What follows belongs to an exercise in optimizing a design on an open flow for small area, a short achievable clock period and few clock cycles per item; a production flow would make more cautious choices. Where RTL was checked, it was by simulation tests only, not by an equivalence proof against the original. The series may have gaps, and a smaller design here may also do less where the tests do not look. For runs 1, 2, 4, 14, 15 and 18, only the layout was checked, not whether the RTL still works.

Run 1, cells coloured by class:
Fill, decap, tap and diode cells in grey.
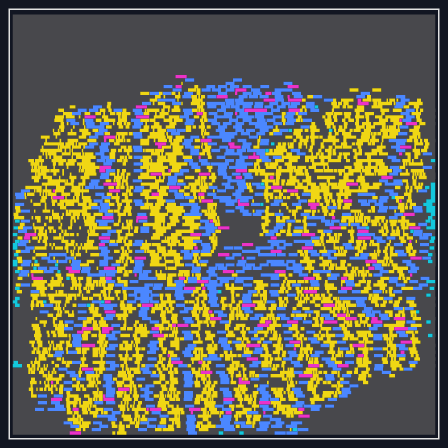
Run 1, clock routing:
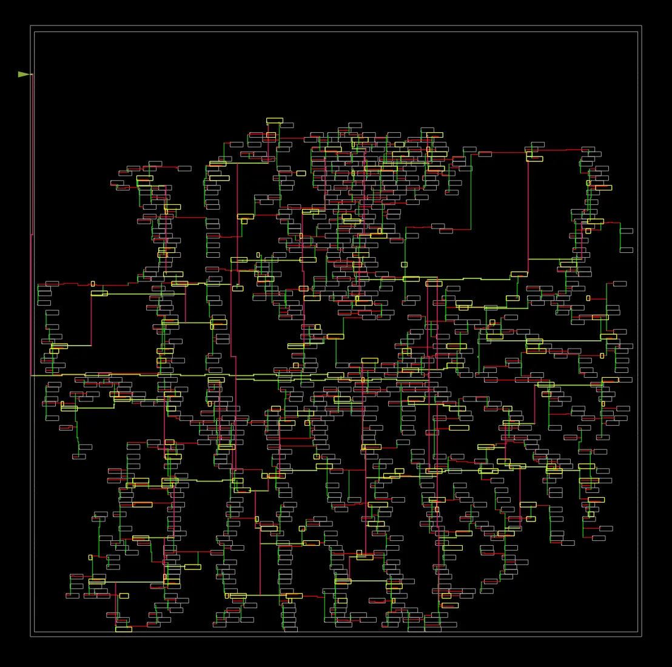
Run 1, routing view:
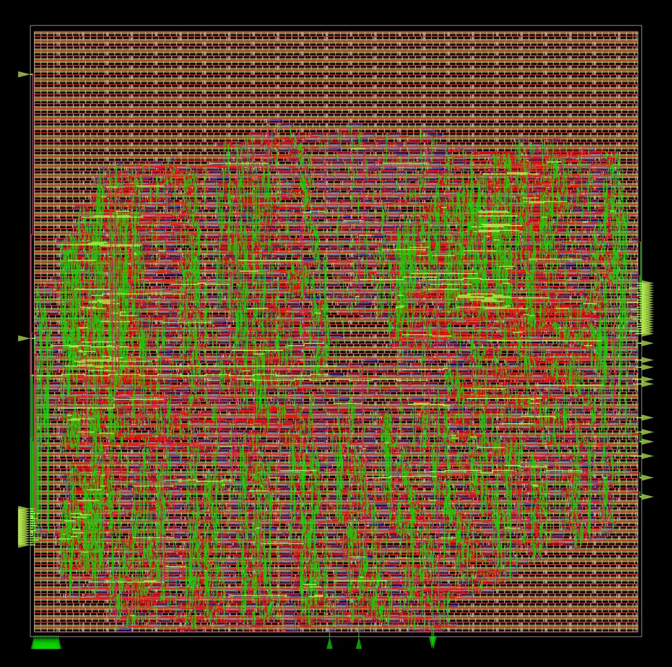
Run 1, met1 routing:
Supply wires on this layer in grey.
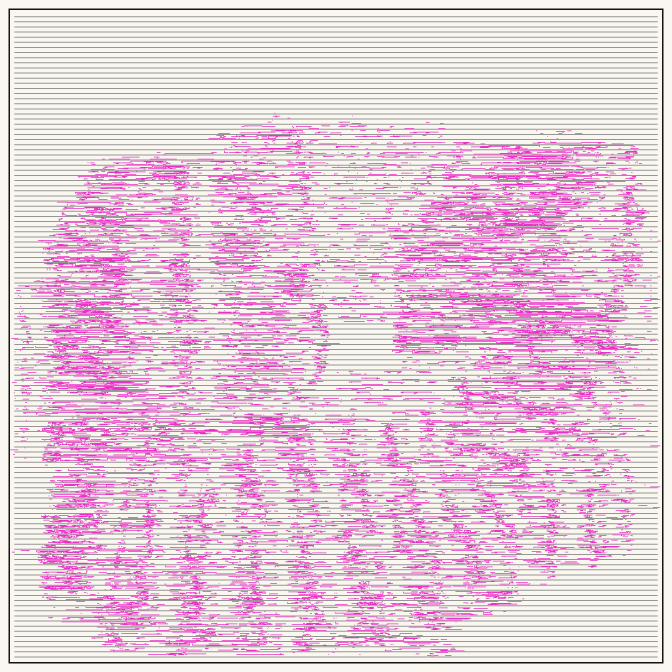
==> flow/design.v, too long to show whole: its modules and the start of the top module <==
// module cordic_final: 1355 lines
// module cf_fa: 4 lines
// module cf_ha: 4 lines
module cordic_final (
    input  wire        clk,
    input  wire        rst_n,
    input  wire        start,
    input  wire [31:0] x_in,
    input  wire        func_select,
    output wire        busy,
    output reg         done,
    output wire [32:0] result
);
  // ...
==> flow/run.sh <==
#!/bin/bash
# synth_recipe.tcl (not shown) runs the flow's synth.tcl, then flattens the netlist and writes it again
# the make line also repeats each setting of config.mk as NAME=value (left out here)
make -C /OpenROAD-flow-scripts/flow DESIGN_CONFIG=/design/flow/config.mk WORK_HOME=/design/flow/orfs CLKGATE_MAP_FILE= SYNTH_SCRIPT=/design/flow/synth_recipe.tcl finish
==> flow/config.mk <==
export PLATFORM = sky130hd
export DESIGN_NAME = cordic_final
export DESIGN_NICKNAME = cordic_final
export VERILOG_FILES = /design/flow/design.v
export SDC_FILE = /design/flow/constraint.sdc
export NUM_CORES = 4
export LEC_CHECK = 0
export CAP_MARGIN = 20
export CORE_MARGIN = 2
export CORE_UTILIZATION = 40
export SLEW_MARGIN = 20
==> flow/constraint.sdc <==
create_clock -name core_clock -period 12.0 [get_ports {clk}]
set_input_delay 2.4000 -clock core_clock [delete_from_list [all_inputs] [get_ports {clk}]]
set_output_delay 2.4000 -clock core_clock [all_outputs]
set_load 0.01 [all_outputs]
==> metrics.md, run 1 <==
| Metric | Value |
|---|---|
| Actual slew at the worst max-slew pin | 1.076 ns |
| Largest buffer count on any clock path | 3 |
| Crit path DAT | 4.86 ns |
| Global route overflow | 0 |
| Slowest cell delay on critical path | 0.46 ns |
| Crit start category | flop |
| Tmin final | 4.369 ns |
| Status | timing/DRC/antenna clean |
| HP Class | flop to flop |
| Drc violations | 0 |
| Top cell type's share of synthesized area | 0.3618 |
| Non-clk buf share | 0.01309 |
| Seq cells | 863 |
| Met2 usage | 0.2629 |
| Initial antenna violation count | 2 |
| Share of layout cells above drive strength 1 | 0.05691 |
| Number of synthesized register bits | 863 |
| Synth area leader | dfxtp_1 |
| Clk pin slew, worst setup/hold paths | 0.06 ns |
| Ys async rst share | 0.01854 |
| Largest family of logic cells by synthesized area | adder cells |
| Flip-flop count of the largest register after layout | 35 |
| Fin. max-slew vios | 0 |
| Min-Delay Path Depth | 0 |
| Total setup buffers inserted after CTS | 0 |
| Syn Area/Cell | 10.56 µm² |
| Crit-path leading delay family | compound AO/OA/AOI/OAI gates |
| Type of element capturing the critical path | flop |
| First-pass GRT wire length | 152000 µm |
| Setup tns final | 0 ns |
| DIE WIDTH | 346.3 µm |
| Final ANT Viol Nets | 0 |
| Final Skew | 0.02579 ns |
| Clk Latency, worst-skew pair | 0.66 ns |
| Highest routed layer | met4 |
| Dpl cells | 5871 |
| Row count | 125 |
| Commonest non-fill, non-tap cell in the layout | dfxtp_1 |
| Buf+Inv Stages, Crit Path | 3 |
| Max-cap violations | 0 |
## Picture notes: 'cells coloured by class'
flops -> blue  # cells 863, share of their area 35%
combinational and other logic -> yellow  # cells 3411, share of their area 58%
other buffers and delay cells -> cyan  # cells 73, share of their area 1.4%
clock drivers and dummy loads -> magenta  # cells 169, share of their area 6.5%
core area: 116200 µm²
Finished Cell Area: 52010 µm²
Seq area share: 0.3337

## Picture notes: 'clock routing'
clock buffers: 127

## Picture notes: 'routing view'
via count: 29860
Total Routing Usage GR: 0.1527
met1 WL: 42590 µm
met2 wire len: 43510 µm

## Picture notes: 'met1 routing'
main direction = horizontal
nets with wire on the layer = 4998
share of all routed wire = 46%
final WL: 91700 µm
GR Util met1: 0.1970

Run 1, routed clock nets over the placement:
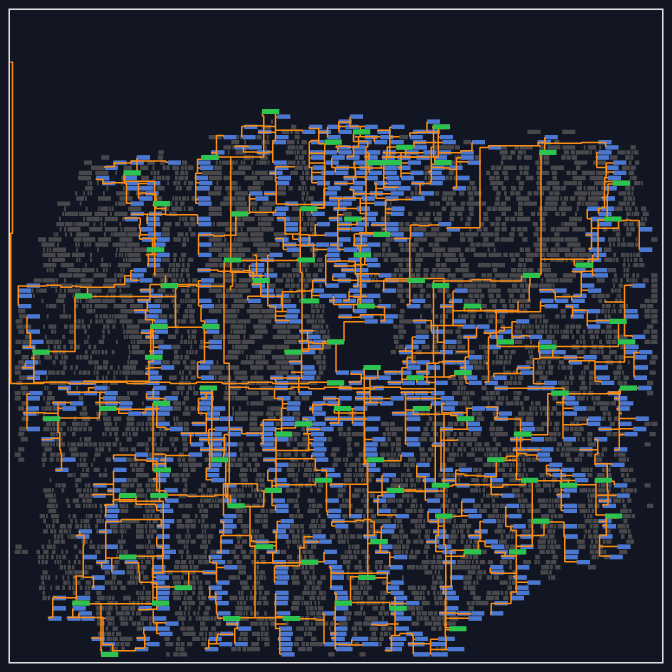

## Run 2: what changed since run 1
==> flow/flow/run.sh (new file) <==
#!/bin/bash
set -euo pipefail
bash standard.sh SETUP_SLACK_MARGIN=7.8 finish > standard_flow.log 2>&1
==> flow/standard.sh (new file) <==
#!/bin/bash
# synth_recipe.tcl (not shown) runs the flow's synth.tcl, then flattens the netlist and writes it again
# the make line also repeats each setting of config.mk as NAME=value (left out here)
make -C /OpenROAD-flow-scripts/flow DESIGN_CONFIG=/design/flow/config.mk WORK_HOME=/design/flow/orfs CLKGATE_MAP_FILE= SYNTH_SCRIPT=/design/flow/synth_recipe.tcl "${@:-finish}"
removed: flow/run.sh
Run 2, routed clock nets over the placement:
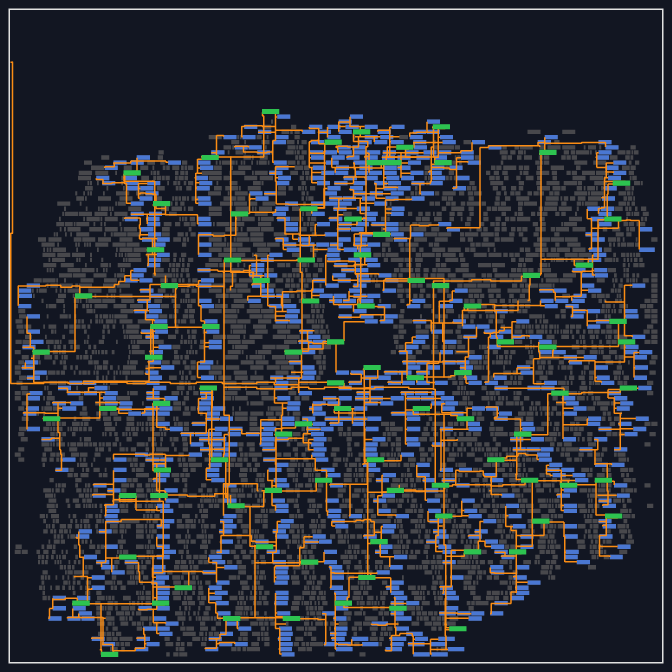
clock drivers -> green  # count 91
clock wires -> orange  # length 10400 µm
flip-flops -> blue  # count 863
flops lie = spread over the die
routed clock nets = 92
Clk Latency, worst-skew pair: 0.66 ns
Final Skew: 0.02478 ns

Run 2, met1 routing:
Supply wires on this layer in grey.
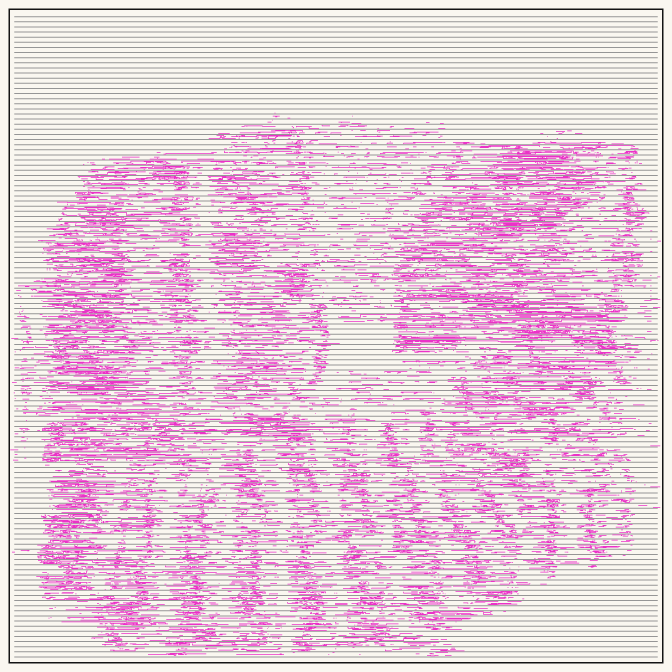
wire length on this layer = 42.4 mm
longest straight run = 55.2 µm
share of all routed wire = 46%
nets with wire on the layer = 5000
main direction = horizontal
GR Util met1: 0.1970
final WL: 91650 µm
via count: 29900

==> run 2 against run 1 <==
Effect of this change: area after synthesis unchanged; non-clock buffer count up 6; still clean on timing, DRC and antenna; count of clock-buffer cells in the layout unchanged; via count is 0.10% higher; cell count barely moved; sequential share of layout area about the same; worst hold slack better by 0.00062 ns; register-to-register slack improved by 0.41 ns; wire length hardly changed; worst setup slack gained 0.33 ns; critical path type is now flop to output port.
==> metrics.md, run 2 <==
| Metric | Value |
|---|---|
| Status | timing/DRC/antenna clean |
| Row count | 125 (unchanged) |
| Met2 usage | 0.2630 (about the same) |
| Clock buffers | 127 (unchanged) |
| Seq area share | 0.3334 (about the same) |
| Max-cap violations | 0 (unchanged) |
| Ys async rst share | 0.01854 (unchanged) |
| Type of element capturing the critical path | output port |
| Share of layout cells above drive strength 1 | 0.06103 (+0.004126) |
| Crit start category | flop |
| DIE WIDTH | 346.3 µm (unchanged) |
| Total Routing Usage GR | 0.1528 (about the same) |
| Fin. max-slew vios | 0 (unchanged) |
| Core area | 116200 µm² (unchanged) |
| HP Class | flop to flop |
| Largest buffer count on any clock path | 3 (unchanged) |
| Slowest cell delay on critical path | 0.56 ns (+0.10 ns) |
| Finished Cell Area | 52100 µm² (+0.17%) |
| Dpl cells | 5871 (unchanged) |
| First-pass GRT wire length | 152000 µm (about the same) |
| Clk pin slew, worst setup/hold paths | 0.06 ns (about the same) |
| Highest routed layer | met4 |
| Global route overflow | 0 (unchanged) |
| Synth area leader | dfxtp_1 |
| Largest family of logic cells by synthesized area | adder cells |
| Flip-flop count of the largest register after layout | 35 (unchanged) |
| Initial antenna violation count | 2 (unchanged) |
| Top cell type's share of synthesized area | 0.3618 (unchanged) |
## Run 3: what changed since run 2
--- a/flow/design.v
+++ b/flow/design.v
@@ -1354,10 +1354,10 @@
     end
 endmodule
-(* keep_hierarchy = "yes" *)
+(* keep_hierarchy = "yes", use_dsp = "yes" *)
 module cf_fa (input wire a, input wire b, input wire c, output wire s, output wire co);
     assign s = a ^ b ^ c;
     assign co = (a & b) | (a & c) | (b & c);
 endmodule
-(* keep_hierarchy = "yes" *)
+(* keep_hierarchy = "yes", use_dsp = "yes" *)
 module cf_ha (input wire a, input wire b, output wire s, output wire co);
     assign s = a ^ b;
Run 3, routing view:
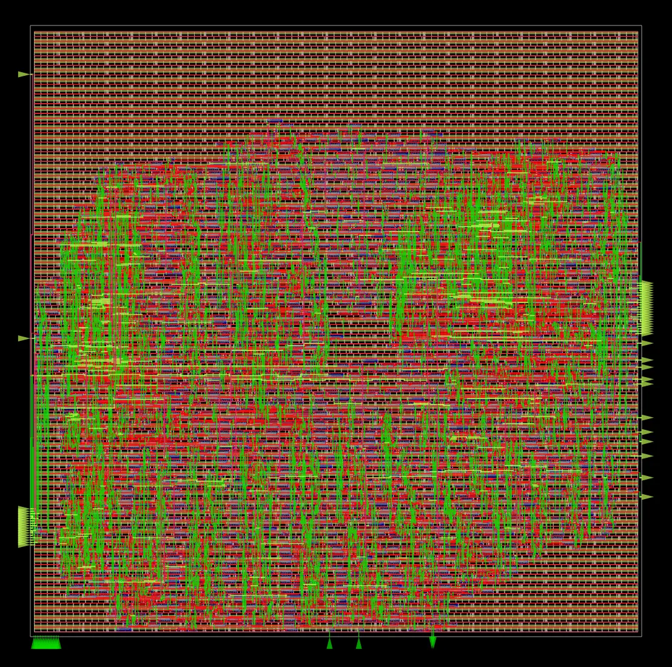
met3 routed WL: 3451 µm
Total Routing Usage GR: 0.1528
highest routed layer: met4
met1 WL: 42430 µm
drt wl/cell: 15.15 µm

==> run 3 against run 2 <==
Effect of this change: worst hold slack is the same; design area is the same; wire length is the same; critical path type unchanged; critical endpoint unchanged.
==> metrics.md, run 3 <==
| Metric | Value |
|---|---|
| Worst path required time | 9.60 ns |
| Mapped Area | 46860 µm² |
| DIE AREA | 119900 µm² |
| H-tree levels | 3 |
| Initial antenna violation count | 2 (unchanged) |
| Clk Latency, worst-skew pair | 0.66 ns (about the same) |
| Fill count | 10850 |
| Final Skew | 0.02478 ns (unchanged) |
| Drc violations | 0 |
| Setup Viol. Count Final | 0 |
| Largest family of logic cells by synthesized area | adder cells |
| Row count | 125 (unchanged) |
| Finished Cell Area | 52100 µm² (unchanged) |
| Status | timing/DRC/antenna clean |
| Synth area leader | dfxtp_1 |
| Seq area share | 0.3334 (unchanged) |
| Dpl cells | 5871 (unchanged) |
| Slowest cell delay on critical path | 0.56 ns (about the same) |
| Clk pin slew, worst setup/hold paths | 0.06 ns (about the same) |
| Share of layout cells above drive strength 1 | 0.06103 (unchanged) |
| Top cell type's share of synthesized area | 0.3618 (unchanged) |
| Global route overflow | 0 (unchanged) |
| Core area | 116200 µm² (unchanged) |
| Final WL | 91650 µm (unchanged) |
| DIE WIDTH | 346.3 µm (unchanged) |
| R2R Setup Slk | 8.04 ns |
| Post-synthesis mux area share | 0.006461 |
| Post-layout util | 0.4483 |
| Met2 usage | 0.2630 (unchanged) |
| Ys async rst share | 0.01854 (unchanged) |
| Crit-path leading delay family | buffers and inverters |
| R2R depth | 14 |
| Fin. max-slew vios | 0 (unchanged) |
| GR Util met1 | 0.1970 (unchanged) |
| Largest buffer count on any clock path | 3 (unchanged) |
| Type of element capturing the critical path | output port |
| Fmax | 0.2476 GHz |
| Total number of yosys warnings | 1 |
| Crit start category | flop |
| EDFF count, synth | 0 |
| HP Class | flop to flop |
| Leading cell types in the layout, fill and taps excluded | dfxtp_1, ha_1, xnor2_1 |
| Via count | 29900 (unchanged) |
| Clock-cell share of area | 0.06225 |
| Flip-flop count of the largest register after layout | 35 (unchanged) |
| Clock buffers | 127 (unchanged) |
| First-pass GRT wire length | 152000 µm (unchanged) |
| Max-cap violations | 0 (unchanged) |
Testbench counts for the RTL of run 3, summed over its fixed seeds: cycles 2,176, items 2,048.
Run 3, clock routing:
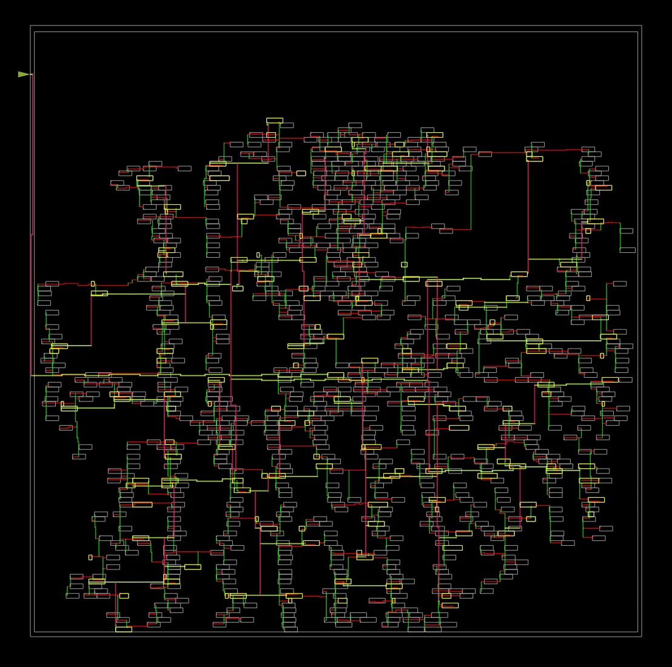
CTS Sinks: 863
Seq cells: 863
Num CTS Buffers: 91

Run 3, cell density map:
The die is cut into 35 by 35 equal tiles; dark purple is low, yellow is high, 0 to 100% covered.
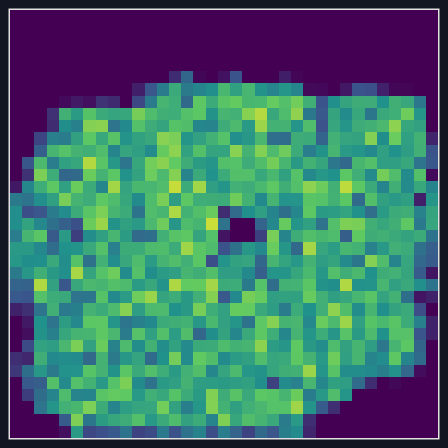

## Run 4: what changed since run 3
--- a/flow/design.v
+++ b/flow/design.v
@@ -57,9 +57,9 @@
     always @(posedge clk) xq <= xt;
     reg [15:0] yq;
-    always @(posedge clk) yq <= yt;
+    always @(posedge clk) yq <= yt ^ {16{~dr[10]}};
     wire [15:0] ysh5 = {{5{yq[15]}}, yq[15:5]};
     wire [15:0] xsh5 = {6'd0, xq[14:5]};
-    wire [15:0] xn6 = {1'b0, xq} + (ysh5 ^ {16{~dq[10]}}) + {15'd0, ~dq[10]};
-    wire [15:0] yn6 = yq + (xsh5 ^ {16{~dq[10]}}) + {15'd0, ~dq[10]};
+    wire [15:0] xn6 = {1'b0, xq} + ysh5 + {15'd0, ~dq[10]};
+    wire [15:0] yn6 = (yq + xsh5) ^ {16{dq[10] ^ dq[9]}};
     reg [14:0] xs6;
     always @(posedge clk) xs6 <= xn6[14:0];
@@ -70,6 +70,6 @@
     wire [15:0] ysh6 = {{6{ys6[15]}}, ys6[15:6]};
     wire [15:0] xsh6 = {7'd0, xs6[14:6]};
-    wire [15:0] xn7 = {1'b0, xs6} + (ysh6 ^ {16{~dq_p4[9]}}) + {15'd0, ~dq_p4[9]};
-    wire [15:0] yn7 = ys6 + (xsh6 ^ {16{~dq_p4[9]}}) + {15'd0, ~dq_p4[9]};
+    wire [15:0] xn7 = {1'b0, xs6} + ysh6 + {15'd0, ~dq_p4[9]};
+    wire [15:0] yn7 = (ys6 + xsh6) ^ {16{dq_p4[9] ^ dq_p4[8]}};
     reg [14:0] xs7;
     always @(posedge clk) xs7 <= xn7[14:0];
@@ -80,6 +80,6 @@
     wire [15:0] ysh7 = {{7{ys7[15]}}, ys7[15:7]};
     wire [15:0] xsh7 = {8'd0, xs7[14:7]};
-    wire [15:0] xn8 = {1'b0, xs7} + (ysh7 ^ {16{~dq_p5[8]}}) + {15'd0, ~dq_p5[8]};
-    wire [15:0] yn8 = ys7 + (xsh7 ^ {16{~dq_p5[8]}}) + {15'd0, ~dq_p5[8]};
+    wire [15:0] xn8 = {1'b0, xs7} + ysh7 + {15'd0, ~dq_p5[8]};
+    wire [15:0] yn8 = (ys7 + xsh7) ^ {16{dq_p5[8] ^ dq_p5[7]}};
     reg [14:0] xs8;
     always @(posedge clk) xs8 <= xn8[14:0];
@@ -90,6 +90,6 @@
     wire [15:0] ysh8 = {{8{ys8[15]}}, ys8[15:8]};
     wire [15:0] xsh8 = {9'd0, xs8[14:8]};
-    wire [15:0] xn9 = {1'b0, xs8} + (ysh8 ^ {16{~dq_p6[7]}}) + {15'd0, ~dq_p6[7]};
-    wire [15:0] yn9 = ys8 + (xsh8 ^ {16{~dq_p6[7]}}) + {15'd0, ~dq_p6[7]};
+    wire [15:0] xn9 = {1'b0, xs8} + ysh8 + {15'd0, ~dq_p6[7]};
+    wire [15:0] yn9 = (ys8 + xsh8) ^ {16{dq_p6[7] ^ dq_p6[6]}};
     reg [14:0] xs9;
     always @(posedge clk) xs9 <= xn9[14:0];
@@ -100,6 +100,6 @@
     wire [15:0] ysh9 = {{9{ys9[15]}}, ys9[15:9]};
     wire [15:0] xsh9 = {10'd0, xs9[14:9]};
-    wire [15:0] xn10 = {1'b0, xs9} + (ysh9 ^ {16{~dq_p7[6]}}) + {15'd0, ~dq_p7[6]};
-    wire [15:0] yn10 = ys9 + (xsh9 ^ {16{~dq_p7[6]}}) + {15'd0, ~dq_p7[6]};
+    wire [15:0] xn10 = {1'b0, xs9} + ysh9 + {15'd0, ~dq_p7[6]};
+    wire [15:0] yn10 = (ys9 + xsh9) ^ {16{dq_p7[6] ^ dq_p7[5]}};
     reg [14:0] xs10;
     always @(posedge clk) xs10 <= xn10[14:0];
@@ -110,6 +110,6 @@
     wire [15:0] ysh10 = {{10{ys10[15]}}, ys10[15:10]};
     wire [15:0] xsh10 = {11'd0, xs10[14:10]};
-    wire [15:0] xn11 = {1'b0, xs10} + (ysh10 ^ {16{~dq_p8[5]}}) + {15'd0, ~dq_p8[5]};
-    wire [15:0] yn11 = ys10 + (xsh10 ^ {16{~dq_p8[5]}}) + {15'd0, ~dq_p8[5]};
+    wire [15:0] xn11 = {1'b0, xs10} + ysh10 + {15'd0, ~dq_p8[5]};
+    wire [15:0] yn11 = (ys10 + xsh10) ^ {16{dq_p8[5] ^ dq_p8[4]}};
     reg [14:0] xs11;
     always @(posedge clk) xs11 <= xn11[14:0];
@@ -120,6 +120,6 @@
     wire [15:0] ysh11 = {{11{ys11[15]}}, ys11[15:11]};
     wire [15:0] xsh11 = {12'd0, xs11[14:11]};
-    wire [15:0] xn12 = {1'b0, xs11} + (ysh11 ^ {16{~dq_p9[4]}}) + {15'd0, ~dq_p9[4]};
-    wire [15:0] yn12 = ys11 + (xsh11 ^ {16{~dq_p9[4]}}) + {15'd0, ~dq_p9[4]};
+    wire [15:0] xn12 = {1'b0, xs11} + ysh11 + {15'd0, ~dq_p9[4]};
+    wire [15:0] yn12 = (ys11 + xsh11) ^ {16{dq_p9[4] ^ dq_p9[3]}};
     reg [14:0] xs12;
     always @(posedge clk) xs12 <= xn12[14:0];
@@ -130,6 +130,6 @@
     wire [15:0] ysh12 = {{12{ys12[15]}}, ys12[15:12]};
     wire [15:0] xsh12 = {13'd0, xs12[14:12]};
-    wire [15:0] xn13 = {1'b0, xs12} + (ysh12 ^ {16{~dq_p10[3]}}) + {15'd0, ~dq_p10[3]};
-    wire [15:0] yn13 = ys12 + (xsh12 ^ {16{~dq_p10[3]}}) + {15'd0, ~dq_p10[3]};
+    wire [15:0] xn13 = {1'b0, xs12} + ysh12 + {15'd0, ~dq_p10[3]};
+    wire [15:0] yn13 = (ys12 + xsh12) ^ {16{dq_p10[3] ^ dq_p10[2]}};
     reg [14:0] xs13;
     always @(posedge clk) xs13 <= xn13[14:0];
@@ -140,6 +140,6 @@
     wire [15:0] ysh13 = {{13{ys13[15]}}, ys13[15:13]};
     wire [15:0] xsh13 = {14'd0, xs13[14:13]};
-    wire [15:0] xn14 = {1'b0, xs13} + (ysh13 ^ {16{~dq_p11[2]}}) + {15'd0, ~dq_p11[2]};
-    wire [15:0] yn14 = ys13 + (xsh13 ^ {16{~dq_p11[2]}}) + {15'd0, ~dq_p11[2]};
+    wire [15:0] xn14 = {1'b0, xs13} + ysh13 + {15'd0, ~dq_p11[2]};
+    wire [15:0] yn14 = (ys13 + xsh13) ^ {16{dq_p11[2] ^ dq_p11[1]}};
     reg [14:0] xs14;
     always @(posedge clk) xs14 <= xn14[14:0];
@@ -150,6 +150,6 @@
     wire [15:0] ysh14 = {{13{ys14[15]}}, ys14[15:13]};
     wire [15:0] xsh14 = {14'd0, xs14[14:13]};
-    wire [15:0] xn15 = {1'b0, xs14} + (ysh14 ^ {16{~dq_p12[1]}}) + {15'd0, ~dq_p12[1]};
-    wire [15:0] yn15 = ys14 + (xsh14 ^ {16{~dq_p12[1]}}) + {15'd0, ~dq_p12[1]};
+    wire [15:0] xn15 = {1'b0, xs14} + ysh14 + {15'd0, ~dq_p12[1]};
+    wire [15:0] yn15 = (ys14 + xsh14) ^ {16{dq_p12[1] ^ dq_p12[0]}};
     reg [14:0] xs15;
     always @(posedge clk) xs15 <= xn15[14:0];
@@ -160,5 +160,5 @@
     wire [15:0] ysh15 = {{14{ys15[15]}}, ys15[15:14]};
     wire [15:0] xsh15 = {15'd0, xs15[14:14]};
-    wire [15:0] yn16 = ys15 + (xsh15 ^ {16{~dq_p13[0]}}) + {15'd0, ~dq_p13[0]};
+    wire [15:0] yn16 = (ys15 + xsh15) ^ {16{~dq_p13[0]}};
     reg [15:0] ys16;
     always @(posedge clk) ys16 <= yn16;
@@ -1354,10 +1354,10 @@
     end
 endmodule
-(* keep_hierarchy = "yes", use_dsp = "yes" *)
+(* keep_hierarchy = "yes" *)
 module cf_fa (input wire a, input wire b, input wire c, output wire s, output wire co);
     assign s = a ^ b ^ c;
     assign co = (a & b) | (a & c) | (b & c);
 endmodule
-(* keep_hierarchy = "yes", use_dsp = "yes" *)
+(* keep_hierarchy = "yes" *)
 module cf_ha (input wire a, input wire b, output wire s, output wire co);
     assign s = a ^ b;
Run 4, cell density map:
The die is cut into 34 by 34 equal tiles; dark purple is low, yellow is high, 0 to 100% covered.
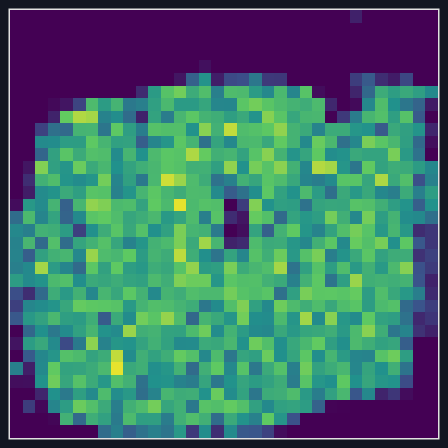
tiles over 75% full = 7.4%
emptiest ninth of the die = north-west
densest ninth of the die = centre
mean over tiles = 42%
nearly empty tiles = 24%

Run 4, routed clock nets over the placement:
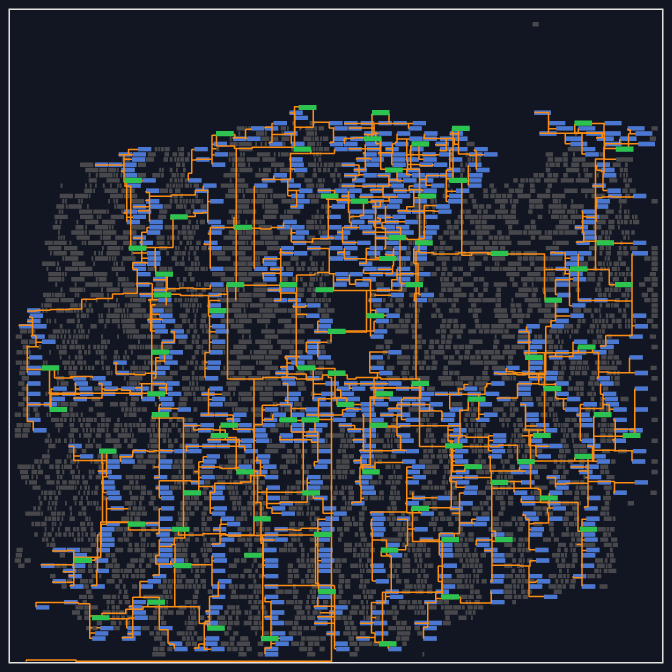
Final Skew: 0.02115 ns

==> run 4 against run 3 <==
Effect of this change: design area fell by 3.1%; count of clock-buffer cells in the layout fell by 15; critical path depth did not move; die area fell by 3.2%; via count fell by 5.9%; highest routed layer unchanged.
==> metrics.md, run 4 <==
| Metric | Value |
|---|---|
| DIE WIDTH | 340.6 µm (-1.6%) |
| Met3 routed WL | 2934 µm (-15%) |
| Synth area leader | dfxtp_1 |
| Worst path required time | 9.60 ns (about the same) |
| Met2 usage | 0.2569 (-0.006030) |
| Status | timing/DRC/antenna clean |
| GR Util met1 | 0.1944 (-0.002598) |
| Seq cells | 863 (unchanged) |
| Crit start category | flop |
| DIE AREA | 116000 µm² (-3.2%) |
| Mapped Area | 45330 µm² (-3.3%) |
| Clock-cell share of area | 0.06216 (-0.00008869) |
| Highest routed layer | met4 |
| Largest family of logic cells by synthesized area | adder cells |
| CTS Sinks | 863 (unchanged) |
| Slowest cell delay on critical path | 0.57 ns (about the same) |
| Finished Cell Area | 50460 µm² (-3.1%) |
| Drc violations | 0 (unchanged) |
| Fill count | 10420 (-4.0%) |
| Drt wl/cell | 15.02 µm (-0.87%) |
| Post-synthesis mux area share | 0.006818 (+0.0003569) |
| Fmax | 0.2469 GHz (-0.29%) |
| Post-layout util | 0.4486 (about the same) |
| Fin. max-slew vios | 0 (unchanged) |
| Flip-flop count of the largest register after layout | 35 (unchanged) |
| Type of element capturing the critical path | output port |
| Row count | 123 (-1.6%) |
## Run 5: what changed since run 4
--- a/flow/design.v
+++ b/flow/design.v
@@ -1354,10 +1354,10 @@
     end
 endmodule
-(* keep_hierarchy = "yes" *)
+(* keep_hierarchy = "yes", use_dsp = "yes" *)
 module cf_fa (input wire a, input wire b, input wire c, output wire s, output wire co);
     assign s = a ^ b ^ c;
     assign co = (a & b) | (a & c) | (b & c);
 endmodule
-(* keep_hierarchy = "yes" *)
+(* keep_hierarchy = "yes", use_dsp = "yes" *)
 module cf_ha (input wire a, input wire b, output wire s, output wire co);
     assign s = a ^ b;
Run 5, routing view:
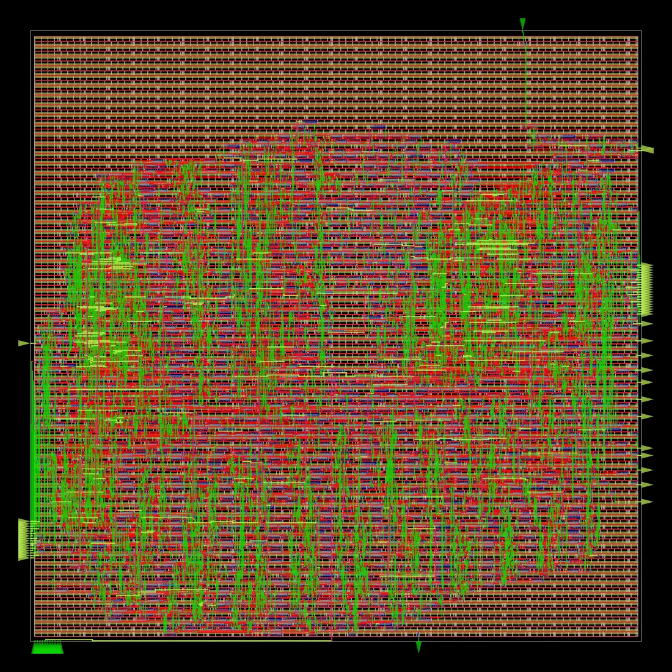
met3 routed WL: 2934 µm
final WL: 86270 µm
Total Routing Usage GR: 0.1493

Run 5, met1 routing:
Supply wires on this layer in grey.
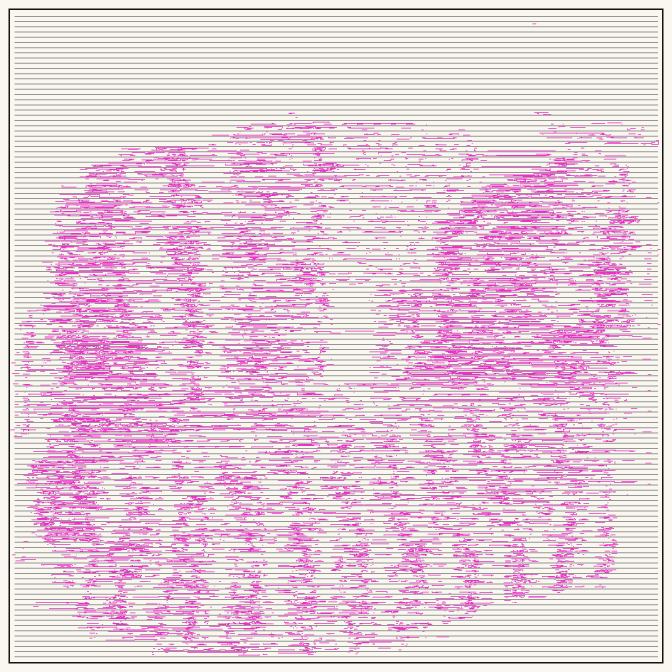
share of all routed wire = 46%
wire length on this layer = 40.0 mm
nets with wire on the layer = 4622
main direction = horizontal

==> run 5 against run 4 <==
Effect of this change: clock skew unchanged; maximum frequency unchanged; critical path depth is the same; flip-flop and latch count is the same; register-to-register slack hardly changed; still clean on timing, DRC and antenna; wire length unchanged; count of clock-buffer cells in the layout unchanged; cell count did not move; sequential share of layout area unchanged; worst hold slack did not move; synthesized cell count unchanged.
==> metrics.md, run 5 <==
| Metric | Value |
|---|---|
| Fin. max-slew vios | 0 (unchanged) |
| Slowest cell delay on critical path | 0.57 ns (about the same) |
| Largest family of logic cells by synthesized area | adder cells |
| Post-synthesis mux area share | 0.006818 (unchanged) |
| Seq cells | 863 (unchanged) |
| GR Util met1 | 0.1944 (unchanged) |
| Type of element capturing the critical path | output port |
| Synth area leader | dfxtp_1 |
| Highest routed layer | met4 |
| Clock-cell share of area | 0.06216 (unchanged) |
| Flip-flop count of the largest register after layout | 35 (unchanged) |
| Fmax | 0.2469 GHz (unchanged) |
| Status | timing/DRC/antenna clean |
| Crit start category | flop |
| Top class by area | multi-input gates |
| DIE AREA | 116000 µm² (unchanged) |
| Max-slew headroom | 0.2723 |
| Vias in the first global route | 28640 |
| Fill count | 10420 (unchanged) |
| Worst path required time | 9.60 ns (about the same) |
| Final Skew | 0.02115 ns (unchanged) |
| Mapped Area | 45330 µm² (unchanged) |
| Post-layout util | 0.4486 (unchanged) |
| DIE WIDTH | 340.6 µm (unchanged) |
| Met2 usage | 0.2569 (unchanged) |
Testbench counts for the RTL of run 5, summed over its fixed seeds: cycles 2,176, items 2,048.
Run 5, clock routing:
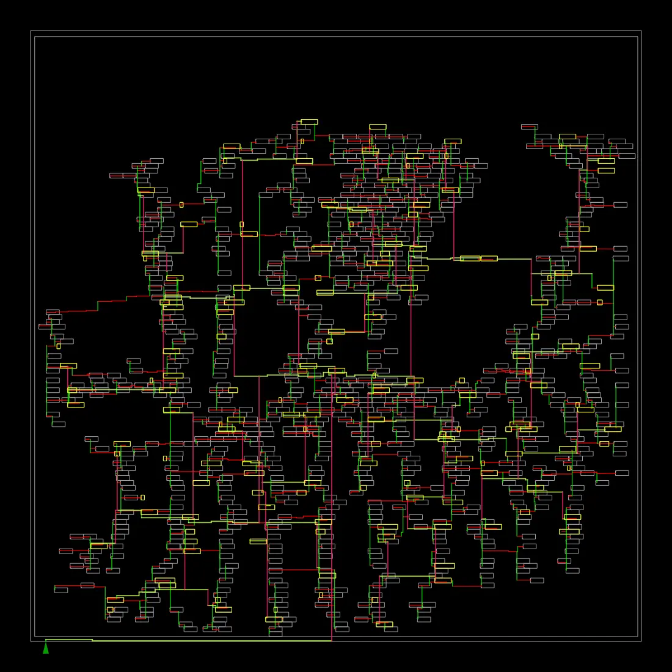

## Run 6: what changed since run 5
==> flow/flow/run.sh (replaced) <==
#!/bin/bash
set -euo pipefail
bash standard.sh SETUP_SLACK_MARGIN=8.5 finish > standard_flow.log 2>&1
Run 6, clock routing:
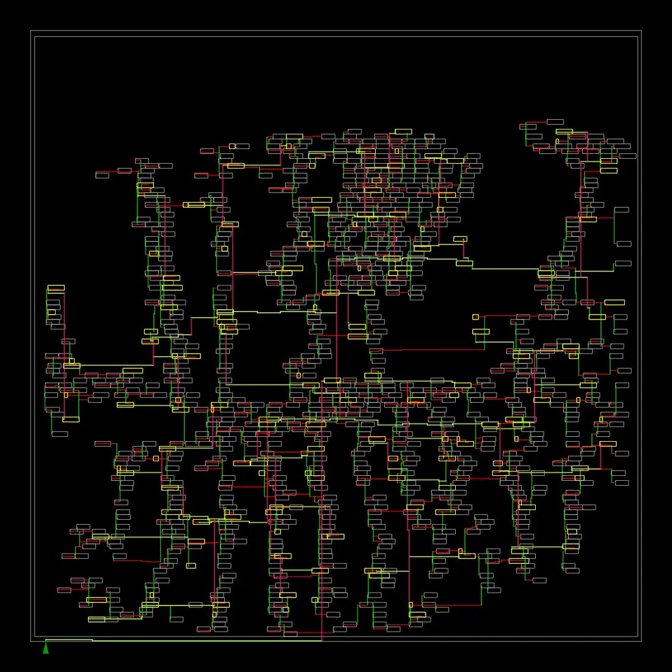
Num CTS Buffers: 90
clock buffers: 111
Final Skew: 0.02464 ns

==> run 6 against run 5 <==
Effect of this change: cell count is 0.47% higher; non-clock buffer count is 22 higher; critical path depth is 1 higher; first-iteration DRC count is 5.0% higher; register-to-register slack better by 0.51 ns; worst hold slack better by 0.0064 ns; critical path type unchanged.
==> metrics.md, run 6 <==
| Metric | Value |
|---|---|
| R2R depth | 18 |
| Number of synthesized register bits | 863 |
| Fill count | 10400 (-0.19%) |
| Drc violations | 0 |
| Via count | 28200 |
| Seq cells | 863 (unchanged) |
| Type of element capturing the critical path | output port |
| DIE WIDTH | 340.6 µm (unchanged) |
| Top class by area | multi-input gates |
| Clk Latency, worst-skew pair | 0.66 ns |
| Syn Area/Cell | 10.84 µm² |
| GR Util met1 | 0.1926 (-0.001806) |
| Clock-cell share of area | 0.06344 (+0.001284) |
| Largest net degree at the start of global routing | 40 |
| Most frequent cells after synthesis | dfxtp_1, xnor2_1, ha_1 |
| Top cell type's share of synthesized area | 0.3741 |
| DIE AREA | 116000 µm² (unchanged) |
| Post-synthesis mux area share | 0.006818 (unchanged) |
| Status | timing/DRC/antenna clean |
| H-tree levels | 3 |
| Min-Delay Path Depth | 0 |
| Multi-input combinational area share | 0.5245 |
| Met2 usage | 0.2571 (about the same) |
| Placed Area | 47170 µm² |
| Crit start category | flop |
| Total Routing Usage GR | 0.1497 (+0.0003693) |
| Largest family of logic cells by synthesized area | adder cells |
| Tightest hold margin | 0.3159 ns |
| Final WL | 87000 µm (+0.85%) |
| Fin. max-slew vios | 0 (unchanged) |
| Met1 WL | 39710 µm |
| Mapped Area | 45330 µm² (unchanged) |
| Post-layout util | 0.4546 (+0.005995) |
| Stages on worst setup path | 2 |
| HP Class | flop to flop |
| Synth area leader | dfxtp_1 |
| Starting Density | 0.4029 |
| Bufs w/o clock | 88 |
| Crit path kind | flop to output port |
| Worst-path maximum fanout | 7 |
| Fmax | 0.2711 GHz (+9.8%) |
| Worst path required time | 9.60 ns (about the same) |
| Hold Fails Final Rpt | 0 |
| Tmin final | 3.689 ns |
| Highest routed layer | met4 |
| Max-slew headroom | 0.3018 (+0.02947) |
| Slowest cell delay on critical path | 0.39 ns (-0.18 ns) |
| First-pass GRT wire length | 144000 µm |
| Vias in the first global route | 28660 (+0.087%) |
| Met3 routed WL | 3616 µm (+23%) |
| Flip-flop count of the largest register after layout | 35 (unchanged) |
| Commonest non-fill, non-tap cell in the layout | dfxtp_1 |
Run 6, routed clock nets over the placement:
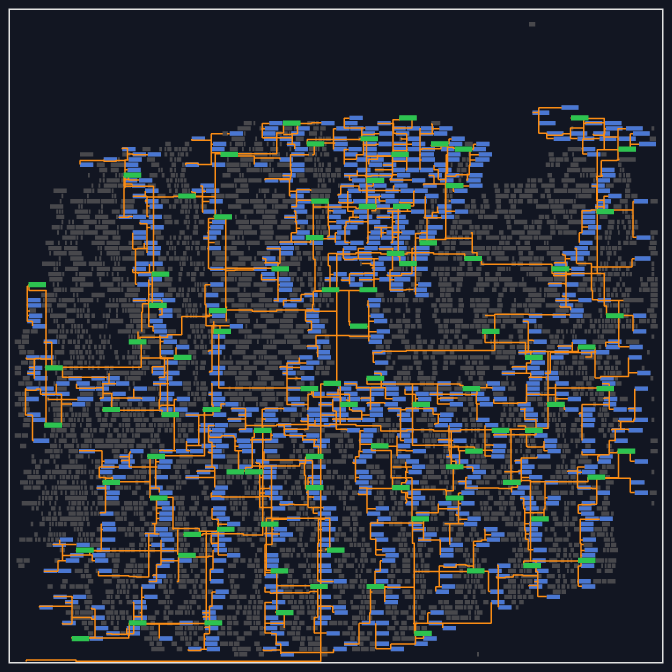

Run 6, cell density map:
The die is cut into 34 by 34 equal tiles; dark purple is low, yellow is high, 0 to 100% covered.
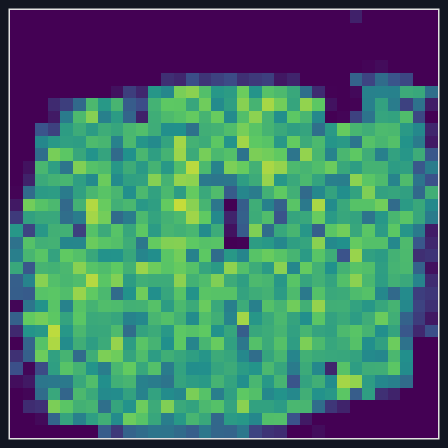

## Run 7: what changed since run 6
==> flow/flow/run.sh (replaced) <==
#!/bin/bash
set -euo pipefail
bash standard.sh SETUP_SLACK_MARGIN=8.35 finish > standard_flow.log 2>&1
Run 7, cell density map:
The die is cut into 34 by 34 equal tiles; dark purple is low, yellow is high, 0 to 100% covered.
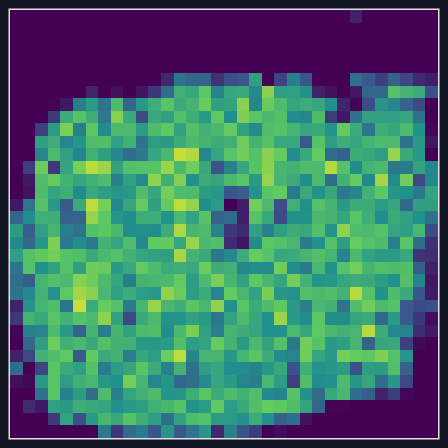
emptiest ninth of the die = north-west
nearly empty tiles = 24%
fullest tile = 92%
mean over tiles = 42%
tiles over 75% full = 8.0%

Run 7, routing view:
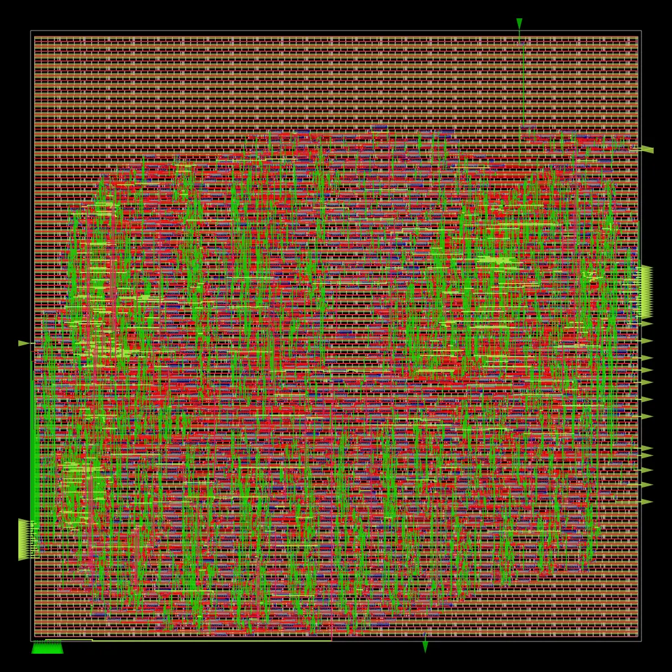
met2 wire len: 41370 µm
via count: 28310
met3 routed WL: 3633 µm
final WL: 87080 µm
drt wl/cell: 15.12 µm

==> run 7 against run 6 <==
Effect of this change: still clean; via count rose by 0.39%; register-to-register slack worse by 0.12 ns; wire length is essentially flat; first-iteration DRC count shrank 3.7%; global-route usage about the same; design area fell by 0.65%; worst setup slack improved by 0.012 ns; cell count down 0.23%; flip-flop and latch count unchanged; die area is the same; worst hold slack got worse by 0.0027 ns.
==> metrics.md, run 7 <==
| Metric | Value |
|---|---|
| Status | timing/DRC/antenna clean |
| First-pass GRT wire length | 143700 µm (-0.22%) |
| Clock buffers | 113 (+1.8%) |
| Multi-input combinational area share | 0.5268 (+0.002316) |
| Clock-cell share of area | 0.06083 (-0.002612) |
| Hold Fails Final Rpt | 0 (unchanged) |
| H-tree levels | 3 (unchanged) |
| Placed Area | 47180 µm² (about the same) |
| Final Skew | 0.03007 ns (+0.005431 ns) |
| Worst-path maximum fanout | 8 (+1) |
| Core area | 112500 µm² |
| Max-slew headroom | 0.2427 (-0.05901) |
| Number of synthesized register bits | 863 (unchanged) |
| Mapped Area | 45330 µm² (unchanged) |
| Vias in the first global route | 28750 (+0.31%) |
| Bufs w/o clock | 83 (-5.7%) |
| Fmax | 0.2720 GHz (+0.34%) |
| Slowest cell delay on critical path | 0.39 ns (about the same) |
| Tightest hold margin | 0.3132 ns (-0.002673 ns) |
| Seq cells | 863 (unchanged) |
| Top cell type's share of synthesized area | 0.3741 (unchanged) |
| Post-layout util | 0.4516 (-0.002970) |
| CTS Sinks | 863 |
| Largest family of logic cells by synthesized area | adder cells |
| Min-Delay Path Depth | 0 (unchanged) |
| Commonest non-fill, non-tap cell in the layout | dfxtp_1 |
| Type of element capturing the critical path | output port |
| Fin. max-slew vios | 0 (unchanged) |
| Total setup buffers inserted after CTS | 6 |
| Top class by area | multi-input gates |
| Largest net degree at the start of global routing | 44 (+10%) |
| Met2 usage | 0.2553 (-0.001821) |
| Starting Density | 0.4029 (unchanged) |
| Drc violations | 0 (unchanged) |
| Fill count | 10390 (-0.12%) |
| Worst path required time | 9.60 ns (about the same) |
| R2R depth | 16 (-2) |
| Syn Area/Cell | 10.84 µm² (unchanged) |
| Synth area leader | dfxtp_1 |
| GR Util met1 | 0.1919 (-0.0007319) |
| Ys async rst share | 0.01854 |
| Tmin final | 3.677 ns (-0.01232 ns) |
| Flip-flop count of the largest register after layout | 35 (unchanged) |
| Post-synthesis mux area share | 0.006818 (unchanged) |
| Crit start category | flop |
| DIE WIDTH | 340.6 µm (unchanged) |
| Highest routed layer | met4 |
| Crit path kind | flop to output port |
| Total Routing Usage GR | 0.1492 (-0.0004738) |
Run 7, cells coloured by class:
Fill, decap, tap and diode cells in grey.
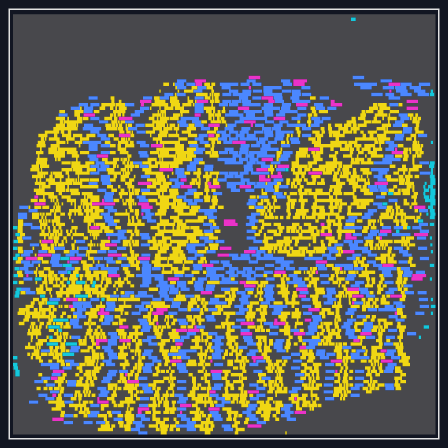

## Run 8: what changed since run 7
==> flow/flow/run.sh (replaced) <==
#!/bin/bash
set -euo pipefail
bash standard.sh SETUP_SLACK_MARGIN=8.0 finish > standard_flow.log 2>&1
Run 8, cells coloured by class:
Fill, decap, tap and diode cells in grey.
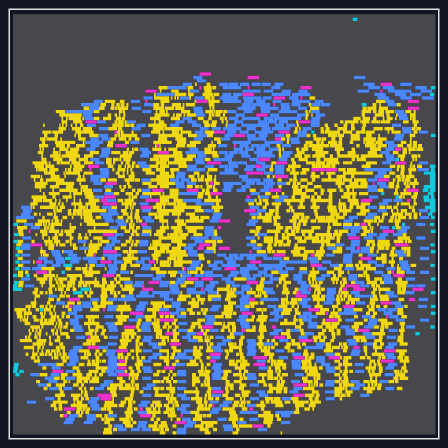
clock drivers and dummy loads -> magenta  # cells 160, share of their area 6.4%
flops -> blue  # cells 863, share of their area 36%
other buffers and delay cells -> cyan  # cells 68, share of their area 1.5%
combinational and other logic -> yellow  # cells 3155, share of their area 56%

==> run 8 against run 7 <==
Effect of this change: design area decreased by 0.50%; synthesized cell count is the same; utilization is 0.22 points lower; wire length down 0.87%; largest cell class unchanged; still clean on timing, DRC and antenna; critical path type unchanged.
==> metrics.md, run 8 <==
| Metric | Value |
|---|---|
| Status | timing/DRC/antenna clean |
| Min-Delay Path Depth | 0 (unchanged) |
| Met3 routed WL | 2973 µm (-18%) |
| Max-slew headroom | 0.2541 (+0.01133) |
| Tightest hold margin | 0.3096 ns (-0.003668 ns) |
| Largest family of logic cells by synthesized area | adder cells |
| Final WL | 86320 µm (-0.87%) |
| Slowest cell delay on critical path | 0.56 ns (+0.17 ns) |
| Flip-flop count of the largest register after layout | 35 (unchanged) |
| GR Util met1 | 0.1943 (+0.002431) |
| Top class by area | multi-input gates |
| Crit start category | flop |
| Seq cells | 863 (unchanged) |
| Vias in the first global route | 28640 (-0.39%) |
| Final Skew | 0.02152 ns (-0.008549 ns) |
| Bufs w/o clock | 68 (-18%) |
| Drt wl/cell | 15.02 µm (-0.66%) |
| Commonest non-fill, non-tap cell in the layout | dfxtp_1 |
| Clock-cell share of area | 0.06205 (+0.001218) |
| Post-synthesis mux area share | 0.006818 (unchanged) |
| Worst-path maximum fanout | 1 (-7) |
| Fill count | 10410 (+0.22%) |
| Fin. max-slew vios | 0 (unchanged) |
| Tmin final | 3.916 ns (+0.2394 ns) |
| Highest routed layer | met4 |
| Synth area leader | dfxtp_1 |
| Met2 wire len | 41040 µm (-0.79%) |
| Placed Area | 47180 µm² (unchanged) |
| DIE WIDTH | 340.6 µm (unchanged) |
| Met2 usage | 0.2572 (+0.001863) |
| Mapped Area | 45330 µm² (unchanged) |
| Crit path kind | flop to output port |
| Multi-input combinational area share | 0.5272 (about the same) |
| Ys async rst share | 0.01854 (unchanged) |
| Number of synthesized register bits | 863 (unchanged) |
Run 8, cell density map:
The die is cut into 34 by 34 equal tiles; dark purple is low, yellow is high, 0 to 100% covered.
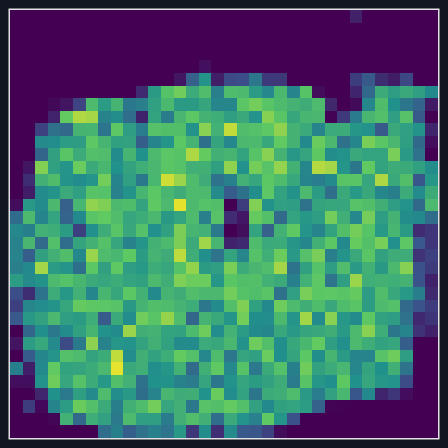
Starting Density: 0.4029
core area: 112500 µm²
post-layout util: 0.4494

Run 8, met1 routing:
Supply wires on this layer in grey.
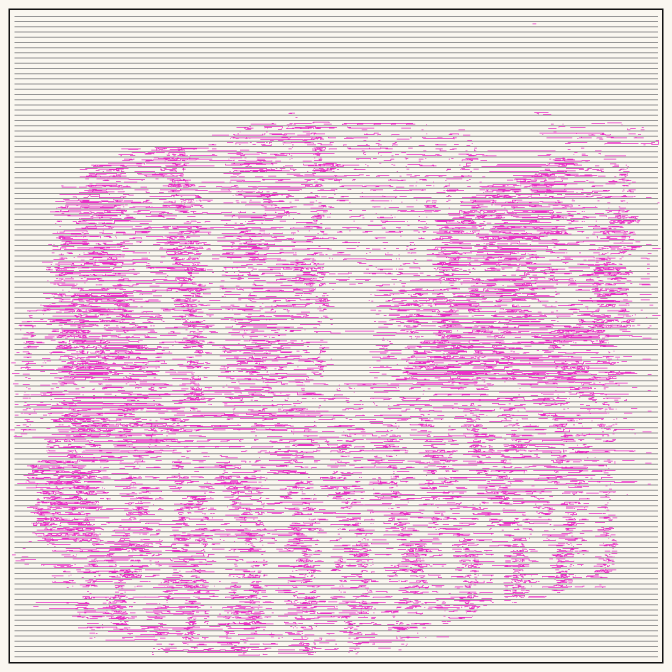

## Run 9: what changed since run 8
==> flow/flow/run.sh (replaced) <==
#!/bin/bash
set -euo pipefail
bash standard.sh SETUP_SLACK_MARGIN=8.2 finish > standard_flow.log 2>&1
Run 9, met1 routing:
Supply wires on this layer in grey.
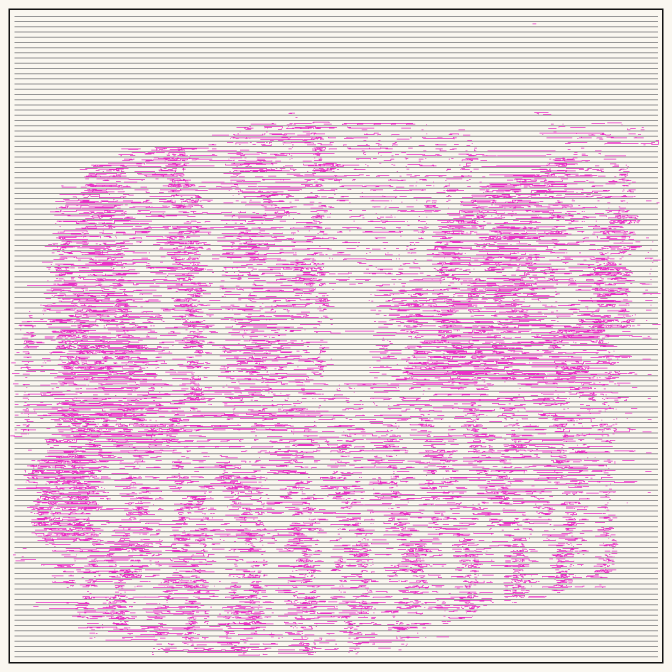
wire length on this layer = 40.3 mm
main direction = horizontal
nets with wire on the layer = 4633
longest straight run = 75.4 µm
share of all routed wire = 46%

==> run 9 against run 8 <==
Effect of this change: maximum frequency increased by 6.2%; highest routed layer unchanged; clock skew is essentially flat; worst hold slack hardly changed; cell count up 0.16%.
==> metrics.md, run 9 <==
| Metric | Value |
|---|---|
| Post-synthesis mux area share | 0.006818 (unchanged) |
| Tap Cells | 1500 |
| Placed Area | 47180 µm² (unchanged) |
| Crit path kind | flop to output port |
| Fmax | 0.2711 GHz |
| Worst-path maximum fanout | 9 (+8) |
| Min-Delay Path Depth | 0 (unchanged) |
| Met2 usage | 0.2580 (+0.0008045) |
| Starting Density | 0.4029 (unchanged) |
| Largest family of logic cells by synthesized area | adder cells |
| Ys async rst share | 0.01854 (unchanged) |
| Status | timing/DRC/antenna clean |
| Highest routed layer | met4 |
| GR Util met1 | 0.1951 (+0.0007120) |
| DR pass1 iterations | 5 |
| Fin. max-slew vios | 0 (unchanged) |
| Flip-flop count of the largest register after layout | 35 (unchanged) |
| Bufs w/o clock | 76 (+12%) |
| Mapped Area | 45330 µm² (unchanged) |
| Vias in the first global route | 28730 (+0.34%) |
| # diodes | 0 |
| Seq cells | 863 (unchanged) |
| Slowest cell delay on critical path | 0.35 ns (-0.21 ns) |
| Post-DP HPWL | 65010 µm |
| R2R Setup Slk | 8.41 ns |
| Core area | 112500 µm² (unchanged) |
| Multi-input combinational area share | 0.5278 (+0.0005385) |
| Tmin final | 3.689 ns (-0.2277 ns) |
| Clock-cell share of area | 0.06198 (-0.00006756) |
| Crit start category | flop |
| Buf+Inv Stages, Crit Path | 2 |
| Number of synthesized register bits | 863 (unchanged) |
| Synth area leader | dfxtp_1 |
| EDFF count, synth | 0 |
| Fill count | 10420 (+0.086%) |
| Top class by area | multi-input gates |
| DIE WIDTH | 340.6 µm (unchanged) |
| Tightest hold margin | 0.3098 ns (+0.0001910 ns) |
| Max-slew headroom | 0.2708 (+0.01671) |
| Final Skew | 0.02167 ns (+0.0001438 ns) |
| Drt wl/cell | 15.16 µm (+0.93%) |
Run 9, cell density map:
The die is cut into 34 by 34 equal tiles; dark purple is low, yellow is high, 0 to 100% covered.
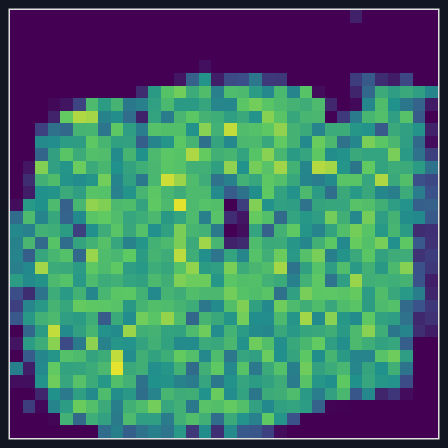
nearly empty tiles = 24%
tiles over 75% full = 7.6%
mean over tiles = 42%
fullest tile = 96%
post-layout util: 0.4498

Run 9, routing view:
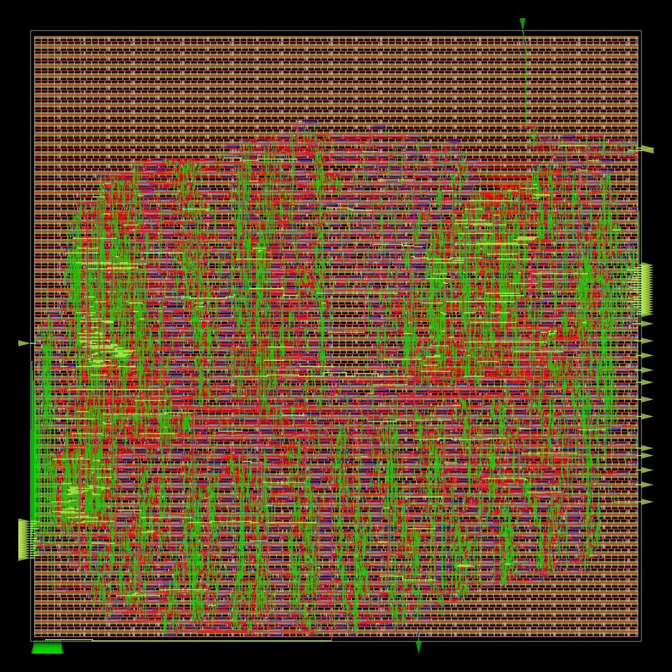

## Run 10: what changed since run 9
--- a/flow/config.mk
+++ b/flow/config.mk
@@ -9,3 +9,5 @@
 export CORE_MARGIN = 2
 export CORE_UTILIZATION = 40
+export CTS_CLUSTER_DIAMETER = 80
+export CTS_CLUSTER_SIZE = 35
 export SLEW_MARGIN = 20
Run 10, routing view:
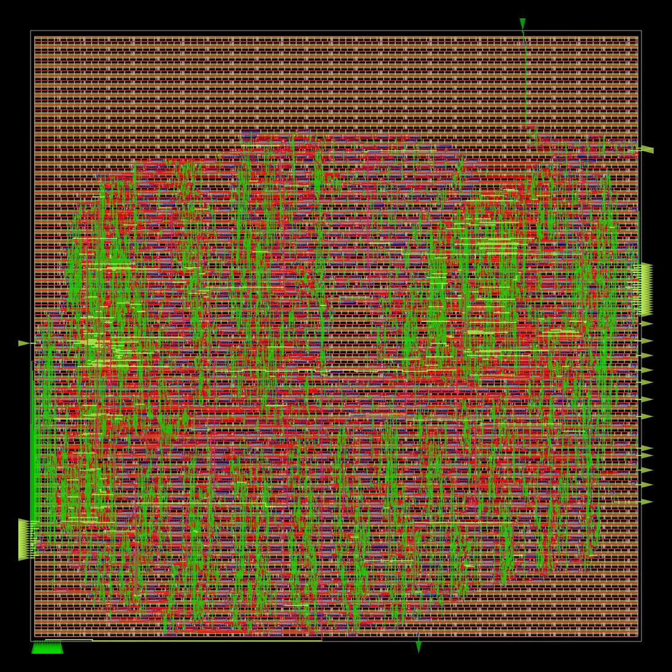
via count: 27720
drt wl/cell: 15.08 µm
Total Routing Usage GR: 0.1466

==> run 10 against run 9 <==
Effect of this change: highest routed layer unchanged; sequential share of layout area grew 1.3 points; worst setup slack lost 0.042 ns; first-iteration DRC count shrank 3.3%; critical endpoint unchanged; count of clock-buffer cells in the layout shrank 72; wire length shrank 2.3%; worst hold slack gained 0.013 ns; global-route usage shrank 0.32 points; synthesized cell count is the same; cell count shrank 1.8%.
==> metrics.md, run 10 <==
| Metric | Value |
|---|---|
| Compound-gate portion of the synthesized area | 0.1122 |
| Met2 usage | 0.2569 (-0.001101) |
| Multi-input combinational area share | 0.5474 (+0.01966) |
| Synth area leader | dfxtp_1 |
| Mapped Area | 45330 µm² (unchanged) |
| Drc violations | 0 |
| Crit start category | flop |
| Top class by area | multi-input gates |
| Tightest hold margin | 0.3225 ns (+0.01276 ns) |
| DIE WIDTH | 340.6 µm (unchanged) |
| GR Util met1 | 0.1931 (-0.001903) |
| Port buffer count | 53 |
| Crit path kind | flop to output port |
| Final Skew | 0.02164 ns (-0.00002610 ns) |
| Ys async rst share | 0.01854 (unchanged) |
| Max-slew headroom | 0.2724 (+0.001611) |
| Core area | 112500 µm² (unchanged) |
| Total setup buffers inserted after CTS | 6 |
| Starting Density | 0.4029 (unchanged) |
| Post-layout util | 0.4337 (-0.01614) |
| Final ANT Viol Nets | 0 |
| Buf+Inv Stages, Crit Path | 2 (unchanged) |
| Placed Area | 47180 µm² (unchanged) |
| DR pass1 iterations | 6 (+1) |
| Fin. max-slew vios | 0 (unchanged) |
| Clock-cell share of area | 0.02821 (-0.03377) |
| Tmin final | 3.731 ns (+0.04211 ns) |
| Met3 routed WL | 2697 µm |
| Worst-path maximum fanout | 10 (+1) |
| Multi-input gates | 2947 |
| Fill count | 10560 (+1.4%) |
| Number of synthesized register bits | 863 (unchanged) |
| Post-DP HPWL | 65010 µm (unchanged) |
| Fmax | 0.2680 GHz (-1.1%) |
| Bufs w/o clock | 71 (-6.6%) |
| Area delta synth->final | 7.646% |
| Seq cells | 863 (unchanged) |
| Tap Cells | 1500 (unchanged) |
| EDFF count, synth | 0 (unchanged) |
| Slowest cell delay on critical path | 0.37 ns (+0.02 ns) |
| # diodes | 0 (unchanged) |
| Status | timing/DRC/antenna clean |
| Vias in the first global route | 28050 (-2.4%) |
| Flip-flop count of the largest register after layout | 35 (unchanged) |
| Post-synthesis mux area share | 0.006818 (unchanged) |
| Highest routed layer | met4 |
| R2R Setup Slk | 8.38 ns (-0.03 ns) |
Run 10, routed clock nets over the placement:
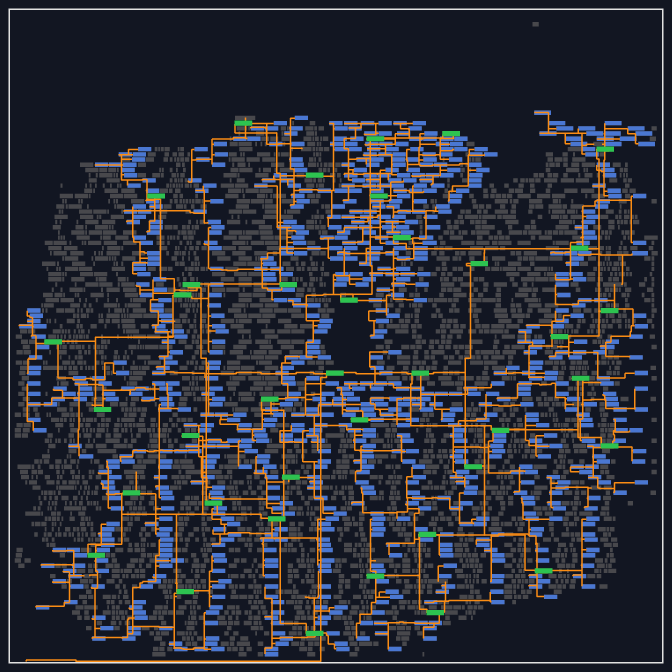
clock drivers -> green  # count 38
flip-flops -> blue  # count 863
clock wires -> orange  # length 8790 µm
flops lie = spread over the die
routed clock nets = 39
Clk Latency, worst-skew pair: 0.62 ns

Run 10, met1 routing:
Supply wires on this layer in grey.
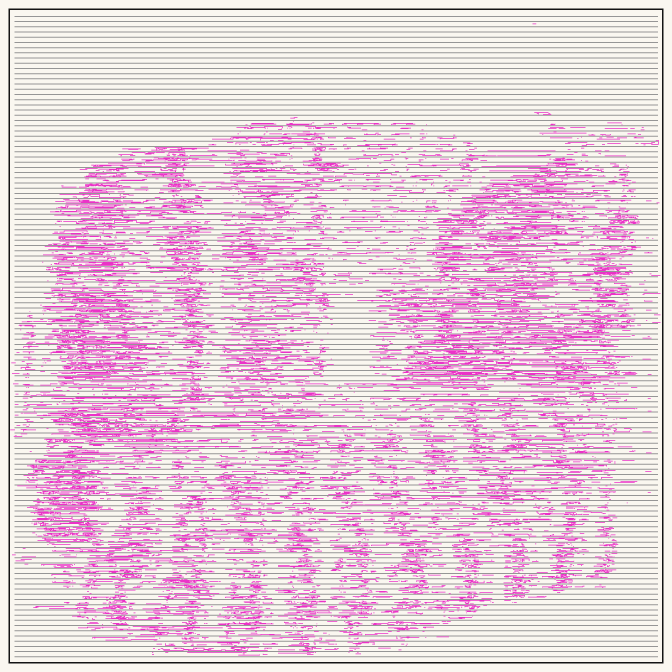

## Run 11: what changed since run 10
--- a/flow/config.mk
+++ b/flow/config.mk
@@ -8,6 +8,6 @@
 export CAP_MARGIN = 20
 export CORE_MARGIN = 2
-export CORE_UTILIZATION = 40
+export CORE_UTILIZATION = 55
 export CTS_CLUSTER_DIAMETER = 80
-export CTS_CLUSTER_SIZE = 35
+export CTS_CLUSTER_SIZE = 28
 export SLEW_MARGIN = 20
Run 11, met1 routing:
Supply wires on this layer in grey.
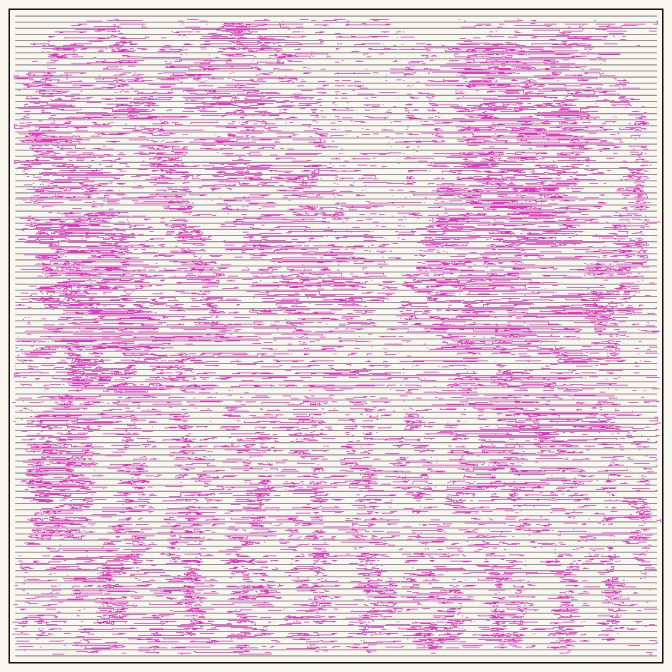
final WL: 86700 µm
via count: 27750
GR Util met1: 0.2703

==> run 11 against run 10 <==
Effect of this change: still clean; via count increased by 0.11%; global-route usage increased by 6.1 points; count of clock-buffer cells in the layout increased by 8; wire length increased by 1.7%; critical endpoint is now result[15].
==> metrics.md, run 11 <==
| Metric | Value |
|---|---|
| Starting Density | 0.5538 (+0.1509) |
| Post-layout util | 0.5910 (+0.1573) |
| Total setup buffers inserted after CTS | 6 (unchanged) |
| Tmin final | 3.731 ns (+0.0007300 ns) |
| Synth area leader | dfxtp_1 |
| Fmax | 0.2680 GHz (about the same) |
| Met2 usage | 0.3636 (+0.1067) |
| Compound-gate portion of the synthesized area | 0.1122 (unchanged) |
| Status | timing/DRC/antenna clean |
| Worst-path maximum fanout | 10 (unchanged) |
| Multi-input gates | 2947 (unchanged) |
| Mapped Area | 45330 µm² (unchanged) |
| Clk Latency, worst-skew pair | 0.62 ns (about the same) |
| Buf+Inv Stages, Crit Path | 2 (unchanged) |
| Max-slew headroom | 0.2934 (+0.02096) |
| Core area | 81850 µm² (-27%) |
| EDFF count, synth | 0 (unchanged) |
| Drt wl/cell | 16.56 µm (+9.9%) |
| Met3 routed WL | 2827 µm (+4.8%) |
| Tightest hold margin | 0.3232 ns (+0.0007020 ns) |
| Ys async rst share | 0.01854 (unchanged) |
| # diodes | 0 (unchanged) |
| Vias in the first global route | 28250 (+0.69%) |
| Total Routing Usage GR | 0.2078 (+0.06123) |
| Post-DP HPWL | 67170 µm (+3.3%) |
| Number of synthesized register bits | 863 (unchanged) |
| Clock-cell share of area | 0.02995 (+0.001747) |
| Drc violations | 0 (unchanged) |
| Post-synthesis mux area share | 0.006818 (unchanged) |
| DIE WIDTH | 291.1 µm (-15%) |
| Flip-flop count of the largest register after layout | 35 (unchanged) |
Run 11, routed clock nets over the placement:
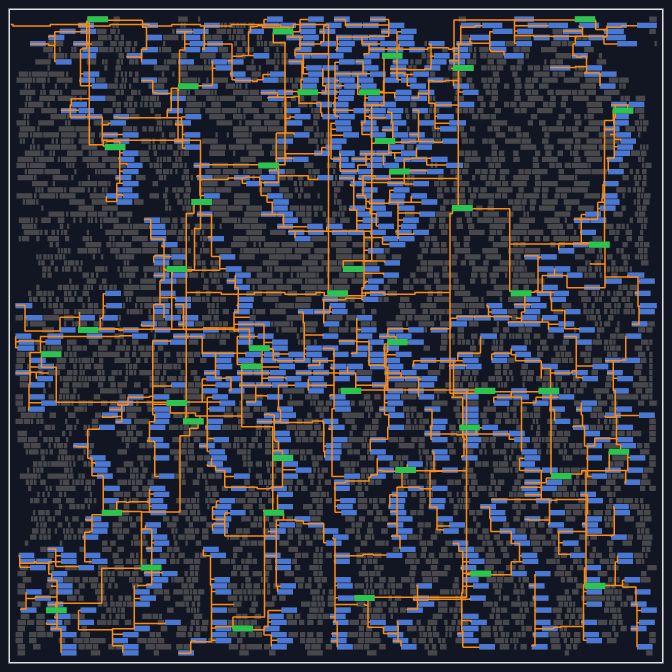
clock wires -> orange  # length 8630 µm
clock drivers -> green  # count 43
flip-flops -> blue  # count 863
flops lie = spread over the die
routed clock nets = 44
Final Skew: 0.01961 ns

Run 11, routing view:
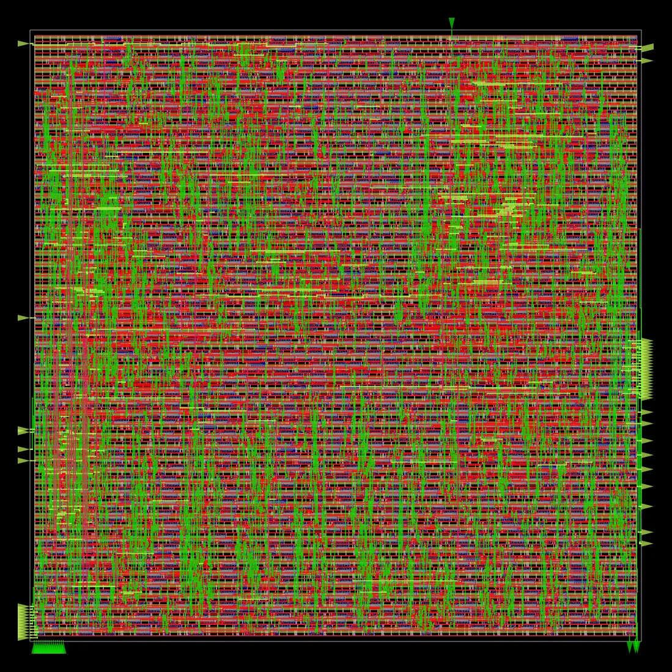

## Run 12: what changed since run 11
--- a/flow/config.mk
+++ b/flow/config.mk
@@ -8,5 +8,5 @@
 export CAP_MARGIN = 20
 export CORE_MARGIN = 2
-export CORE_UTILIZATION = 55
+export CORE_UTILIZATION = 70
 export CTS_CLUSTER_DIAMETER = 80
 export CTS_CLUSTER_SIZE = 28
Run 12, routing view:
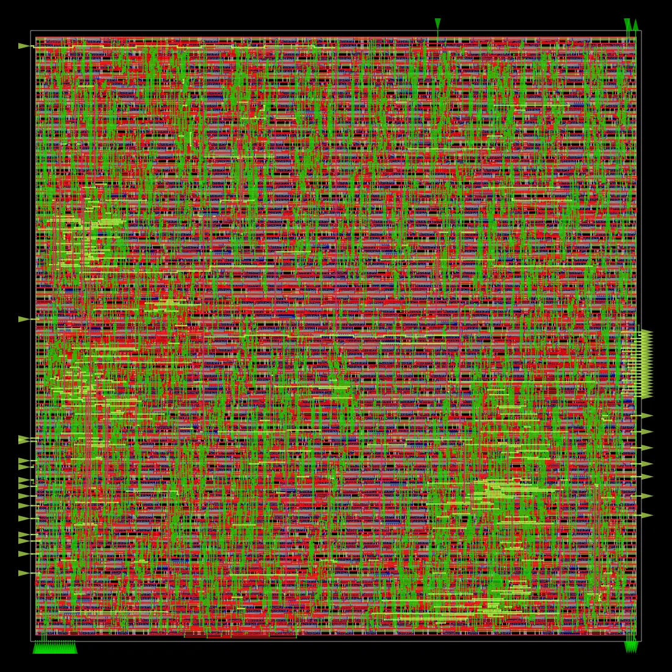
met1 WL: 35520 µm
met2 wire len: 39770 µm
final WL: 80540 µm
Total Routing Usage GR: 0.2461
met3 routed WL: 3272 µm

==> run 12 against run 11 <==
Effect of this change: maximum frequency shrank 0.87%; highest routed layer unchanged; global-route usage grew 3.8 points; area after synthesis did not move; first-iteration DRC count rose by 41%; design area fell by 0.77%; via count is 1.8% higher; still clean; count of clock-buffer cells in the layout is 1 lower; die area fell by 21%; worst setup slack worse by 0.033 ns; worst hold slack improved by 0.0015 ns.
==> metrics.md, run 12 <==
| Metric | Value |
|---|---|
| Status | timing/DRC/antenna clean |
| Number of synthesized register bits | 863 (unchanged) |
| Final ANT Viol Nets | 0 |
| Global route overflow | 0 |
| Worst-path maximum fanout | 10 (unchanged) |
| Gpl congestion | 0.8913 |
| Slowest cell delay on critical path | 0.37 ns |
| Largest family of logic cells by synthesized area | adder cells |
| Mapped Area | 45330 µm² (unchanged) |
| Stages on worst setup path | 2 |
| Clk pin slew, worst setup/hold paths | 0.09 ns |
| Starting Density | 0.7057 (+0.1519) |
| Total setup buffers inserted after CTS | 7 (+1) |
| Compound-gate portion of the synthesized area | 0.1122 (unchanged) |
| Crit start category | flop |
| Drt wl/cell | 16.07 µm (-3.0%) |
| Period utilization | 0.3137 |
| Largest net degree at the start of global routing | 46 |
| EDFF count, synth | 0 (unchanged) |
| # diodes | 0 (unchanged) |
| Ys async rst share | 0.01854 (unchanged) |
| Tmin final | 3.764 ns (+0.03273 ns) |
| Type of element capturing the critical path | output port |
| Max-slew headroom | 0.2541 (-0.03928) |
| Flip-flop count of the largest register after layout | 35 (unchanged) |
| XOR/XNOR Fraction of Synth Area | 0.1308 |
| Multi-input gates | 2947 (unchanged) |
| Post-synthesis mux area share | 0.006818 (unchanged) |
| Fmax | 0.2657 GHz (-0.87%) |
| Post-DP HPWL | 61170 µm (-8.9%) |
| Core area | 64230 µm² (-22%) |
| Buf+Inv Stages, Crit Path | 2 (unchanged) |
| Via count | 28250 (+1.8%) |
| DIE WIDTH | 258.5 µm (-11%) |
| GR Util met1 | 0.3187 (+0.04845) |
| Vias in the first global route | 28680 (+1.5%) |
| Clk Latency, worst-skew pair | 0.61 ns (about the same) |
| Drc violations | 0 (unchanged) |
| Syn Area/Cell | 10.84 µm² |
| Post-layout util | 0.7472 (+0.1563) |
| Cells after Synth | 4183 |
| Met2 usage | 0.4350 (+0.07140) |
| Clock-cell share of area | 0.02948 (-0.0004710) |
| Tightest hold margin | 0.3248 ns (+0.001549 ns) |
| Synth area leader | dfxtp_1 |
Run 12, clock routing:
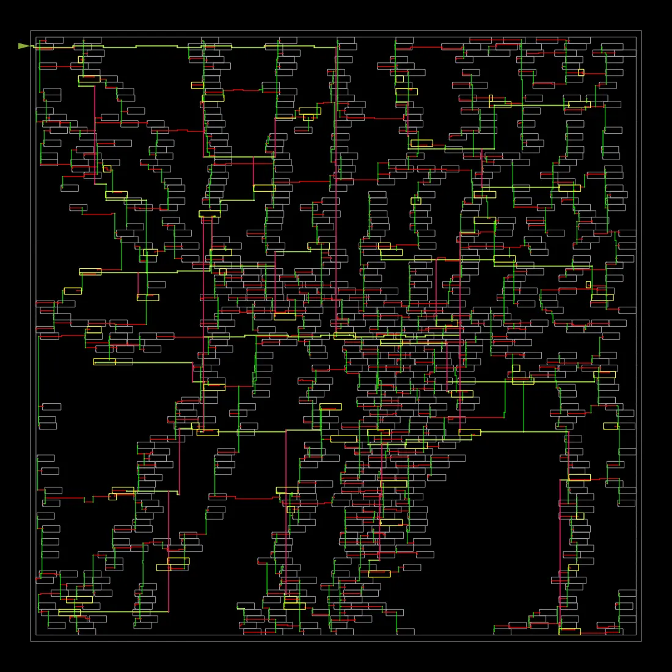
Final Skew: 0.02217 ns
clock buffers: 47

Run 12, met1 routing:
Supply wires on this layer in grey.
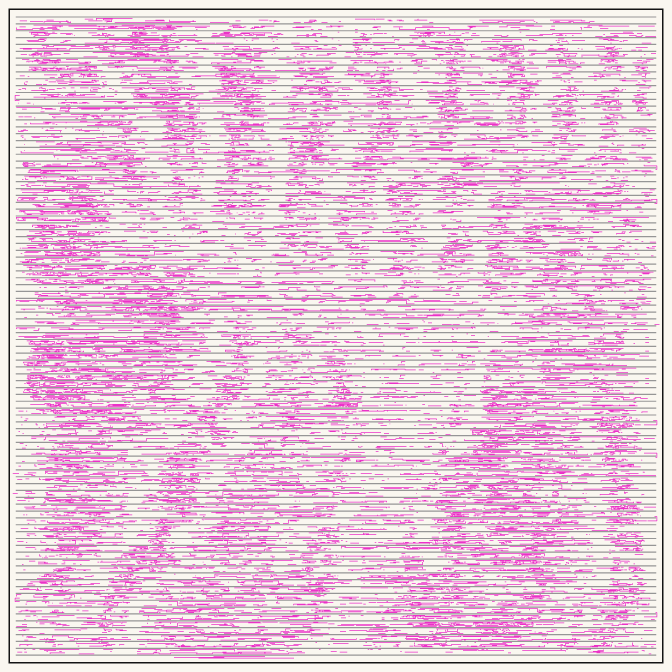

## Run 13: what changed since run 12
--- a/flow/config.mk
+++ b/flow/config.mk
@@ -8,5 +8,5 @@
 export CAP_MARGIN = 20
 export CORE_MARGIN = 2
-export CORE_UTILIZATION = 70
+export CORE_UTILIZATION = 40
 export CTS_CLUSTER_DIAMETER = 80
 export CTS_CLUSTER_SIZE = 28
Run 13, met1 routing:
Supply wires on this layer in grey.
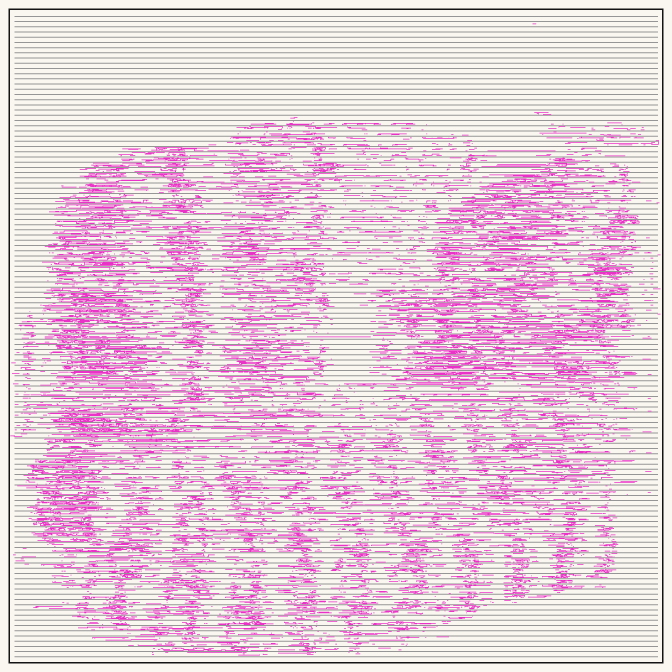
final WL: 85320 µm
GR Util met1: 0.1933
via count: 27830

Run 13, cells coloured by class:
Fill, decap, tap and diode cells in grey.
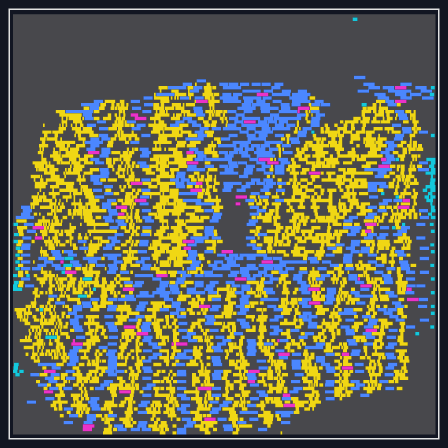
combinational and other logic -> yellow  # cells 3155, share of their area 58%
clock drivers and dummy loads -> magenta  # cells 69, share of their area 3.1%
other buffers and delay cells -> cyan  # cells 71, share of their area 1.5%
flops -> blue  # cells 863, share of their area 37%
Seq area share: 0.3552
row count: 123
Finished Cell Area: 48920 µm²
post-layout util: 0.4349

==> run 13 against run 12 <==
Effect of this change: still clean on timing, DRC and antenna; clock skew increased by 0.0010 ns; synthesized cell count unchanged; critical path depth unchanged; maximum frequency increased by 0.79%; wire length increased by 5.9%; utilization decreased by 31 points; first-iteration DRC count decreased by 12%; highest routed layer unchanged.
==> metrics.md, run 13 <==
| Metric | Value |
|---|---|
| Met3 routed WL | 2665 µm (-19%) |
| Gpl congestion | 0.8346 (-6.4%) |
| Syn Area/Cell | 10.84 µm² (unchanged) |
| Drc violations | 0 (unchanged) |
| Vias in the first global route | 28120 (-2.0%) |
| Met1 WL | 39880 µm (+12%) |
| Status | timing/DRC/antenna clean |
| # diodes | 0 (unchanged) |
| Clk pin slew, worst setup/hold paths | 0.10 ns (about the same) |
| Tmin final | 3.735 ns (-0.02945 ns) |
| Buf+Inv Stages, Crit Path | 2 (unchanged) |
| Clock buffers | 54 (+15%) |
| Met2 wire len | 40900 µm (+2.8%) |
| Post-DP HPWL | 65010 µm (+6.3%) |
| Slowest cell delay on critical path | 0.37 ns (about the same) |
| Tightest hold margin | 0.3257 ns (+0.0009130 ns) |
| Worst-path maximum fanout | 10 (unchanged) |
| Multi-input gates | 2947 (unchanged) |
| XOR/XNOR Fraction of Synth Area | 0.1308 (unchanged) |
| Global route overflow | 0 (unchanged) |
| Mapped Area | 45330 µm² (unchanged) |
| Final Skew | 0.02318 ns (+0.001006 ns) |
| Clk Latency, worst-skew pair | 0.62 ns (about the same) |
| Compound-gate portion of the synthesized area | 0.1122 (unchanged) |
| Met2 usage | 0.2571 (-0.1779) |
| Starting Density | 0.4029 (-0.3028) |
| DIE WIDTH | 340.6 µm (+32%) |
| Max-slew headroom | 0.2587 (+0.004605) |
| Core area | 112500 µm² (+75%) |
| Final ANT Viol Nets | 0 (unchanged) |
| Number of synthesized register bits | 863 (unchanged) |
| Type of element capturing the critical path | output port |
| Total Routing Usage GR | 0.1467 (-0.09941) |
| Cells after Synth | 4183 (unchanged) |
| EDFF count, synth | 0 (unchanged) |
| Flip-flop count of the largest register after layout | 35 (unchanged) |
| Clock-cell share of area | 0.02969 (+0.0002076) |
| Largest net degree at the start of global routing | 46 (unchanged) |
Run 13, cell density map:
The die is cut into 34 by 34 equal tiles; dark purple is low, yellow is high, 0 to 100% covered.
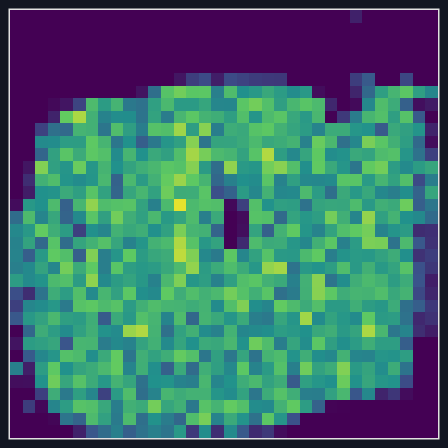

--- run 14: outline of the changes from run 13 ---
flow/design.v: 1365 -> 1335 lines; modules unchanged: 2
  cordic_final: edited, 1355 -> 1325 lines
==> flow/flow/run.sh (replaced) <==
#!/bin/bash
set -euo pipefail
bash standard.sh SETUP_SLACK_MARGIN=8.5 finish > standard_flow.log 2>&1
Run 14, cell density map:
The die is cut into 34 by 34 equal tiles; dark purple is low, yellow is high, 0 to 100% covered.
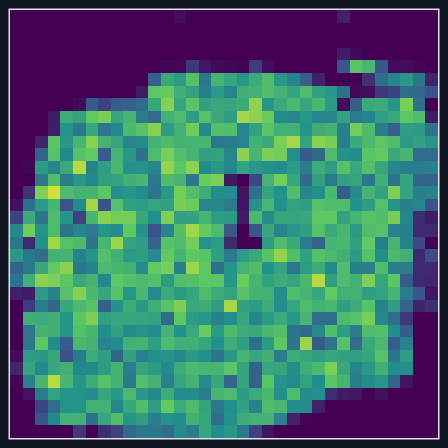
mean over tiles = 41%
tiles over 75% full = 6.1%
emptiest ninth of the die = north-west

Run 14, routed clock nets over the placement:
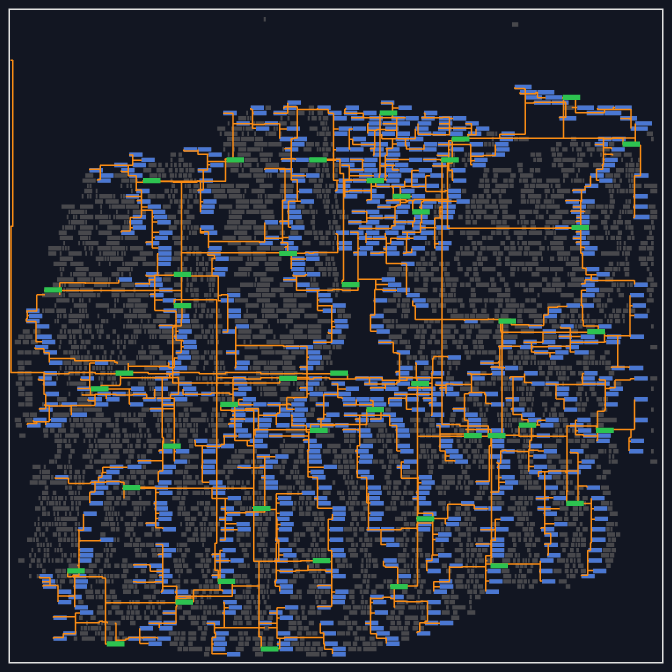
Final Skew: 0.02354 ns

==> run 14 against run 13 <==
Effect of this change: critical path type unchanged; sequential share of layout area down 0.31 points; clock skew about the same; design area up 1.0%; highest routed layer unchanged; wire length up 0.46%; worst setup slack better by 0.10 ns; worst hold slack worse by 0.0021 ns; utilization up 0.44 points; via count up 0.33%; largest cell class unchanged; flip-flop and latch count unchanged.
==> metrics.md, run 14 <==
| Metric | Value |
|---|---|
| Status | timing/DRC/antenna clean |
| Tmin final | 3.632 ns (-0.1026 ns) |
| Compound-gate portion of the synthesized area | 0.1101 (-0.002045) |
| Post-DP HPWL | 65110 µm (+0.16%) |
| Largest net degree at the start of global routing | 61 (+33%) |
| Worst-path maximum fanout | 10 (unchanged) |
| Starting Density | 0.4033 (+0.0004115) |
| Cells after Synth | 4221 (+0.91%) |
| Final ANT Viol Nets | 0 (unchanged) |
| GR Util met1 | 0.1979 (+0.004629) |
| Final WL | 85710 µm (+0.46%) |
| Vias in the first global route | 28200 (+0.28%) |
| Mapped Area | 45370 µm² (+0.10%) |
| Slowest cell delay on critical path | 0.36 ns (about the same) |
| EDFF count, synth | 0 (unchanged) |
| Drc violations | 0 (unchanged) |
| Met2 usage | 0.2448 (-0.01224) |
| Clk pin slew, worst setup/hold paths | 0.10 ns (about the same) |
| Met3 routed WL | 3779 µm (+42%) |
| Row count | 123 (unchanged) |
| Met1 WL | 39850 µm (about the same) |
| Global route overflow | 0 (unchanged) |
| Clock buffers | 50 (-7.4%) |
| Multi-input gates | 3000 (+1.8%) |
| XOR/XNOR Fraction of Synth Area | 0.1347 (+0.003948) |
| Buf+Inv Stages, Crit Path | 2 (unchanged) |
| Gpl congestion | 0.8528 (+2.2%) |
| Post-layout util | 0.4393 (+0.004371) |
| Flip-flop count of the largest register after layout | 35 (unchanged) |
Run 14, clock routing:
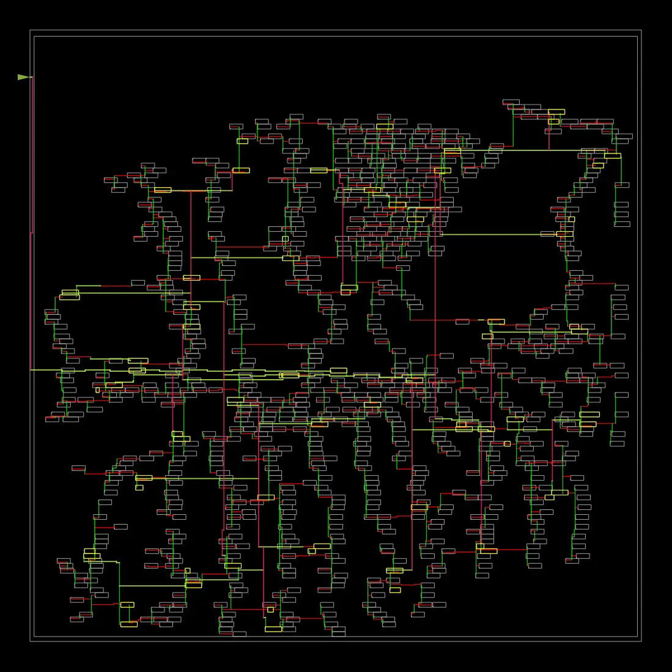

## Run 15: what changed since run 14
==> flow/flow/run.sh (replaced) <==
#!/bin/bash
set -euo pipefail
bash standard.sh SETUP_SLACK_MARGIN=8.2 finish > standard_flow.log 2>&1
Run 15, clock routing:
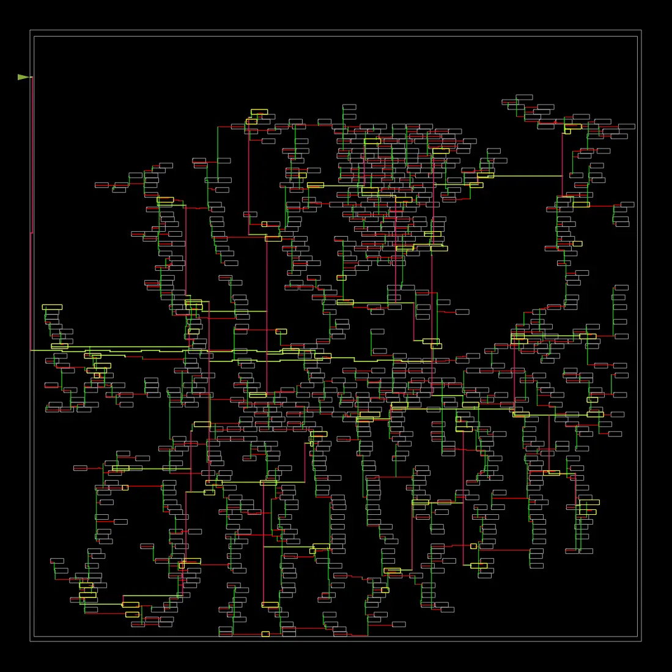
clock buffers: 50
Num CTS Buffers: 46

Run 15, cells coloured by class:
Fill, decap, tap and diode cells in grey.
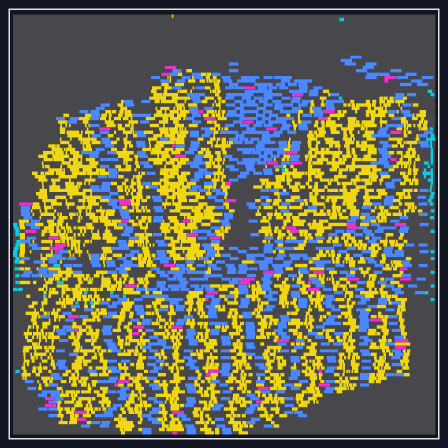
Seq area share: 0.3542
post-layout util: 0.4358
Finished Cell Area: 49030 µm²

==> run 15 against run 14 <==
Effect of this change: still clean on timing, DRC and antenna; cell count is 0.19% lower; register-to-register slack worse by 0.23 ns; critical path depth stayed put; worst setup slack worse by 0.096 ns; area after synthesis stayed put; design area is 0.78% lower; via count hardly changed; synthesized cell count stayed put; global-route usage is 0.056 points lower; maximum frequency is 2.6% lower; largest cell class unchanged; highest routed layer unchanged.
==> metrics.md, run 15 <==
| Metric | Value |
|---|---|
| Synth area leader | dfxtp_1 |
| Met2 usage | 0.2486 (+0.003769) |
| Multi-input gates | 3000 (unchanged) |
| Vias in the first global route | 28130 (-0.24%) |
| Final ANT Viol Nets | 0 (unchanged) |
| Commonest non-fill, non-tap cell in the layout | dfxtp_1 |
| Status | timing/DRC/antenna clean |
| Clk pin slew, worst setup/hold paths | 0.10 ns (about the same) |
| Buf+Inv Stages, Crit Path | 2 (unchanged) |
| Global route overflow | 0 (unchanged) |
| Drc violations | 0 (unchanged) |
| XOR/XNOR Fraction of Synth Area | 0.1347 (unchanged) |
| Post-DP HPWL | 64890 µm (-0.35%) |
| Cells after Synth | 4221 (unchanged) |
| Met3 routed WL | 3232 µm (-14%) |
| Mapped Area | 45370 µm² (unchanged) |
| Max-slew headroom | 0.2502 |
| Slowest cell delay on critical path | 0.36 ns (about the same) |
| Gpl congestion | 0.8461 (-0.79%) |
| Final WL | 85280 µm (-0.51%) |
| Met1 WL | 40300 µm (+1.1%) |
| GR Util met1 | 0.1967 (-0.001242) |
| Top cell type's share of synthesized area | 0.3737 |
| Hold-fix buffers, CTS | 0 |
| Placed Area | 47210 µm² |
| Compound-gate portion of the synthesized area | 0.1101 (unchanged) |
| EDFF count, synth | 0 (unchanged) |
| Starting Density | 0.4033 (unchanged) |
| Worst-path maximum fanout | 10 (unchanged) |
| Flip-flop count of the largest register after layout | 35 (unchanged) |
| Largest net degree at the start of global routing | 61 (unchanged) |
| Period utilization | 0.3107 |
| Tmin final | 3.728 ns (+0.09596 ns) |
| Final Skew | 0.03011 ns (+0.006568 ns) |
| DIE WIDTH | 340.8 µm |
Run 15, routing view:
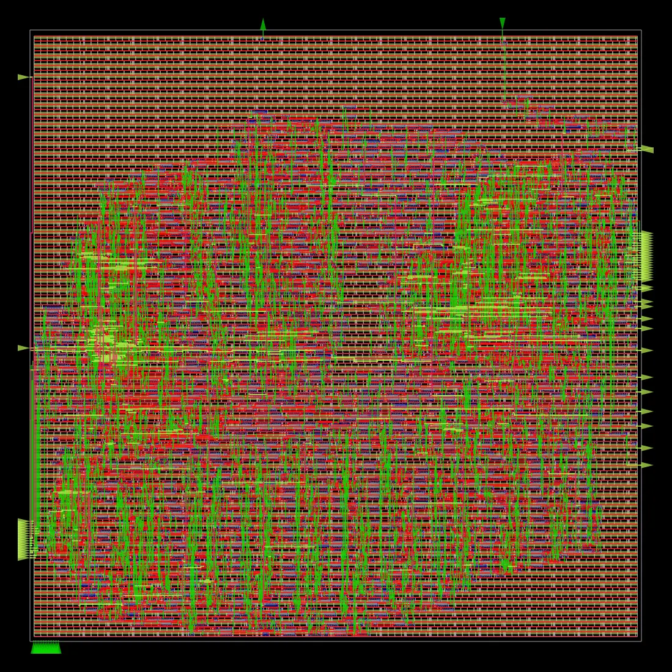

## Run 16: what changed since run 15
--- a/flow/design.v
+++ b/flow/design.v
@@ -10,10 +10,13 @@
 );
     assign busy = 1'b0;
-    reg [15:0] z0r;
-    always @(posedge clk) z0r <= func_select ? x_in[15:0] : {x_in[15], x_in[15:1]};
+    wire [15:0] z0i = func_select ? x_in[15:0] : {x_in[15], x_in[15:1]};
+    reg [14:0] v0r;
+    always @(posedge clk) v0r <= z0i[14:0] ^ {15{z0i[15]}};
+    reg [0:0] s0r;
+    always @(posedge clk) s0r <= z0i[15];
     reg [0:0] fsr;
     always @(posedge clk) fsr <= func_select;
-    wire zs = z0r[15];
-    wire [14:0] zv = z0r[14:0] ^ {15{zs}};
+    wire zs = s0r;
+    wire [14:0] zv = v0r;
     wire [15:1] tq;
     assign tq[1] = (zv >= 15'd1731);
@@ -48,5 +51,7 @@
     wire wbig = ~W[16] & (|W[15:11]);
     wire [2:0] dl = (W[2] ? (W[1] ? 3'd6 : 3'd5) : (W[1] ? 3'd2 : 3'd1));
-    wire [10:0] dr = (wneg ? 11'd0 : wbig ? 11'h7ff : {W[10:3], dl}) ^ {11{sq}};   
+    wire [10:0] dr = {W[10:3], dl} ^ {11{sq}};   
+    wire sat = wneg | wbig;
+    wire st = wbig ^ sq;
     wire [4:0] d04 = {~sq, cq ^ {4{sq}}};
     wire [14:0] xt = (d04[4] ? (d04[3] ? (d04[2] ? (d04[1] ? (d04[0] ? 15'd26407 : 15'd24017) : (d04[0] ? 15'd24017 : 15'd22003)) : (d04[1] ? (d04[0] ? 15'd21989 : 15'd20323) : (d04[0] ? 15'd20323 : 15'd18977))) : (d04[2] ? (d04[1] ? (d04[0] ? 15'd18887 : 15'd17859) : (d04[0] ? 15'd17859 : 15'd17111)) : (d04[1] ? (d04[0] ? 15'd17105 : 15'd16627) : (d04[0] ? 15'd16628 : 15'd16412)))) : (d04[3] ? (d04[2] ? (d04[1] ? (d04[0] ? 15'd16409 : 15'd16627) : (d04[0] ? 15'd16626 : 15'd17106)) : (d04[1] ? (d04[0] ? 15'd17110 : 15'd17860) : (d04[0] ? 15'd17860 : 15'd18890))) : (d04[2] ? (d04[1] ? (d04[0] ? 15'd18974 : 15'd20322) : (d04[0] ? 15'd20322 : 15'd21990)) : (d04[1] ? (d04[0] ? 15'd22002 : 15'd24018) : (d04[0] ? 15'd24018 : 15'd26410)))));
@@ -54,15 +59,21 @@
     reg [10:0] dq;
     always @(posedge clk) dq <= dr;
+    reg [0:0] satq;
+    always @(posedge clk) satq <= sat;
+    reg [0:0] stq;
+    always @(posedge clk) stq <= st;
     reg [14:0] xq;
     always @(posedge clk) xq <= xt;
     reg [15:0] yq;
     always @(posedge clk) yq <= yt;
+    wire d5s3 = satq ? stq : dq[10];
     wire [15:0] ysh5 = {{5{yq[15]}}, yq[15:5]};
     wire [15:0] xsh5 = {6'd0, xq[14:5]};
-    wire [15:0] yh5 = yq ^ {16{~dq[10]}};
+    wire [15:0] yh5 = yq ^ {16{~d5s3}};
     wire [15:0] yhs5 = {{5{yh5[15]}}, yh5[15:5]};
-    wire [15:0] xn6 = {1'b0, xq} + yhs5 + {15'd0, ~dq[10]};
-    wire [15:0] yn6p = yq + (xsh5 ^ {16{~dq[10]}}) + {15'd0, ~dq[10]};
-    wire [15:0] yn6 = yn6p ^ {16{~dq[9]}};
+    wire [15:0] xn6 = {1'b0, xq} + yhs5 + {15'd0, ~d5s3};
+    wire [15:0] yn6p = yq + (xsh5 ^ {16{~d5s3}}) + {15'd0, ~d5s3};
+    wire d6s3 = satq ? stq : dq[9];
+    wire [15:0] yn6 = yn6p ^ {16{~d6s3}};
     reg [14:0] xs6;
     always @(posedge clk) xs6 <= xn6[14:0];
@@ -71,8 +82,14 @@
     reg [10:0] dq_p4;
     always @(posedge clk) dq_p4 <= dq;
+    reg [0:0] satq_p4;
+    always @(posedge clk) satq_p4 <= satq;
+    reg [0:0] stq_p4;
+    always @(posedge clk) stq_p4 <= stq;
+    wire d6s4 = satq_p4 ? stq_p4 : dq_p4[9];
     wire [15:0] ysh6 = {{6{ys6[15]}}, ys6[15:6]};
     wire [15:0] xsh6 = {7'd0, xs6[14:6]};
-    wire [15:0] xn7 = {1'b0, xs6} + ysh6 + {15'd0, ~dq_p4[9]};
-    wire [15:0] yn7 = (ys6 + xsh6) ^ {16{dq_p4[9] ^ dq_p4[8]}};
+    wire [15:0] xn7 = {1'b0, xs6} + ysh6 + {15'd0, ~d6s4};
+    wire d7s4 = satq_p4 ? stq_p4 : dq_p4[8];
+    wire [15:0] yn7 = (ys6 + xsh6) ^ {16{d6s4 ^ d7s4}};
     reg [14:0] xs7;
     always @(posedge clk) xs7 <= xn7[14:0];
@@ -81,8 +98,14 @@
     reg [10:0] dq_p5;
     always @(posedge clk) dq_p5 <= dq_p4;
+    reg [0:0] satq_p5;
+    always @(posedge clk) satq_p5 <= satq_p4;
+    reg [0:0] stq_p5;
+    always @(posedge clk) stq_p5 <= stq_p4;
+    wire d7s5 = satq_p5 ? stq_p5 : dq_p5[8];
     wire [15:0] ysh7 = {{7{ys7[15]}}, ys7[15:7]};
     wire [15:0] xsh7 = {8'd0, xs7[14:7]};
-    wire [15:0] xn8 = {1'b0, xs7} + ysh7 + {15'd0, ~dq_p5[8]};
-    wire [15:0] yn8 = (ys7 + xsh7) ^ {16{dq_p5[8] ^ dq_p5[7]}};
+    wire [15:0] xn8 = {1'b0, xs7} + ysh7 + {15'd0, ~d7s5};
+    wire d8s5 = satq_p5 ? stq_p5 : dq_p5[7];
+    wire [15:0] yn8 = (ys7 + xsh7) ^ {16{d7s5 ^ d8s5}};
     reg [14:0] xs8;
     always @(posedge clk) xs8 <= xn8[14:0];
@@ -91,8 +114,14 @@
     reg [10:0] dq_p6;
     always @(posedge clk) dq_p6 <= dq_p5;
+    reg [0:0] satq_p6;
+    always @(posedge clk) satq_p6 <= satq_p5;
+    reg [0:0] stq_p6;
+    always @(posedge clk) stq_p6 <= stq_p5;
+    wire d8s6 = satq_p6 ? stq_p6 : dq_p6[7];
     wire [15:0] ysh8 = {{8{ys8[15]}}, ys8[15:8]};
     wire [15:0] xsh8 = {9'd0, xs8[14:8]};
-    wire [15:0] xn9 = {1'b0, xs8} + ysh8 + {15'd0, ~dq_p6[7]};
-    wire [15:0] yn9 = (ys8 + xsh8) ^ {16{dq_p6[7] ^ dq_p6[6]}};
+    wire [15:0] xn9 = {1'b0, xs8} + ysh8 + {15'd0, ~d8s6};
+    wire d9s6 = satq_p6 ? stq_p6 : dq_p6[6];
+    wire [15:0] yn9 = (ys8 + xsh8) ^ {16{d8s6 ^ d9s6}};
     reg [14:0] xs9;
     always @(posedge clk) xs9 <= xn9[14:0];
@@ -101,8 +130,14 @@
     reg [10:0] dq_p7;
     always @(posedge clk) dq_p7 <= dq_p6;
+    reg [0:0] satq_p7;
+    always @(posedge clk) satq_p7 <= satq_p6;
+    reg [0:0] stq_p7;
+    always @(posedge clk) stq_p7 <= stq_p6;
+    wire d9s7 = satq_p7 ? stq_p7 : dq_p7[6];
     wire [15:0] ysh9 = {{9{ys9[15]}}, ys9[15:9]};
     wire [15:0] xsh9 = {10'd0, xs9[14:9]};
-    wire [15:0] xn10 = {1'b0, xs9} + ysh9 + {15'd0, ~dq_p7[6]};
-    wire [15:0] yn10 = (ys9 + xsh9) ^ {16{dq_p7[6] ^ dq_p7[5]}};
+    wire [15:0] xn10 = {1'b0, xs9} + ysh9 + {15'd0, ~d9s7};
+    wire d10s7 = satq_p7 ? stq_p7 : dq_p7[5];
+    wire [15:0] yn10 = (ys9 + xsh9) ^ {16{d9s7 ^ d10s7}};
     reg [14:0] xs10;
     always @(posedge clk) xs10 <= xn10[14:0];
@@ -111,8 +146,14 @@
     reg [10:0] dq_p8;
     always @(posedge clk) dq_p8 <= dq_p7;
+    reg [0:0] satq_p8;
+    always @(posedge clk) satq_p8 <= satq_p7;
+    reg [0:0] stq_p8;
+    always @(posedge clk) stq_p8 <= stq_p7;
+    wire d10s8 = satq_p8 ? stq_p8 : dq_p8[5];
     wire [15:0] ysh10 = {{10{ys10[15]}}, ys10[15:10]};
     wire [15:0] xsh10 = {11'd0, xs10[14:10]};
-    wire [15:0] xn11 = {1'b0, xs10} + ysh10 + {15'd0, ~dq_p8[5]};
-    wire [15:0] yn11 = (ys10 + xsh10) ^ {16{dq_p8[5] ^ dq_p8[4]}};
+    wire [15:0] xn11 = {1'b0, xs10} + ysh10 + {15'd0, ~d10s8};
+    wire d11s8 = satq_p8 ? stq_p8 : dq_p8[4];
+    wire [15:0] yn11 = (ys10 + xsh10) ^ {16{d10s8 ^ d11s8}};
     reg [14:0] xs11;
     always @(posedge clk) xs11 <= xn11[14:0];
@@ -121,8 +162,14 @@
     reg [10:0] dq_p9;
     always @(posedge clk) dq_p9 <= dq_p8;
+    reg [0:0] satq_p9;
+    always @(posedge clk) satq_p9 <= satq_p8;
+    reg [0:0] stq_p9;
+    always @(posedge clk) stq_p9 <= stq_p8;
+    wire d11s9 = satq_p9 ? stq_p9 : dq_p9[4];
     wire [15:0] ysh11 = {{11{ys11[15]}}, ys11[15:11]};
     wire [15:0] xsh11 = {12'd0, xs11[14:11]};
-    wire [15:0] xn12 = {1'b0, xs11} + ysh11 + {15'd0, ~dq_p9[4]};
-    wire [15:0] yn12 = (ys11 + xsh11) ^ {16{dq_p9[4] ^ dq_p9[3]}};
+    wire [15:0] xn12 = {1'b0, xs11} + ysh11 + {15'd0, ~d11s9};
+    wire d12s9 = satq_p9 ? stq_p9 : dq_p9[3];
+    wire [15:0] yn12 = (ys11 + xsh11) ^ {16{d11s9 ^ d12s9}};
     reg [14:0] xs12;
     always @(posedge clk) xs12 <= xn12[14:0];
@@ -131,8 +178,14 @@
     reg [10:0] dq_p10;
     always @(posedge clk) dq_p10 <= dq_p9;
+    reg [0:0] satq_p10;
+    always @(posedge clk) satq_p10 <= satq_p9;
+    reg [0:0] stq_p10;
+    always @(posedge clk) stq_p10 <= stq_p9;
+    wire d12s10 = satq_p10 ? stq_p10 : dq_p10[3];
     wire [15:0] ysh12 = {{12{ys12[15]}}, ys12[15:12]};
     wire [15:0] xsh12 = {13'd0, xs12[14:12]};
-    wire [15:0] xn13 = {1'b0, xs12} + ysh12 + {15'd0, ~dq_p10[3]};
-    wire [15:0] yn13 = (ys12 + xsh12) ^ {16{dq_p10[3] ^ dq_p10[2]}};
+    wire [15:0] xn13 = {1'b0, xs12} + ysh12 + {15'd0, ~d12s10};
+    wire d13s10 = satq_p10 ? stq_p10 : dq_p10[2];
+    wire [15:0] yn13 = (ys12 + xsh12) ^ {16{d12s10 ^ d13s10}};
     reg [14:0] xs13;
     always @(posedge clk) xs13 <= xn13[14:0];
@@ -141,8 +194,14 @@
     reg [10:0] dq_p11;
     always @(posedge clk) dq_p11 <= dq_p10;
+    reg [0:0] satq_p11;
+    always @(posedge clk) satq_p11 <= satq_p10;
+    reg [0:0] stq_p11;
+    always @(posedge clk) stq_p11 <= stq_p10;
+    wire d13s11 = satq_p11 ? stq_p11 : dq_p11[2];
     wire [15:0] ysh13 = {{13{ys13[15]}}, ys13[15:13]};
     wire [15:0] xsh13 = {14'd0, xs13[14:13]};
-    wire [15:0] xn14 = {1'b0, xs13} + ysh13 + {15'd0, ~dq_p11[2]};
-    wire [15:0] yn14 = (ys13 + xsh13) ^ {16{dq_p11[2] ^ dq_p11[1]}};
+    wire [15:0] xn14 = {1'b0, xs13} + ysh13 + {15'd0, ~d13s11};
+    wire d14s11 = satq_p11 ? stq_p11 : dq_p11[1];
+    wire [15:0] yn14 = (ys13 + xsh13) ^ {16{d13s11 ^ d14s11}};
     reg [14:0] xs14;
     always @(posedge clk) xs14 <= xn14[14:0];
@@ -151,8 +210,14 @@
     reg [10:0] dq_p12;
     always @(posedge clk) dq_p12 <= dq_p11;
+    reg [0:0] satq_p12;
+    always @(posedge clk) satq_p12 <= satq_p11;
+    reg [0:0] stq_p12;
+    always @(posedge clk) stq_p12 <= stq_p11;
+    wire d14s12 = satq_p12 ? stq_p12 : dq_p12[1];
     wire [15:0] ysh14 = {{13{ys14[15]}}, ys14[15:13]};
     wire [15:0] xsh14 = {14'd0, xs14[14:13]};
-    wire [15:0] xn15 = {1'b0, xs14} + ysh14 + {15'd0, ~dq_p12[1]};
-    wire [15:0] yn15 = (ys14 + xsh14) ^ {16{dq_p12[1] ^ dq_p12[0]}};
+    wire [15:0] xn15 = {1'b0, xs14} + ysh14 + {15'd0, ~d14s12};
+    wire d15s12 = satq_p12 ? stq_p12 : dq_p12[0];
+    wire [15:0] yn15 = (ys14 + xsh14) ^ {16{d14s12 ^ d15s12}};
     reg [14:0] xs15;
     always @(posedge clk) xs15 <= xn15[14:0];
@@ -161,7 +226,12 @@
     reg [10:0] dq_p13;
     always @(posedge clk) dq_p13 <= dq_p12;
+    reg [0:0] satq_p13;
+    always @(posedge clk) satq_p13 <= satq_p12;
+    reg [0:0] stq_p13;
+    always @(posedge clk) stq_p13 <= stq_p12;
+    wire d15s13 = satq_p13 ? stq_p13 : dq_p13[0];
     wire [15:0] ysh15 = {{14{ys15[15]}}, ys15[15:14]};
     wire [15:0] xsh15 = {15'd0, xs15[14:14]};
-    wire [15:0] yn16 = (ys15 + xsh15) ^ {16{~dq_p13[0]}};
+    wire [15:0] yn16 = (ys15 + xsh15) ^ {16{~d15s13}};
     reg [15:0] ys16;
     always @(posedge clk) ys16 <= yn16;
@@ -1317,5 +1387,9 @@
     reg [14:0] res;
     always @(posedge clk) res <= rr;
-    assign result = {{18{res[14]}}, res};
+    reg [0:0] rsa;
+    always @(posedge clk) rsa <= fsr_p15 & fp[28];
+    reg [0:0] rsb;
+    always @(posedge clk) rsb <= fsr_p15 & fp[29];
+    assign result = {{6{rsb}}, {6{rsa}}, {7{res[14]}}, res[13:0]};
     reg [14:0] vld;
     always @(posedge clk or negedge rst_n) begin
==> flow/flow/run.sh (replaced) <==
#!/bin/bash
set -euo pipefail
bash standard.sh SETUP_SLACK_MARGIN=8.7 finish > standard_flow.log 2>&1
Run 16, routing view:
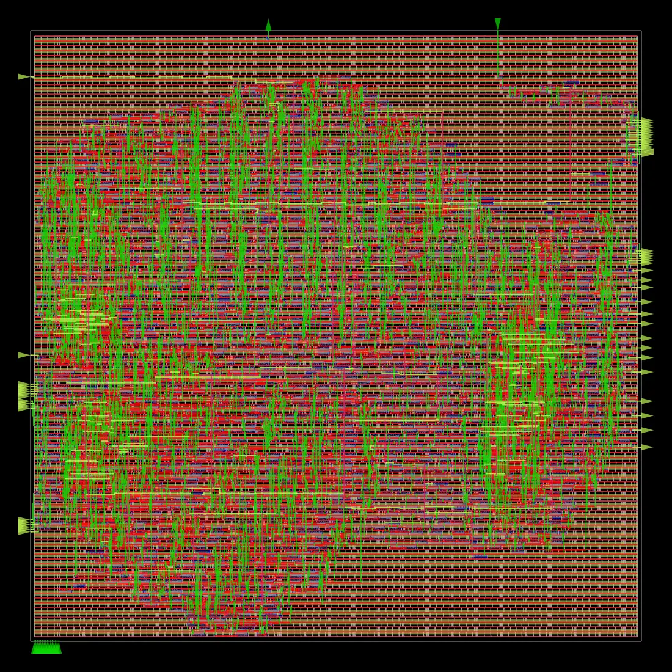
met1 WL: 37720 µm
met3 routed WL: 3014 µm

Run 16, routed clock nets over the placement:
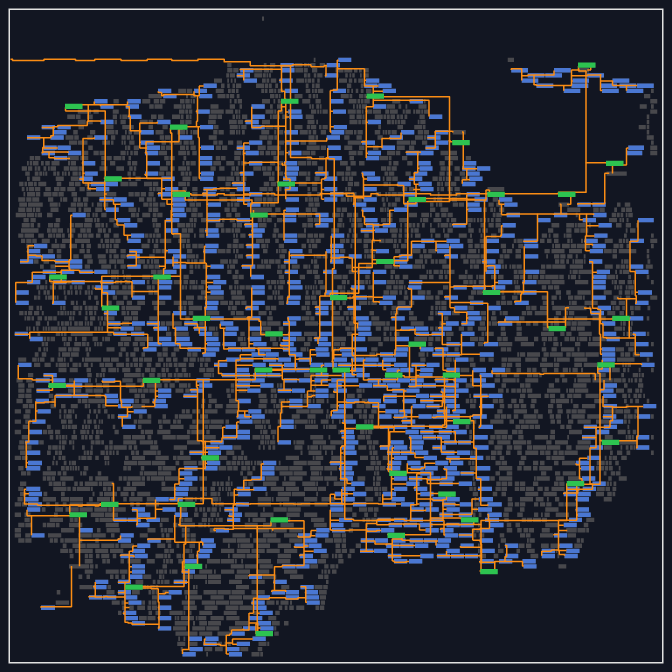
flip-flops -> blue  # count 887
clock wires -> orange  # length 9910 µm
clock drivers -> green  # count 50
flops lie = spread over the die
routed clock nets = 51
Clk Latency, worst-skew pair: 0.67 ns
Final Skew: 0.03087 ns

==> run 16 against run 15 <==
Effect of this change: register-to-register slack better by 0.22 ns; die area is 1.4% higher; sequential share of layout area hardly changed; global-route usage is 0.56 points lower; count of clock-buffer cells in the layout is 5 higher; wire length is 2.4% lower; first-iteration DRC count is 15% lower.
==> metrics.md, run 16 <==
| Metric | Value |
|---|---|
| Status | timing/DRC/antenna clean |
| Iter 0 DRT Violations | 1259 |
| DIE WIDTH | 343.2 µm (+0.69%) |
| DR pass1 iterations | 5 |
| EDFF count, synth | 0 (unchanged) |
| Cells after Synth | 4222 (+0.024%) |
| Clk pin slew, worst setup/hold paths | 0.10 ns (about the same) |
| Final WL | 83260 µm (-2.4%) |
| Placed Area | 47990 µm² (+1.6%) |
| Met2 usage | 0.2537 (+0.005094) |
| Hold-fix buffers, CTS | 0 (unchanged) |
| Vias in the first global route | 28390 (+0.94%) |
| Clock buffers | 55 (+10%) |
| GR Util met1 | 0.1762 (-0.02049) |
| Non-clk invs | 184 |
| Buf+Inv Stages, Crit Path | 1 (-1) |
| Largest net degree at the start of global routing | 64 (+4.9%) |
| Synth area leader | dfxtp_1 |
| Count of cell types in the netlist | 81 |
| Starting Density | 0.4029 (about the same) |
| Total setup buffers inserted after CTS | 27 |
| Final ANT Viol Nets | 0 (unchanged) |
| Num CTS Buffers | 50 (+8.7%) |
| Gpl congestion | 0.8162 (-3.5%) |
| Bufs w/o clock | 124 |
| Mapped Area | 46010 µm² (+1.4%) |
| Slowest cell delay on critical path | 0.39 ns (+0.03 ns) |
| Compound-gate portion of the synthesized area | 0.1154 (+0.005268) |
| Period utilization | 0.2970 (-0.01369) |
| XOR/XNOR Fraction of Synth Area | 0.1338 (-0.0009205) |
| Worst-path maximum fanout | 6 (-4) |
| Post-DP HPWL | 61590 µm (-5.1%) |
| Commonest non-fill, non-tap cell in the layout | dfxtp_1 |
| Drc violations | 0 (unchanged) |
| Seq area share | 0.3545 (about the same) |
| Top cell type's share of synthesized area | 0.3790 (+0.005249) |
| Max-slew headroom | 0.3046 (+0.05444) |
| Post-synthesis sequential area ratio | 0.3877 |
| Post-layout util | 0.4427 (+0.006840) |
| Finished Cell Area | 50550 µm² (+3.1%) |
| Tmin final | 3.564 ns (-0.1643 ns) |
Testbench counts for the RTL of run 16, summed over its fixed seeds: cycles 2,176, items 2,048.
Run 16, clock routing:
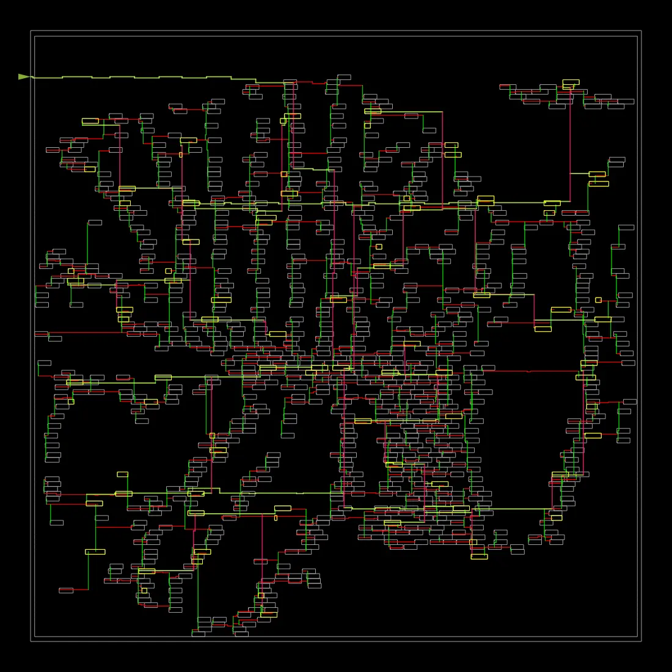

## Run 17: what changed since run 16
==> flow/flow/run.sh (replaced) <==
#!/bin/bash
set -euo pipefail
bash standard.sh SETUP_SLACK_MARGIN=8.5 finish > standard_flow.log 2>&1
Run 17, clock routing:
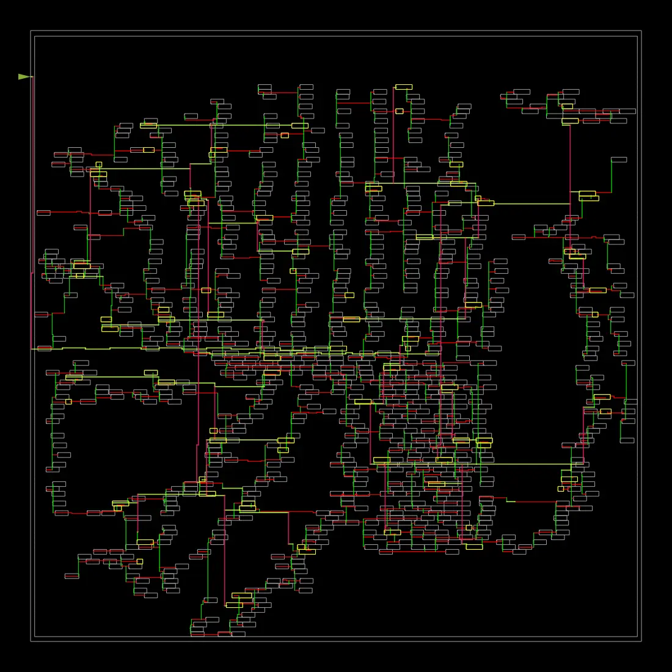
Clk Latency, worst-skew pair: 0.66 ns
Seq cells: 887

Run 17, cells coloured by class:
Fill, decap, tap and diode cells in grey.
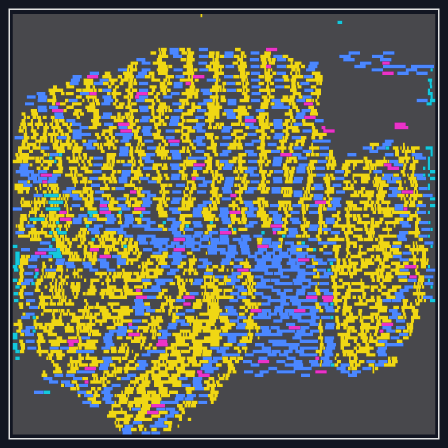
flops -> blue  # cells 887, share of their area 37%
other buffers and delay cells -> cyan  # cells 98, share of their area 1.9%
combinational and other logic -> yellow  # cells 3183, share of their area 58%
clock drivers and dummy loads -> magenta  # cells 81, share of their area 3.5%

==> run 17 against run 16 <==
Effect of this change: die area stayed put; via count shrank 1.1%; critical path depth did not move; wire length is 1.8% lower; maximum frequency up 0.54%; utilization down 0.46 points; largest cell class unchanged; highest routed layer unchanged.
==> metrics.md, run 17 <==
| Metric | Value |
|---|---|
| Seq area share | 0.3573 (+0.002816) |
| Met1 WL | 36860 µm (-2.3%) |
| Count of cell types in the netlist | 81 (unchanged) |
| Gpl congestion | 0.8271 (+1.3%) |
| Drc violations | 0 (unchanged) |
| Clk pin slew, worst setup/hold paths | 0.10 ns (about the same) |
| Top cell type's share of synthesized area | 0.3790 (unchanged) |
| Status | timing/DRC/antenna clean |
| Met2 usage | 0.2525 (-0.001176) |
| Cells after Synth | 4222 (unchanged) |
| XOR/XNOR Fraction of Synth Area | 0.1338 (unchanged) |
| GR Util met1 | 0.1744 (-0.001768) |
| Post-synthesis sequential area ratio | 0.3877 (unchanged) |
| Total setup buffers inserted after CTS | 8 (-70%) |
| Post-DP HPWL | 61270 µm (-0.52%) |
| Met3 routed WL | 2949 µm (-2.2%) |
| Starting Density | 0.4029 (unchanged) |
| Placed Area | 48000 µm² (about the same) |
| DIE WIDTH | 343.2 µm (unchanged) |
| Iter 0 DRT Violations | 1349 (+7.1%) |
| Clock buffers | 51 (-7.3%) |
| Compound-gate portion of the synthesized area | 0.1154 (unchanged) |
| Num CTS Buffers | 48 (-4.0%) |
Run 17, routed clock nets over the placement:
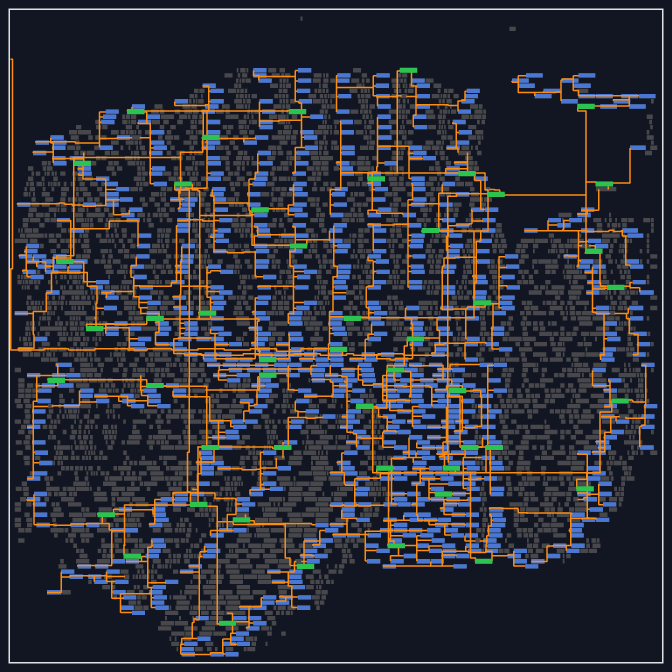

--- run 18: outline of the changes from run 17 ---
flow/design.v: 1409 -> 1401 lines; modules unchanged: 2
  cordic_final: edited, 1399 -> 1391 lines
Run 18, routed clock nets over the placement:
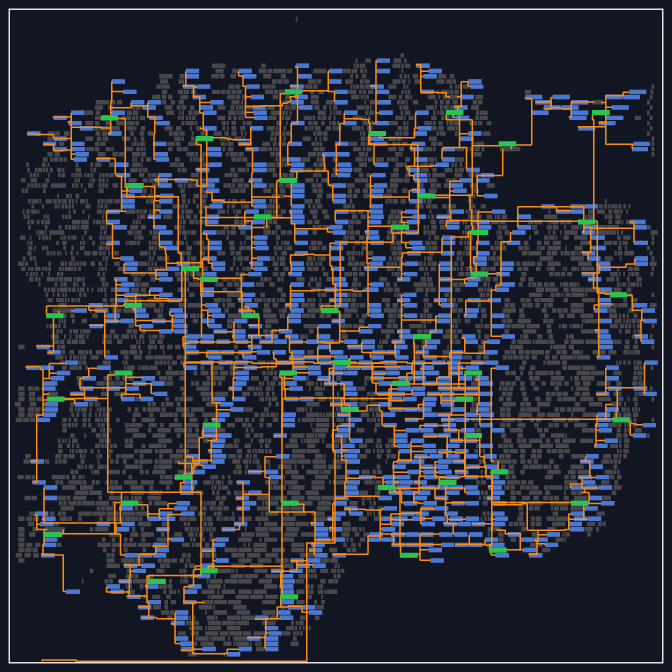
clock wires -> orange  # length 9180 µm
flip-flops -> blue  # count 861
clock drivers -> green  # count 47
routed clock nets = 48

==> run 18 against run 17 <==
Effect of this change: still clean; register-to-register slack improved by 0.02 ns; utilization is 0.54 points lower; worst setup slack better by 0.022 ns; cell count is 0.78% lower; highest routed layer unchanged.
==> metrics.md, run 18 <==
| Metric | Value |
|---|---|
| DIE WIDTH | 340.6 µm (-0.75%) |
| Status | timing/DRC/antenna clean |
| GR Util met1 | 0.1736 (-0.0007983) |
| Seq area share | 0.3562 (-0.001127) |
| R2R depth | 5 |
| Num CTS Buffers | 47 (-2.1%) |
| XOR/XNOR Fraction of Synth Area | 0.1301 (-0.003751) |
| Slowest cell delay on critical path | 0.37 ns |
| Seq cells | 861 (-2.9%) |
| I/O pin total | 71 |
| Drc violations | 0 (unchanged) |
| Post-DP HPWL | 61330 µm (+0.11%) |
| Clk pin slew, worst setup/hold paths | 0.09 ns (about the same) |
| Crit path kind | flop to output port |
| Tightest hold margin | 0.3301 ns |
| Iter 0 DRT Violations | 1467 (+8.7%) |
| Total setup buffers inserted after CTS | 0 (-8) |
| Nets | 4887 |
| Tmin final | 3.523 ns |
| Post-synthesis sequential area ratio | 0.3821 (-0.005556) |
| Met2 usage | 0.2520 (-0.0004876) |
| Top cell type's share of synthesized area | 0.3733 (-0.005689) |
| Cells after Synth | 4235 (+0.31%) |
| Gpl congestion | 0.8318 (+0.57%) |
| Total number of yosys warnings | 1 |
| Stages on worst setup path | 1 |
| Hold-fix buffers, CTS | 0 |
| Bufs w/o clock | 76 |
| Most frequent cells after synthesis | dfxtp_1, xnor2_1, ha_1 |
| Starting Density | 0.4028 (about the same) |
| Clock buffers | 47 (-7.8%) |
| Non-clk invs | 175 |
| Clk Latency, worst-skew pair | 0.63 ns (-0.03 ns) |
| Placed Area | 47170 µm² (-1.7%) |
| Global route overflow | 0 |
| Largest buffer count on any clock path | 3 |
| Die height | 340.6 µm |
| Count of cell types in the netlist | 90 (+11%) |
| Multi-input combinational area share | 0.5470 |
| Compound-gate portion of the synthesized area | 0.1216 (+0.006237) |
| Crit start category | flop |
Run 18, routing view:
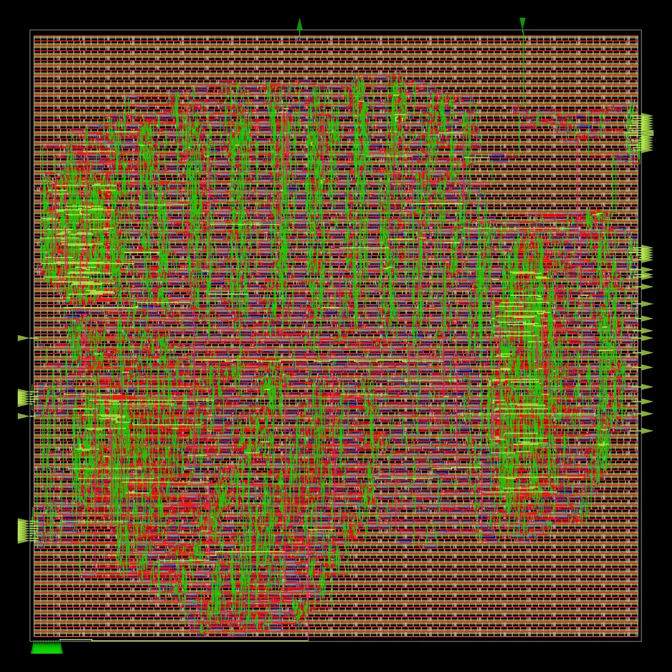
met1 WL: 36530 µm
met3 routed WL: 3100 µm
via count: 27960

-- port drivers added, routing unchanged --
In the flow no input, the clock included, has a driving cell. The finished layouts below were timed again as built, in two steps.
Step 1: set_driving_cell puts a clkbuf_16 on clk and a buf_2 on each other input, an assumption about the parent block.
Step 2 moves the port delays by t, midway between the first and last clock arrival at a register: inputs arrive t later, outputs are due t later. That takes back most of the time a late clock gives input paths.
Slacks: no drivers / after step 1 / after step 2; pairs: no drivers / after step 1.
| run | shift t [ns] | setup WS [ns] | worst data-port slew with drivers (ns) |
|---|---|---|---|
| run 1 | 0.713 | 7.631 / 7.631 / 7.631 | 0.12 |
| run 2 | 0.713 | 7.962 / 7.893 / 8.045 | 0.12 |
| run 3 | 0.713 | 7.962 / 7.893 / 8.045 | 0.12 |
| run 4 | 0.712 | 7.950 / 7.887 / 8.071 | 0.09 |
| run 5 | 0.712 | 7.950 / 7.887 / 8.071 | 0.09 |
| run 6 | 0.703 | 8.311 / 8.252 / 8.186 | 0.10 |
| run 7 | 0.704 | 8.323 / 8.261 / 8.189 | 0.10 |
| run 8 | 0.713 | 8.084 / 8.021 / 8.155 | 0.09 |
| run 9 | 0.712 | 8.311 / 8.249 / 8.156 | 0.09 |
| run 10 | 0.673 | 8.269 / 8.210 / 8.176 | 0.09 |
| run 11 | 0.673 | 8.269 / 8.205 / 8.084 | 0.04 |
| run 12 | 0.660 | 8.236 / 8.170 / 8.144 | 0.04 |
| run 13 | 0.672 | 8.265 / 8.204 / 8.171 | 0.09 |
| run 14 | 0.689 | 8.368 / 8.300 / 8.212 | 0.12 |
| run 15 | 0.690 | 8.272 / 8.208 / 8.186 | 0.13 |
| run 16 | 0.720 | 8.436 / 8.367 / 8.149 | 0.04 |
| run 17 | 0.703 | 8.455 / 8.391 / 8.060 | 0.04 |
| run 18 | 0.684 | 8.477 / 8.415 / 8.045 | 0.05 |
After both steps setup and hold are still met in every run listed. The setup slack of run 18, which loses most, moves by -0.062 ns with the drivers and by -0.432 ns with both steps.
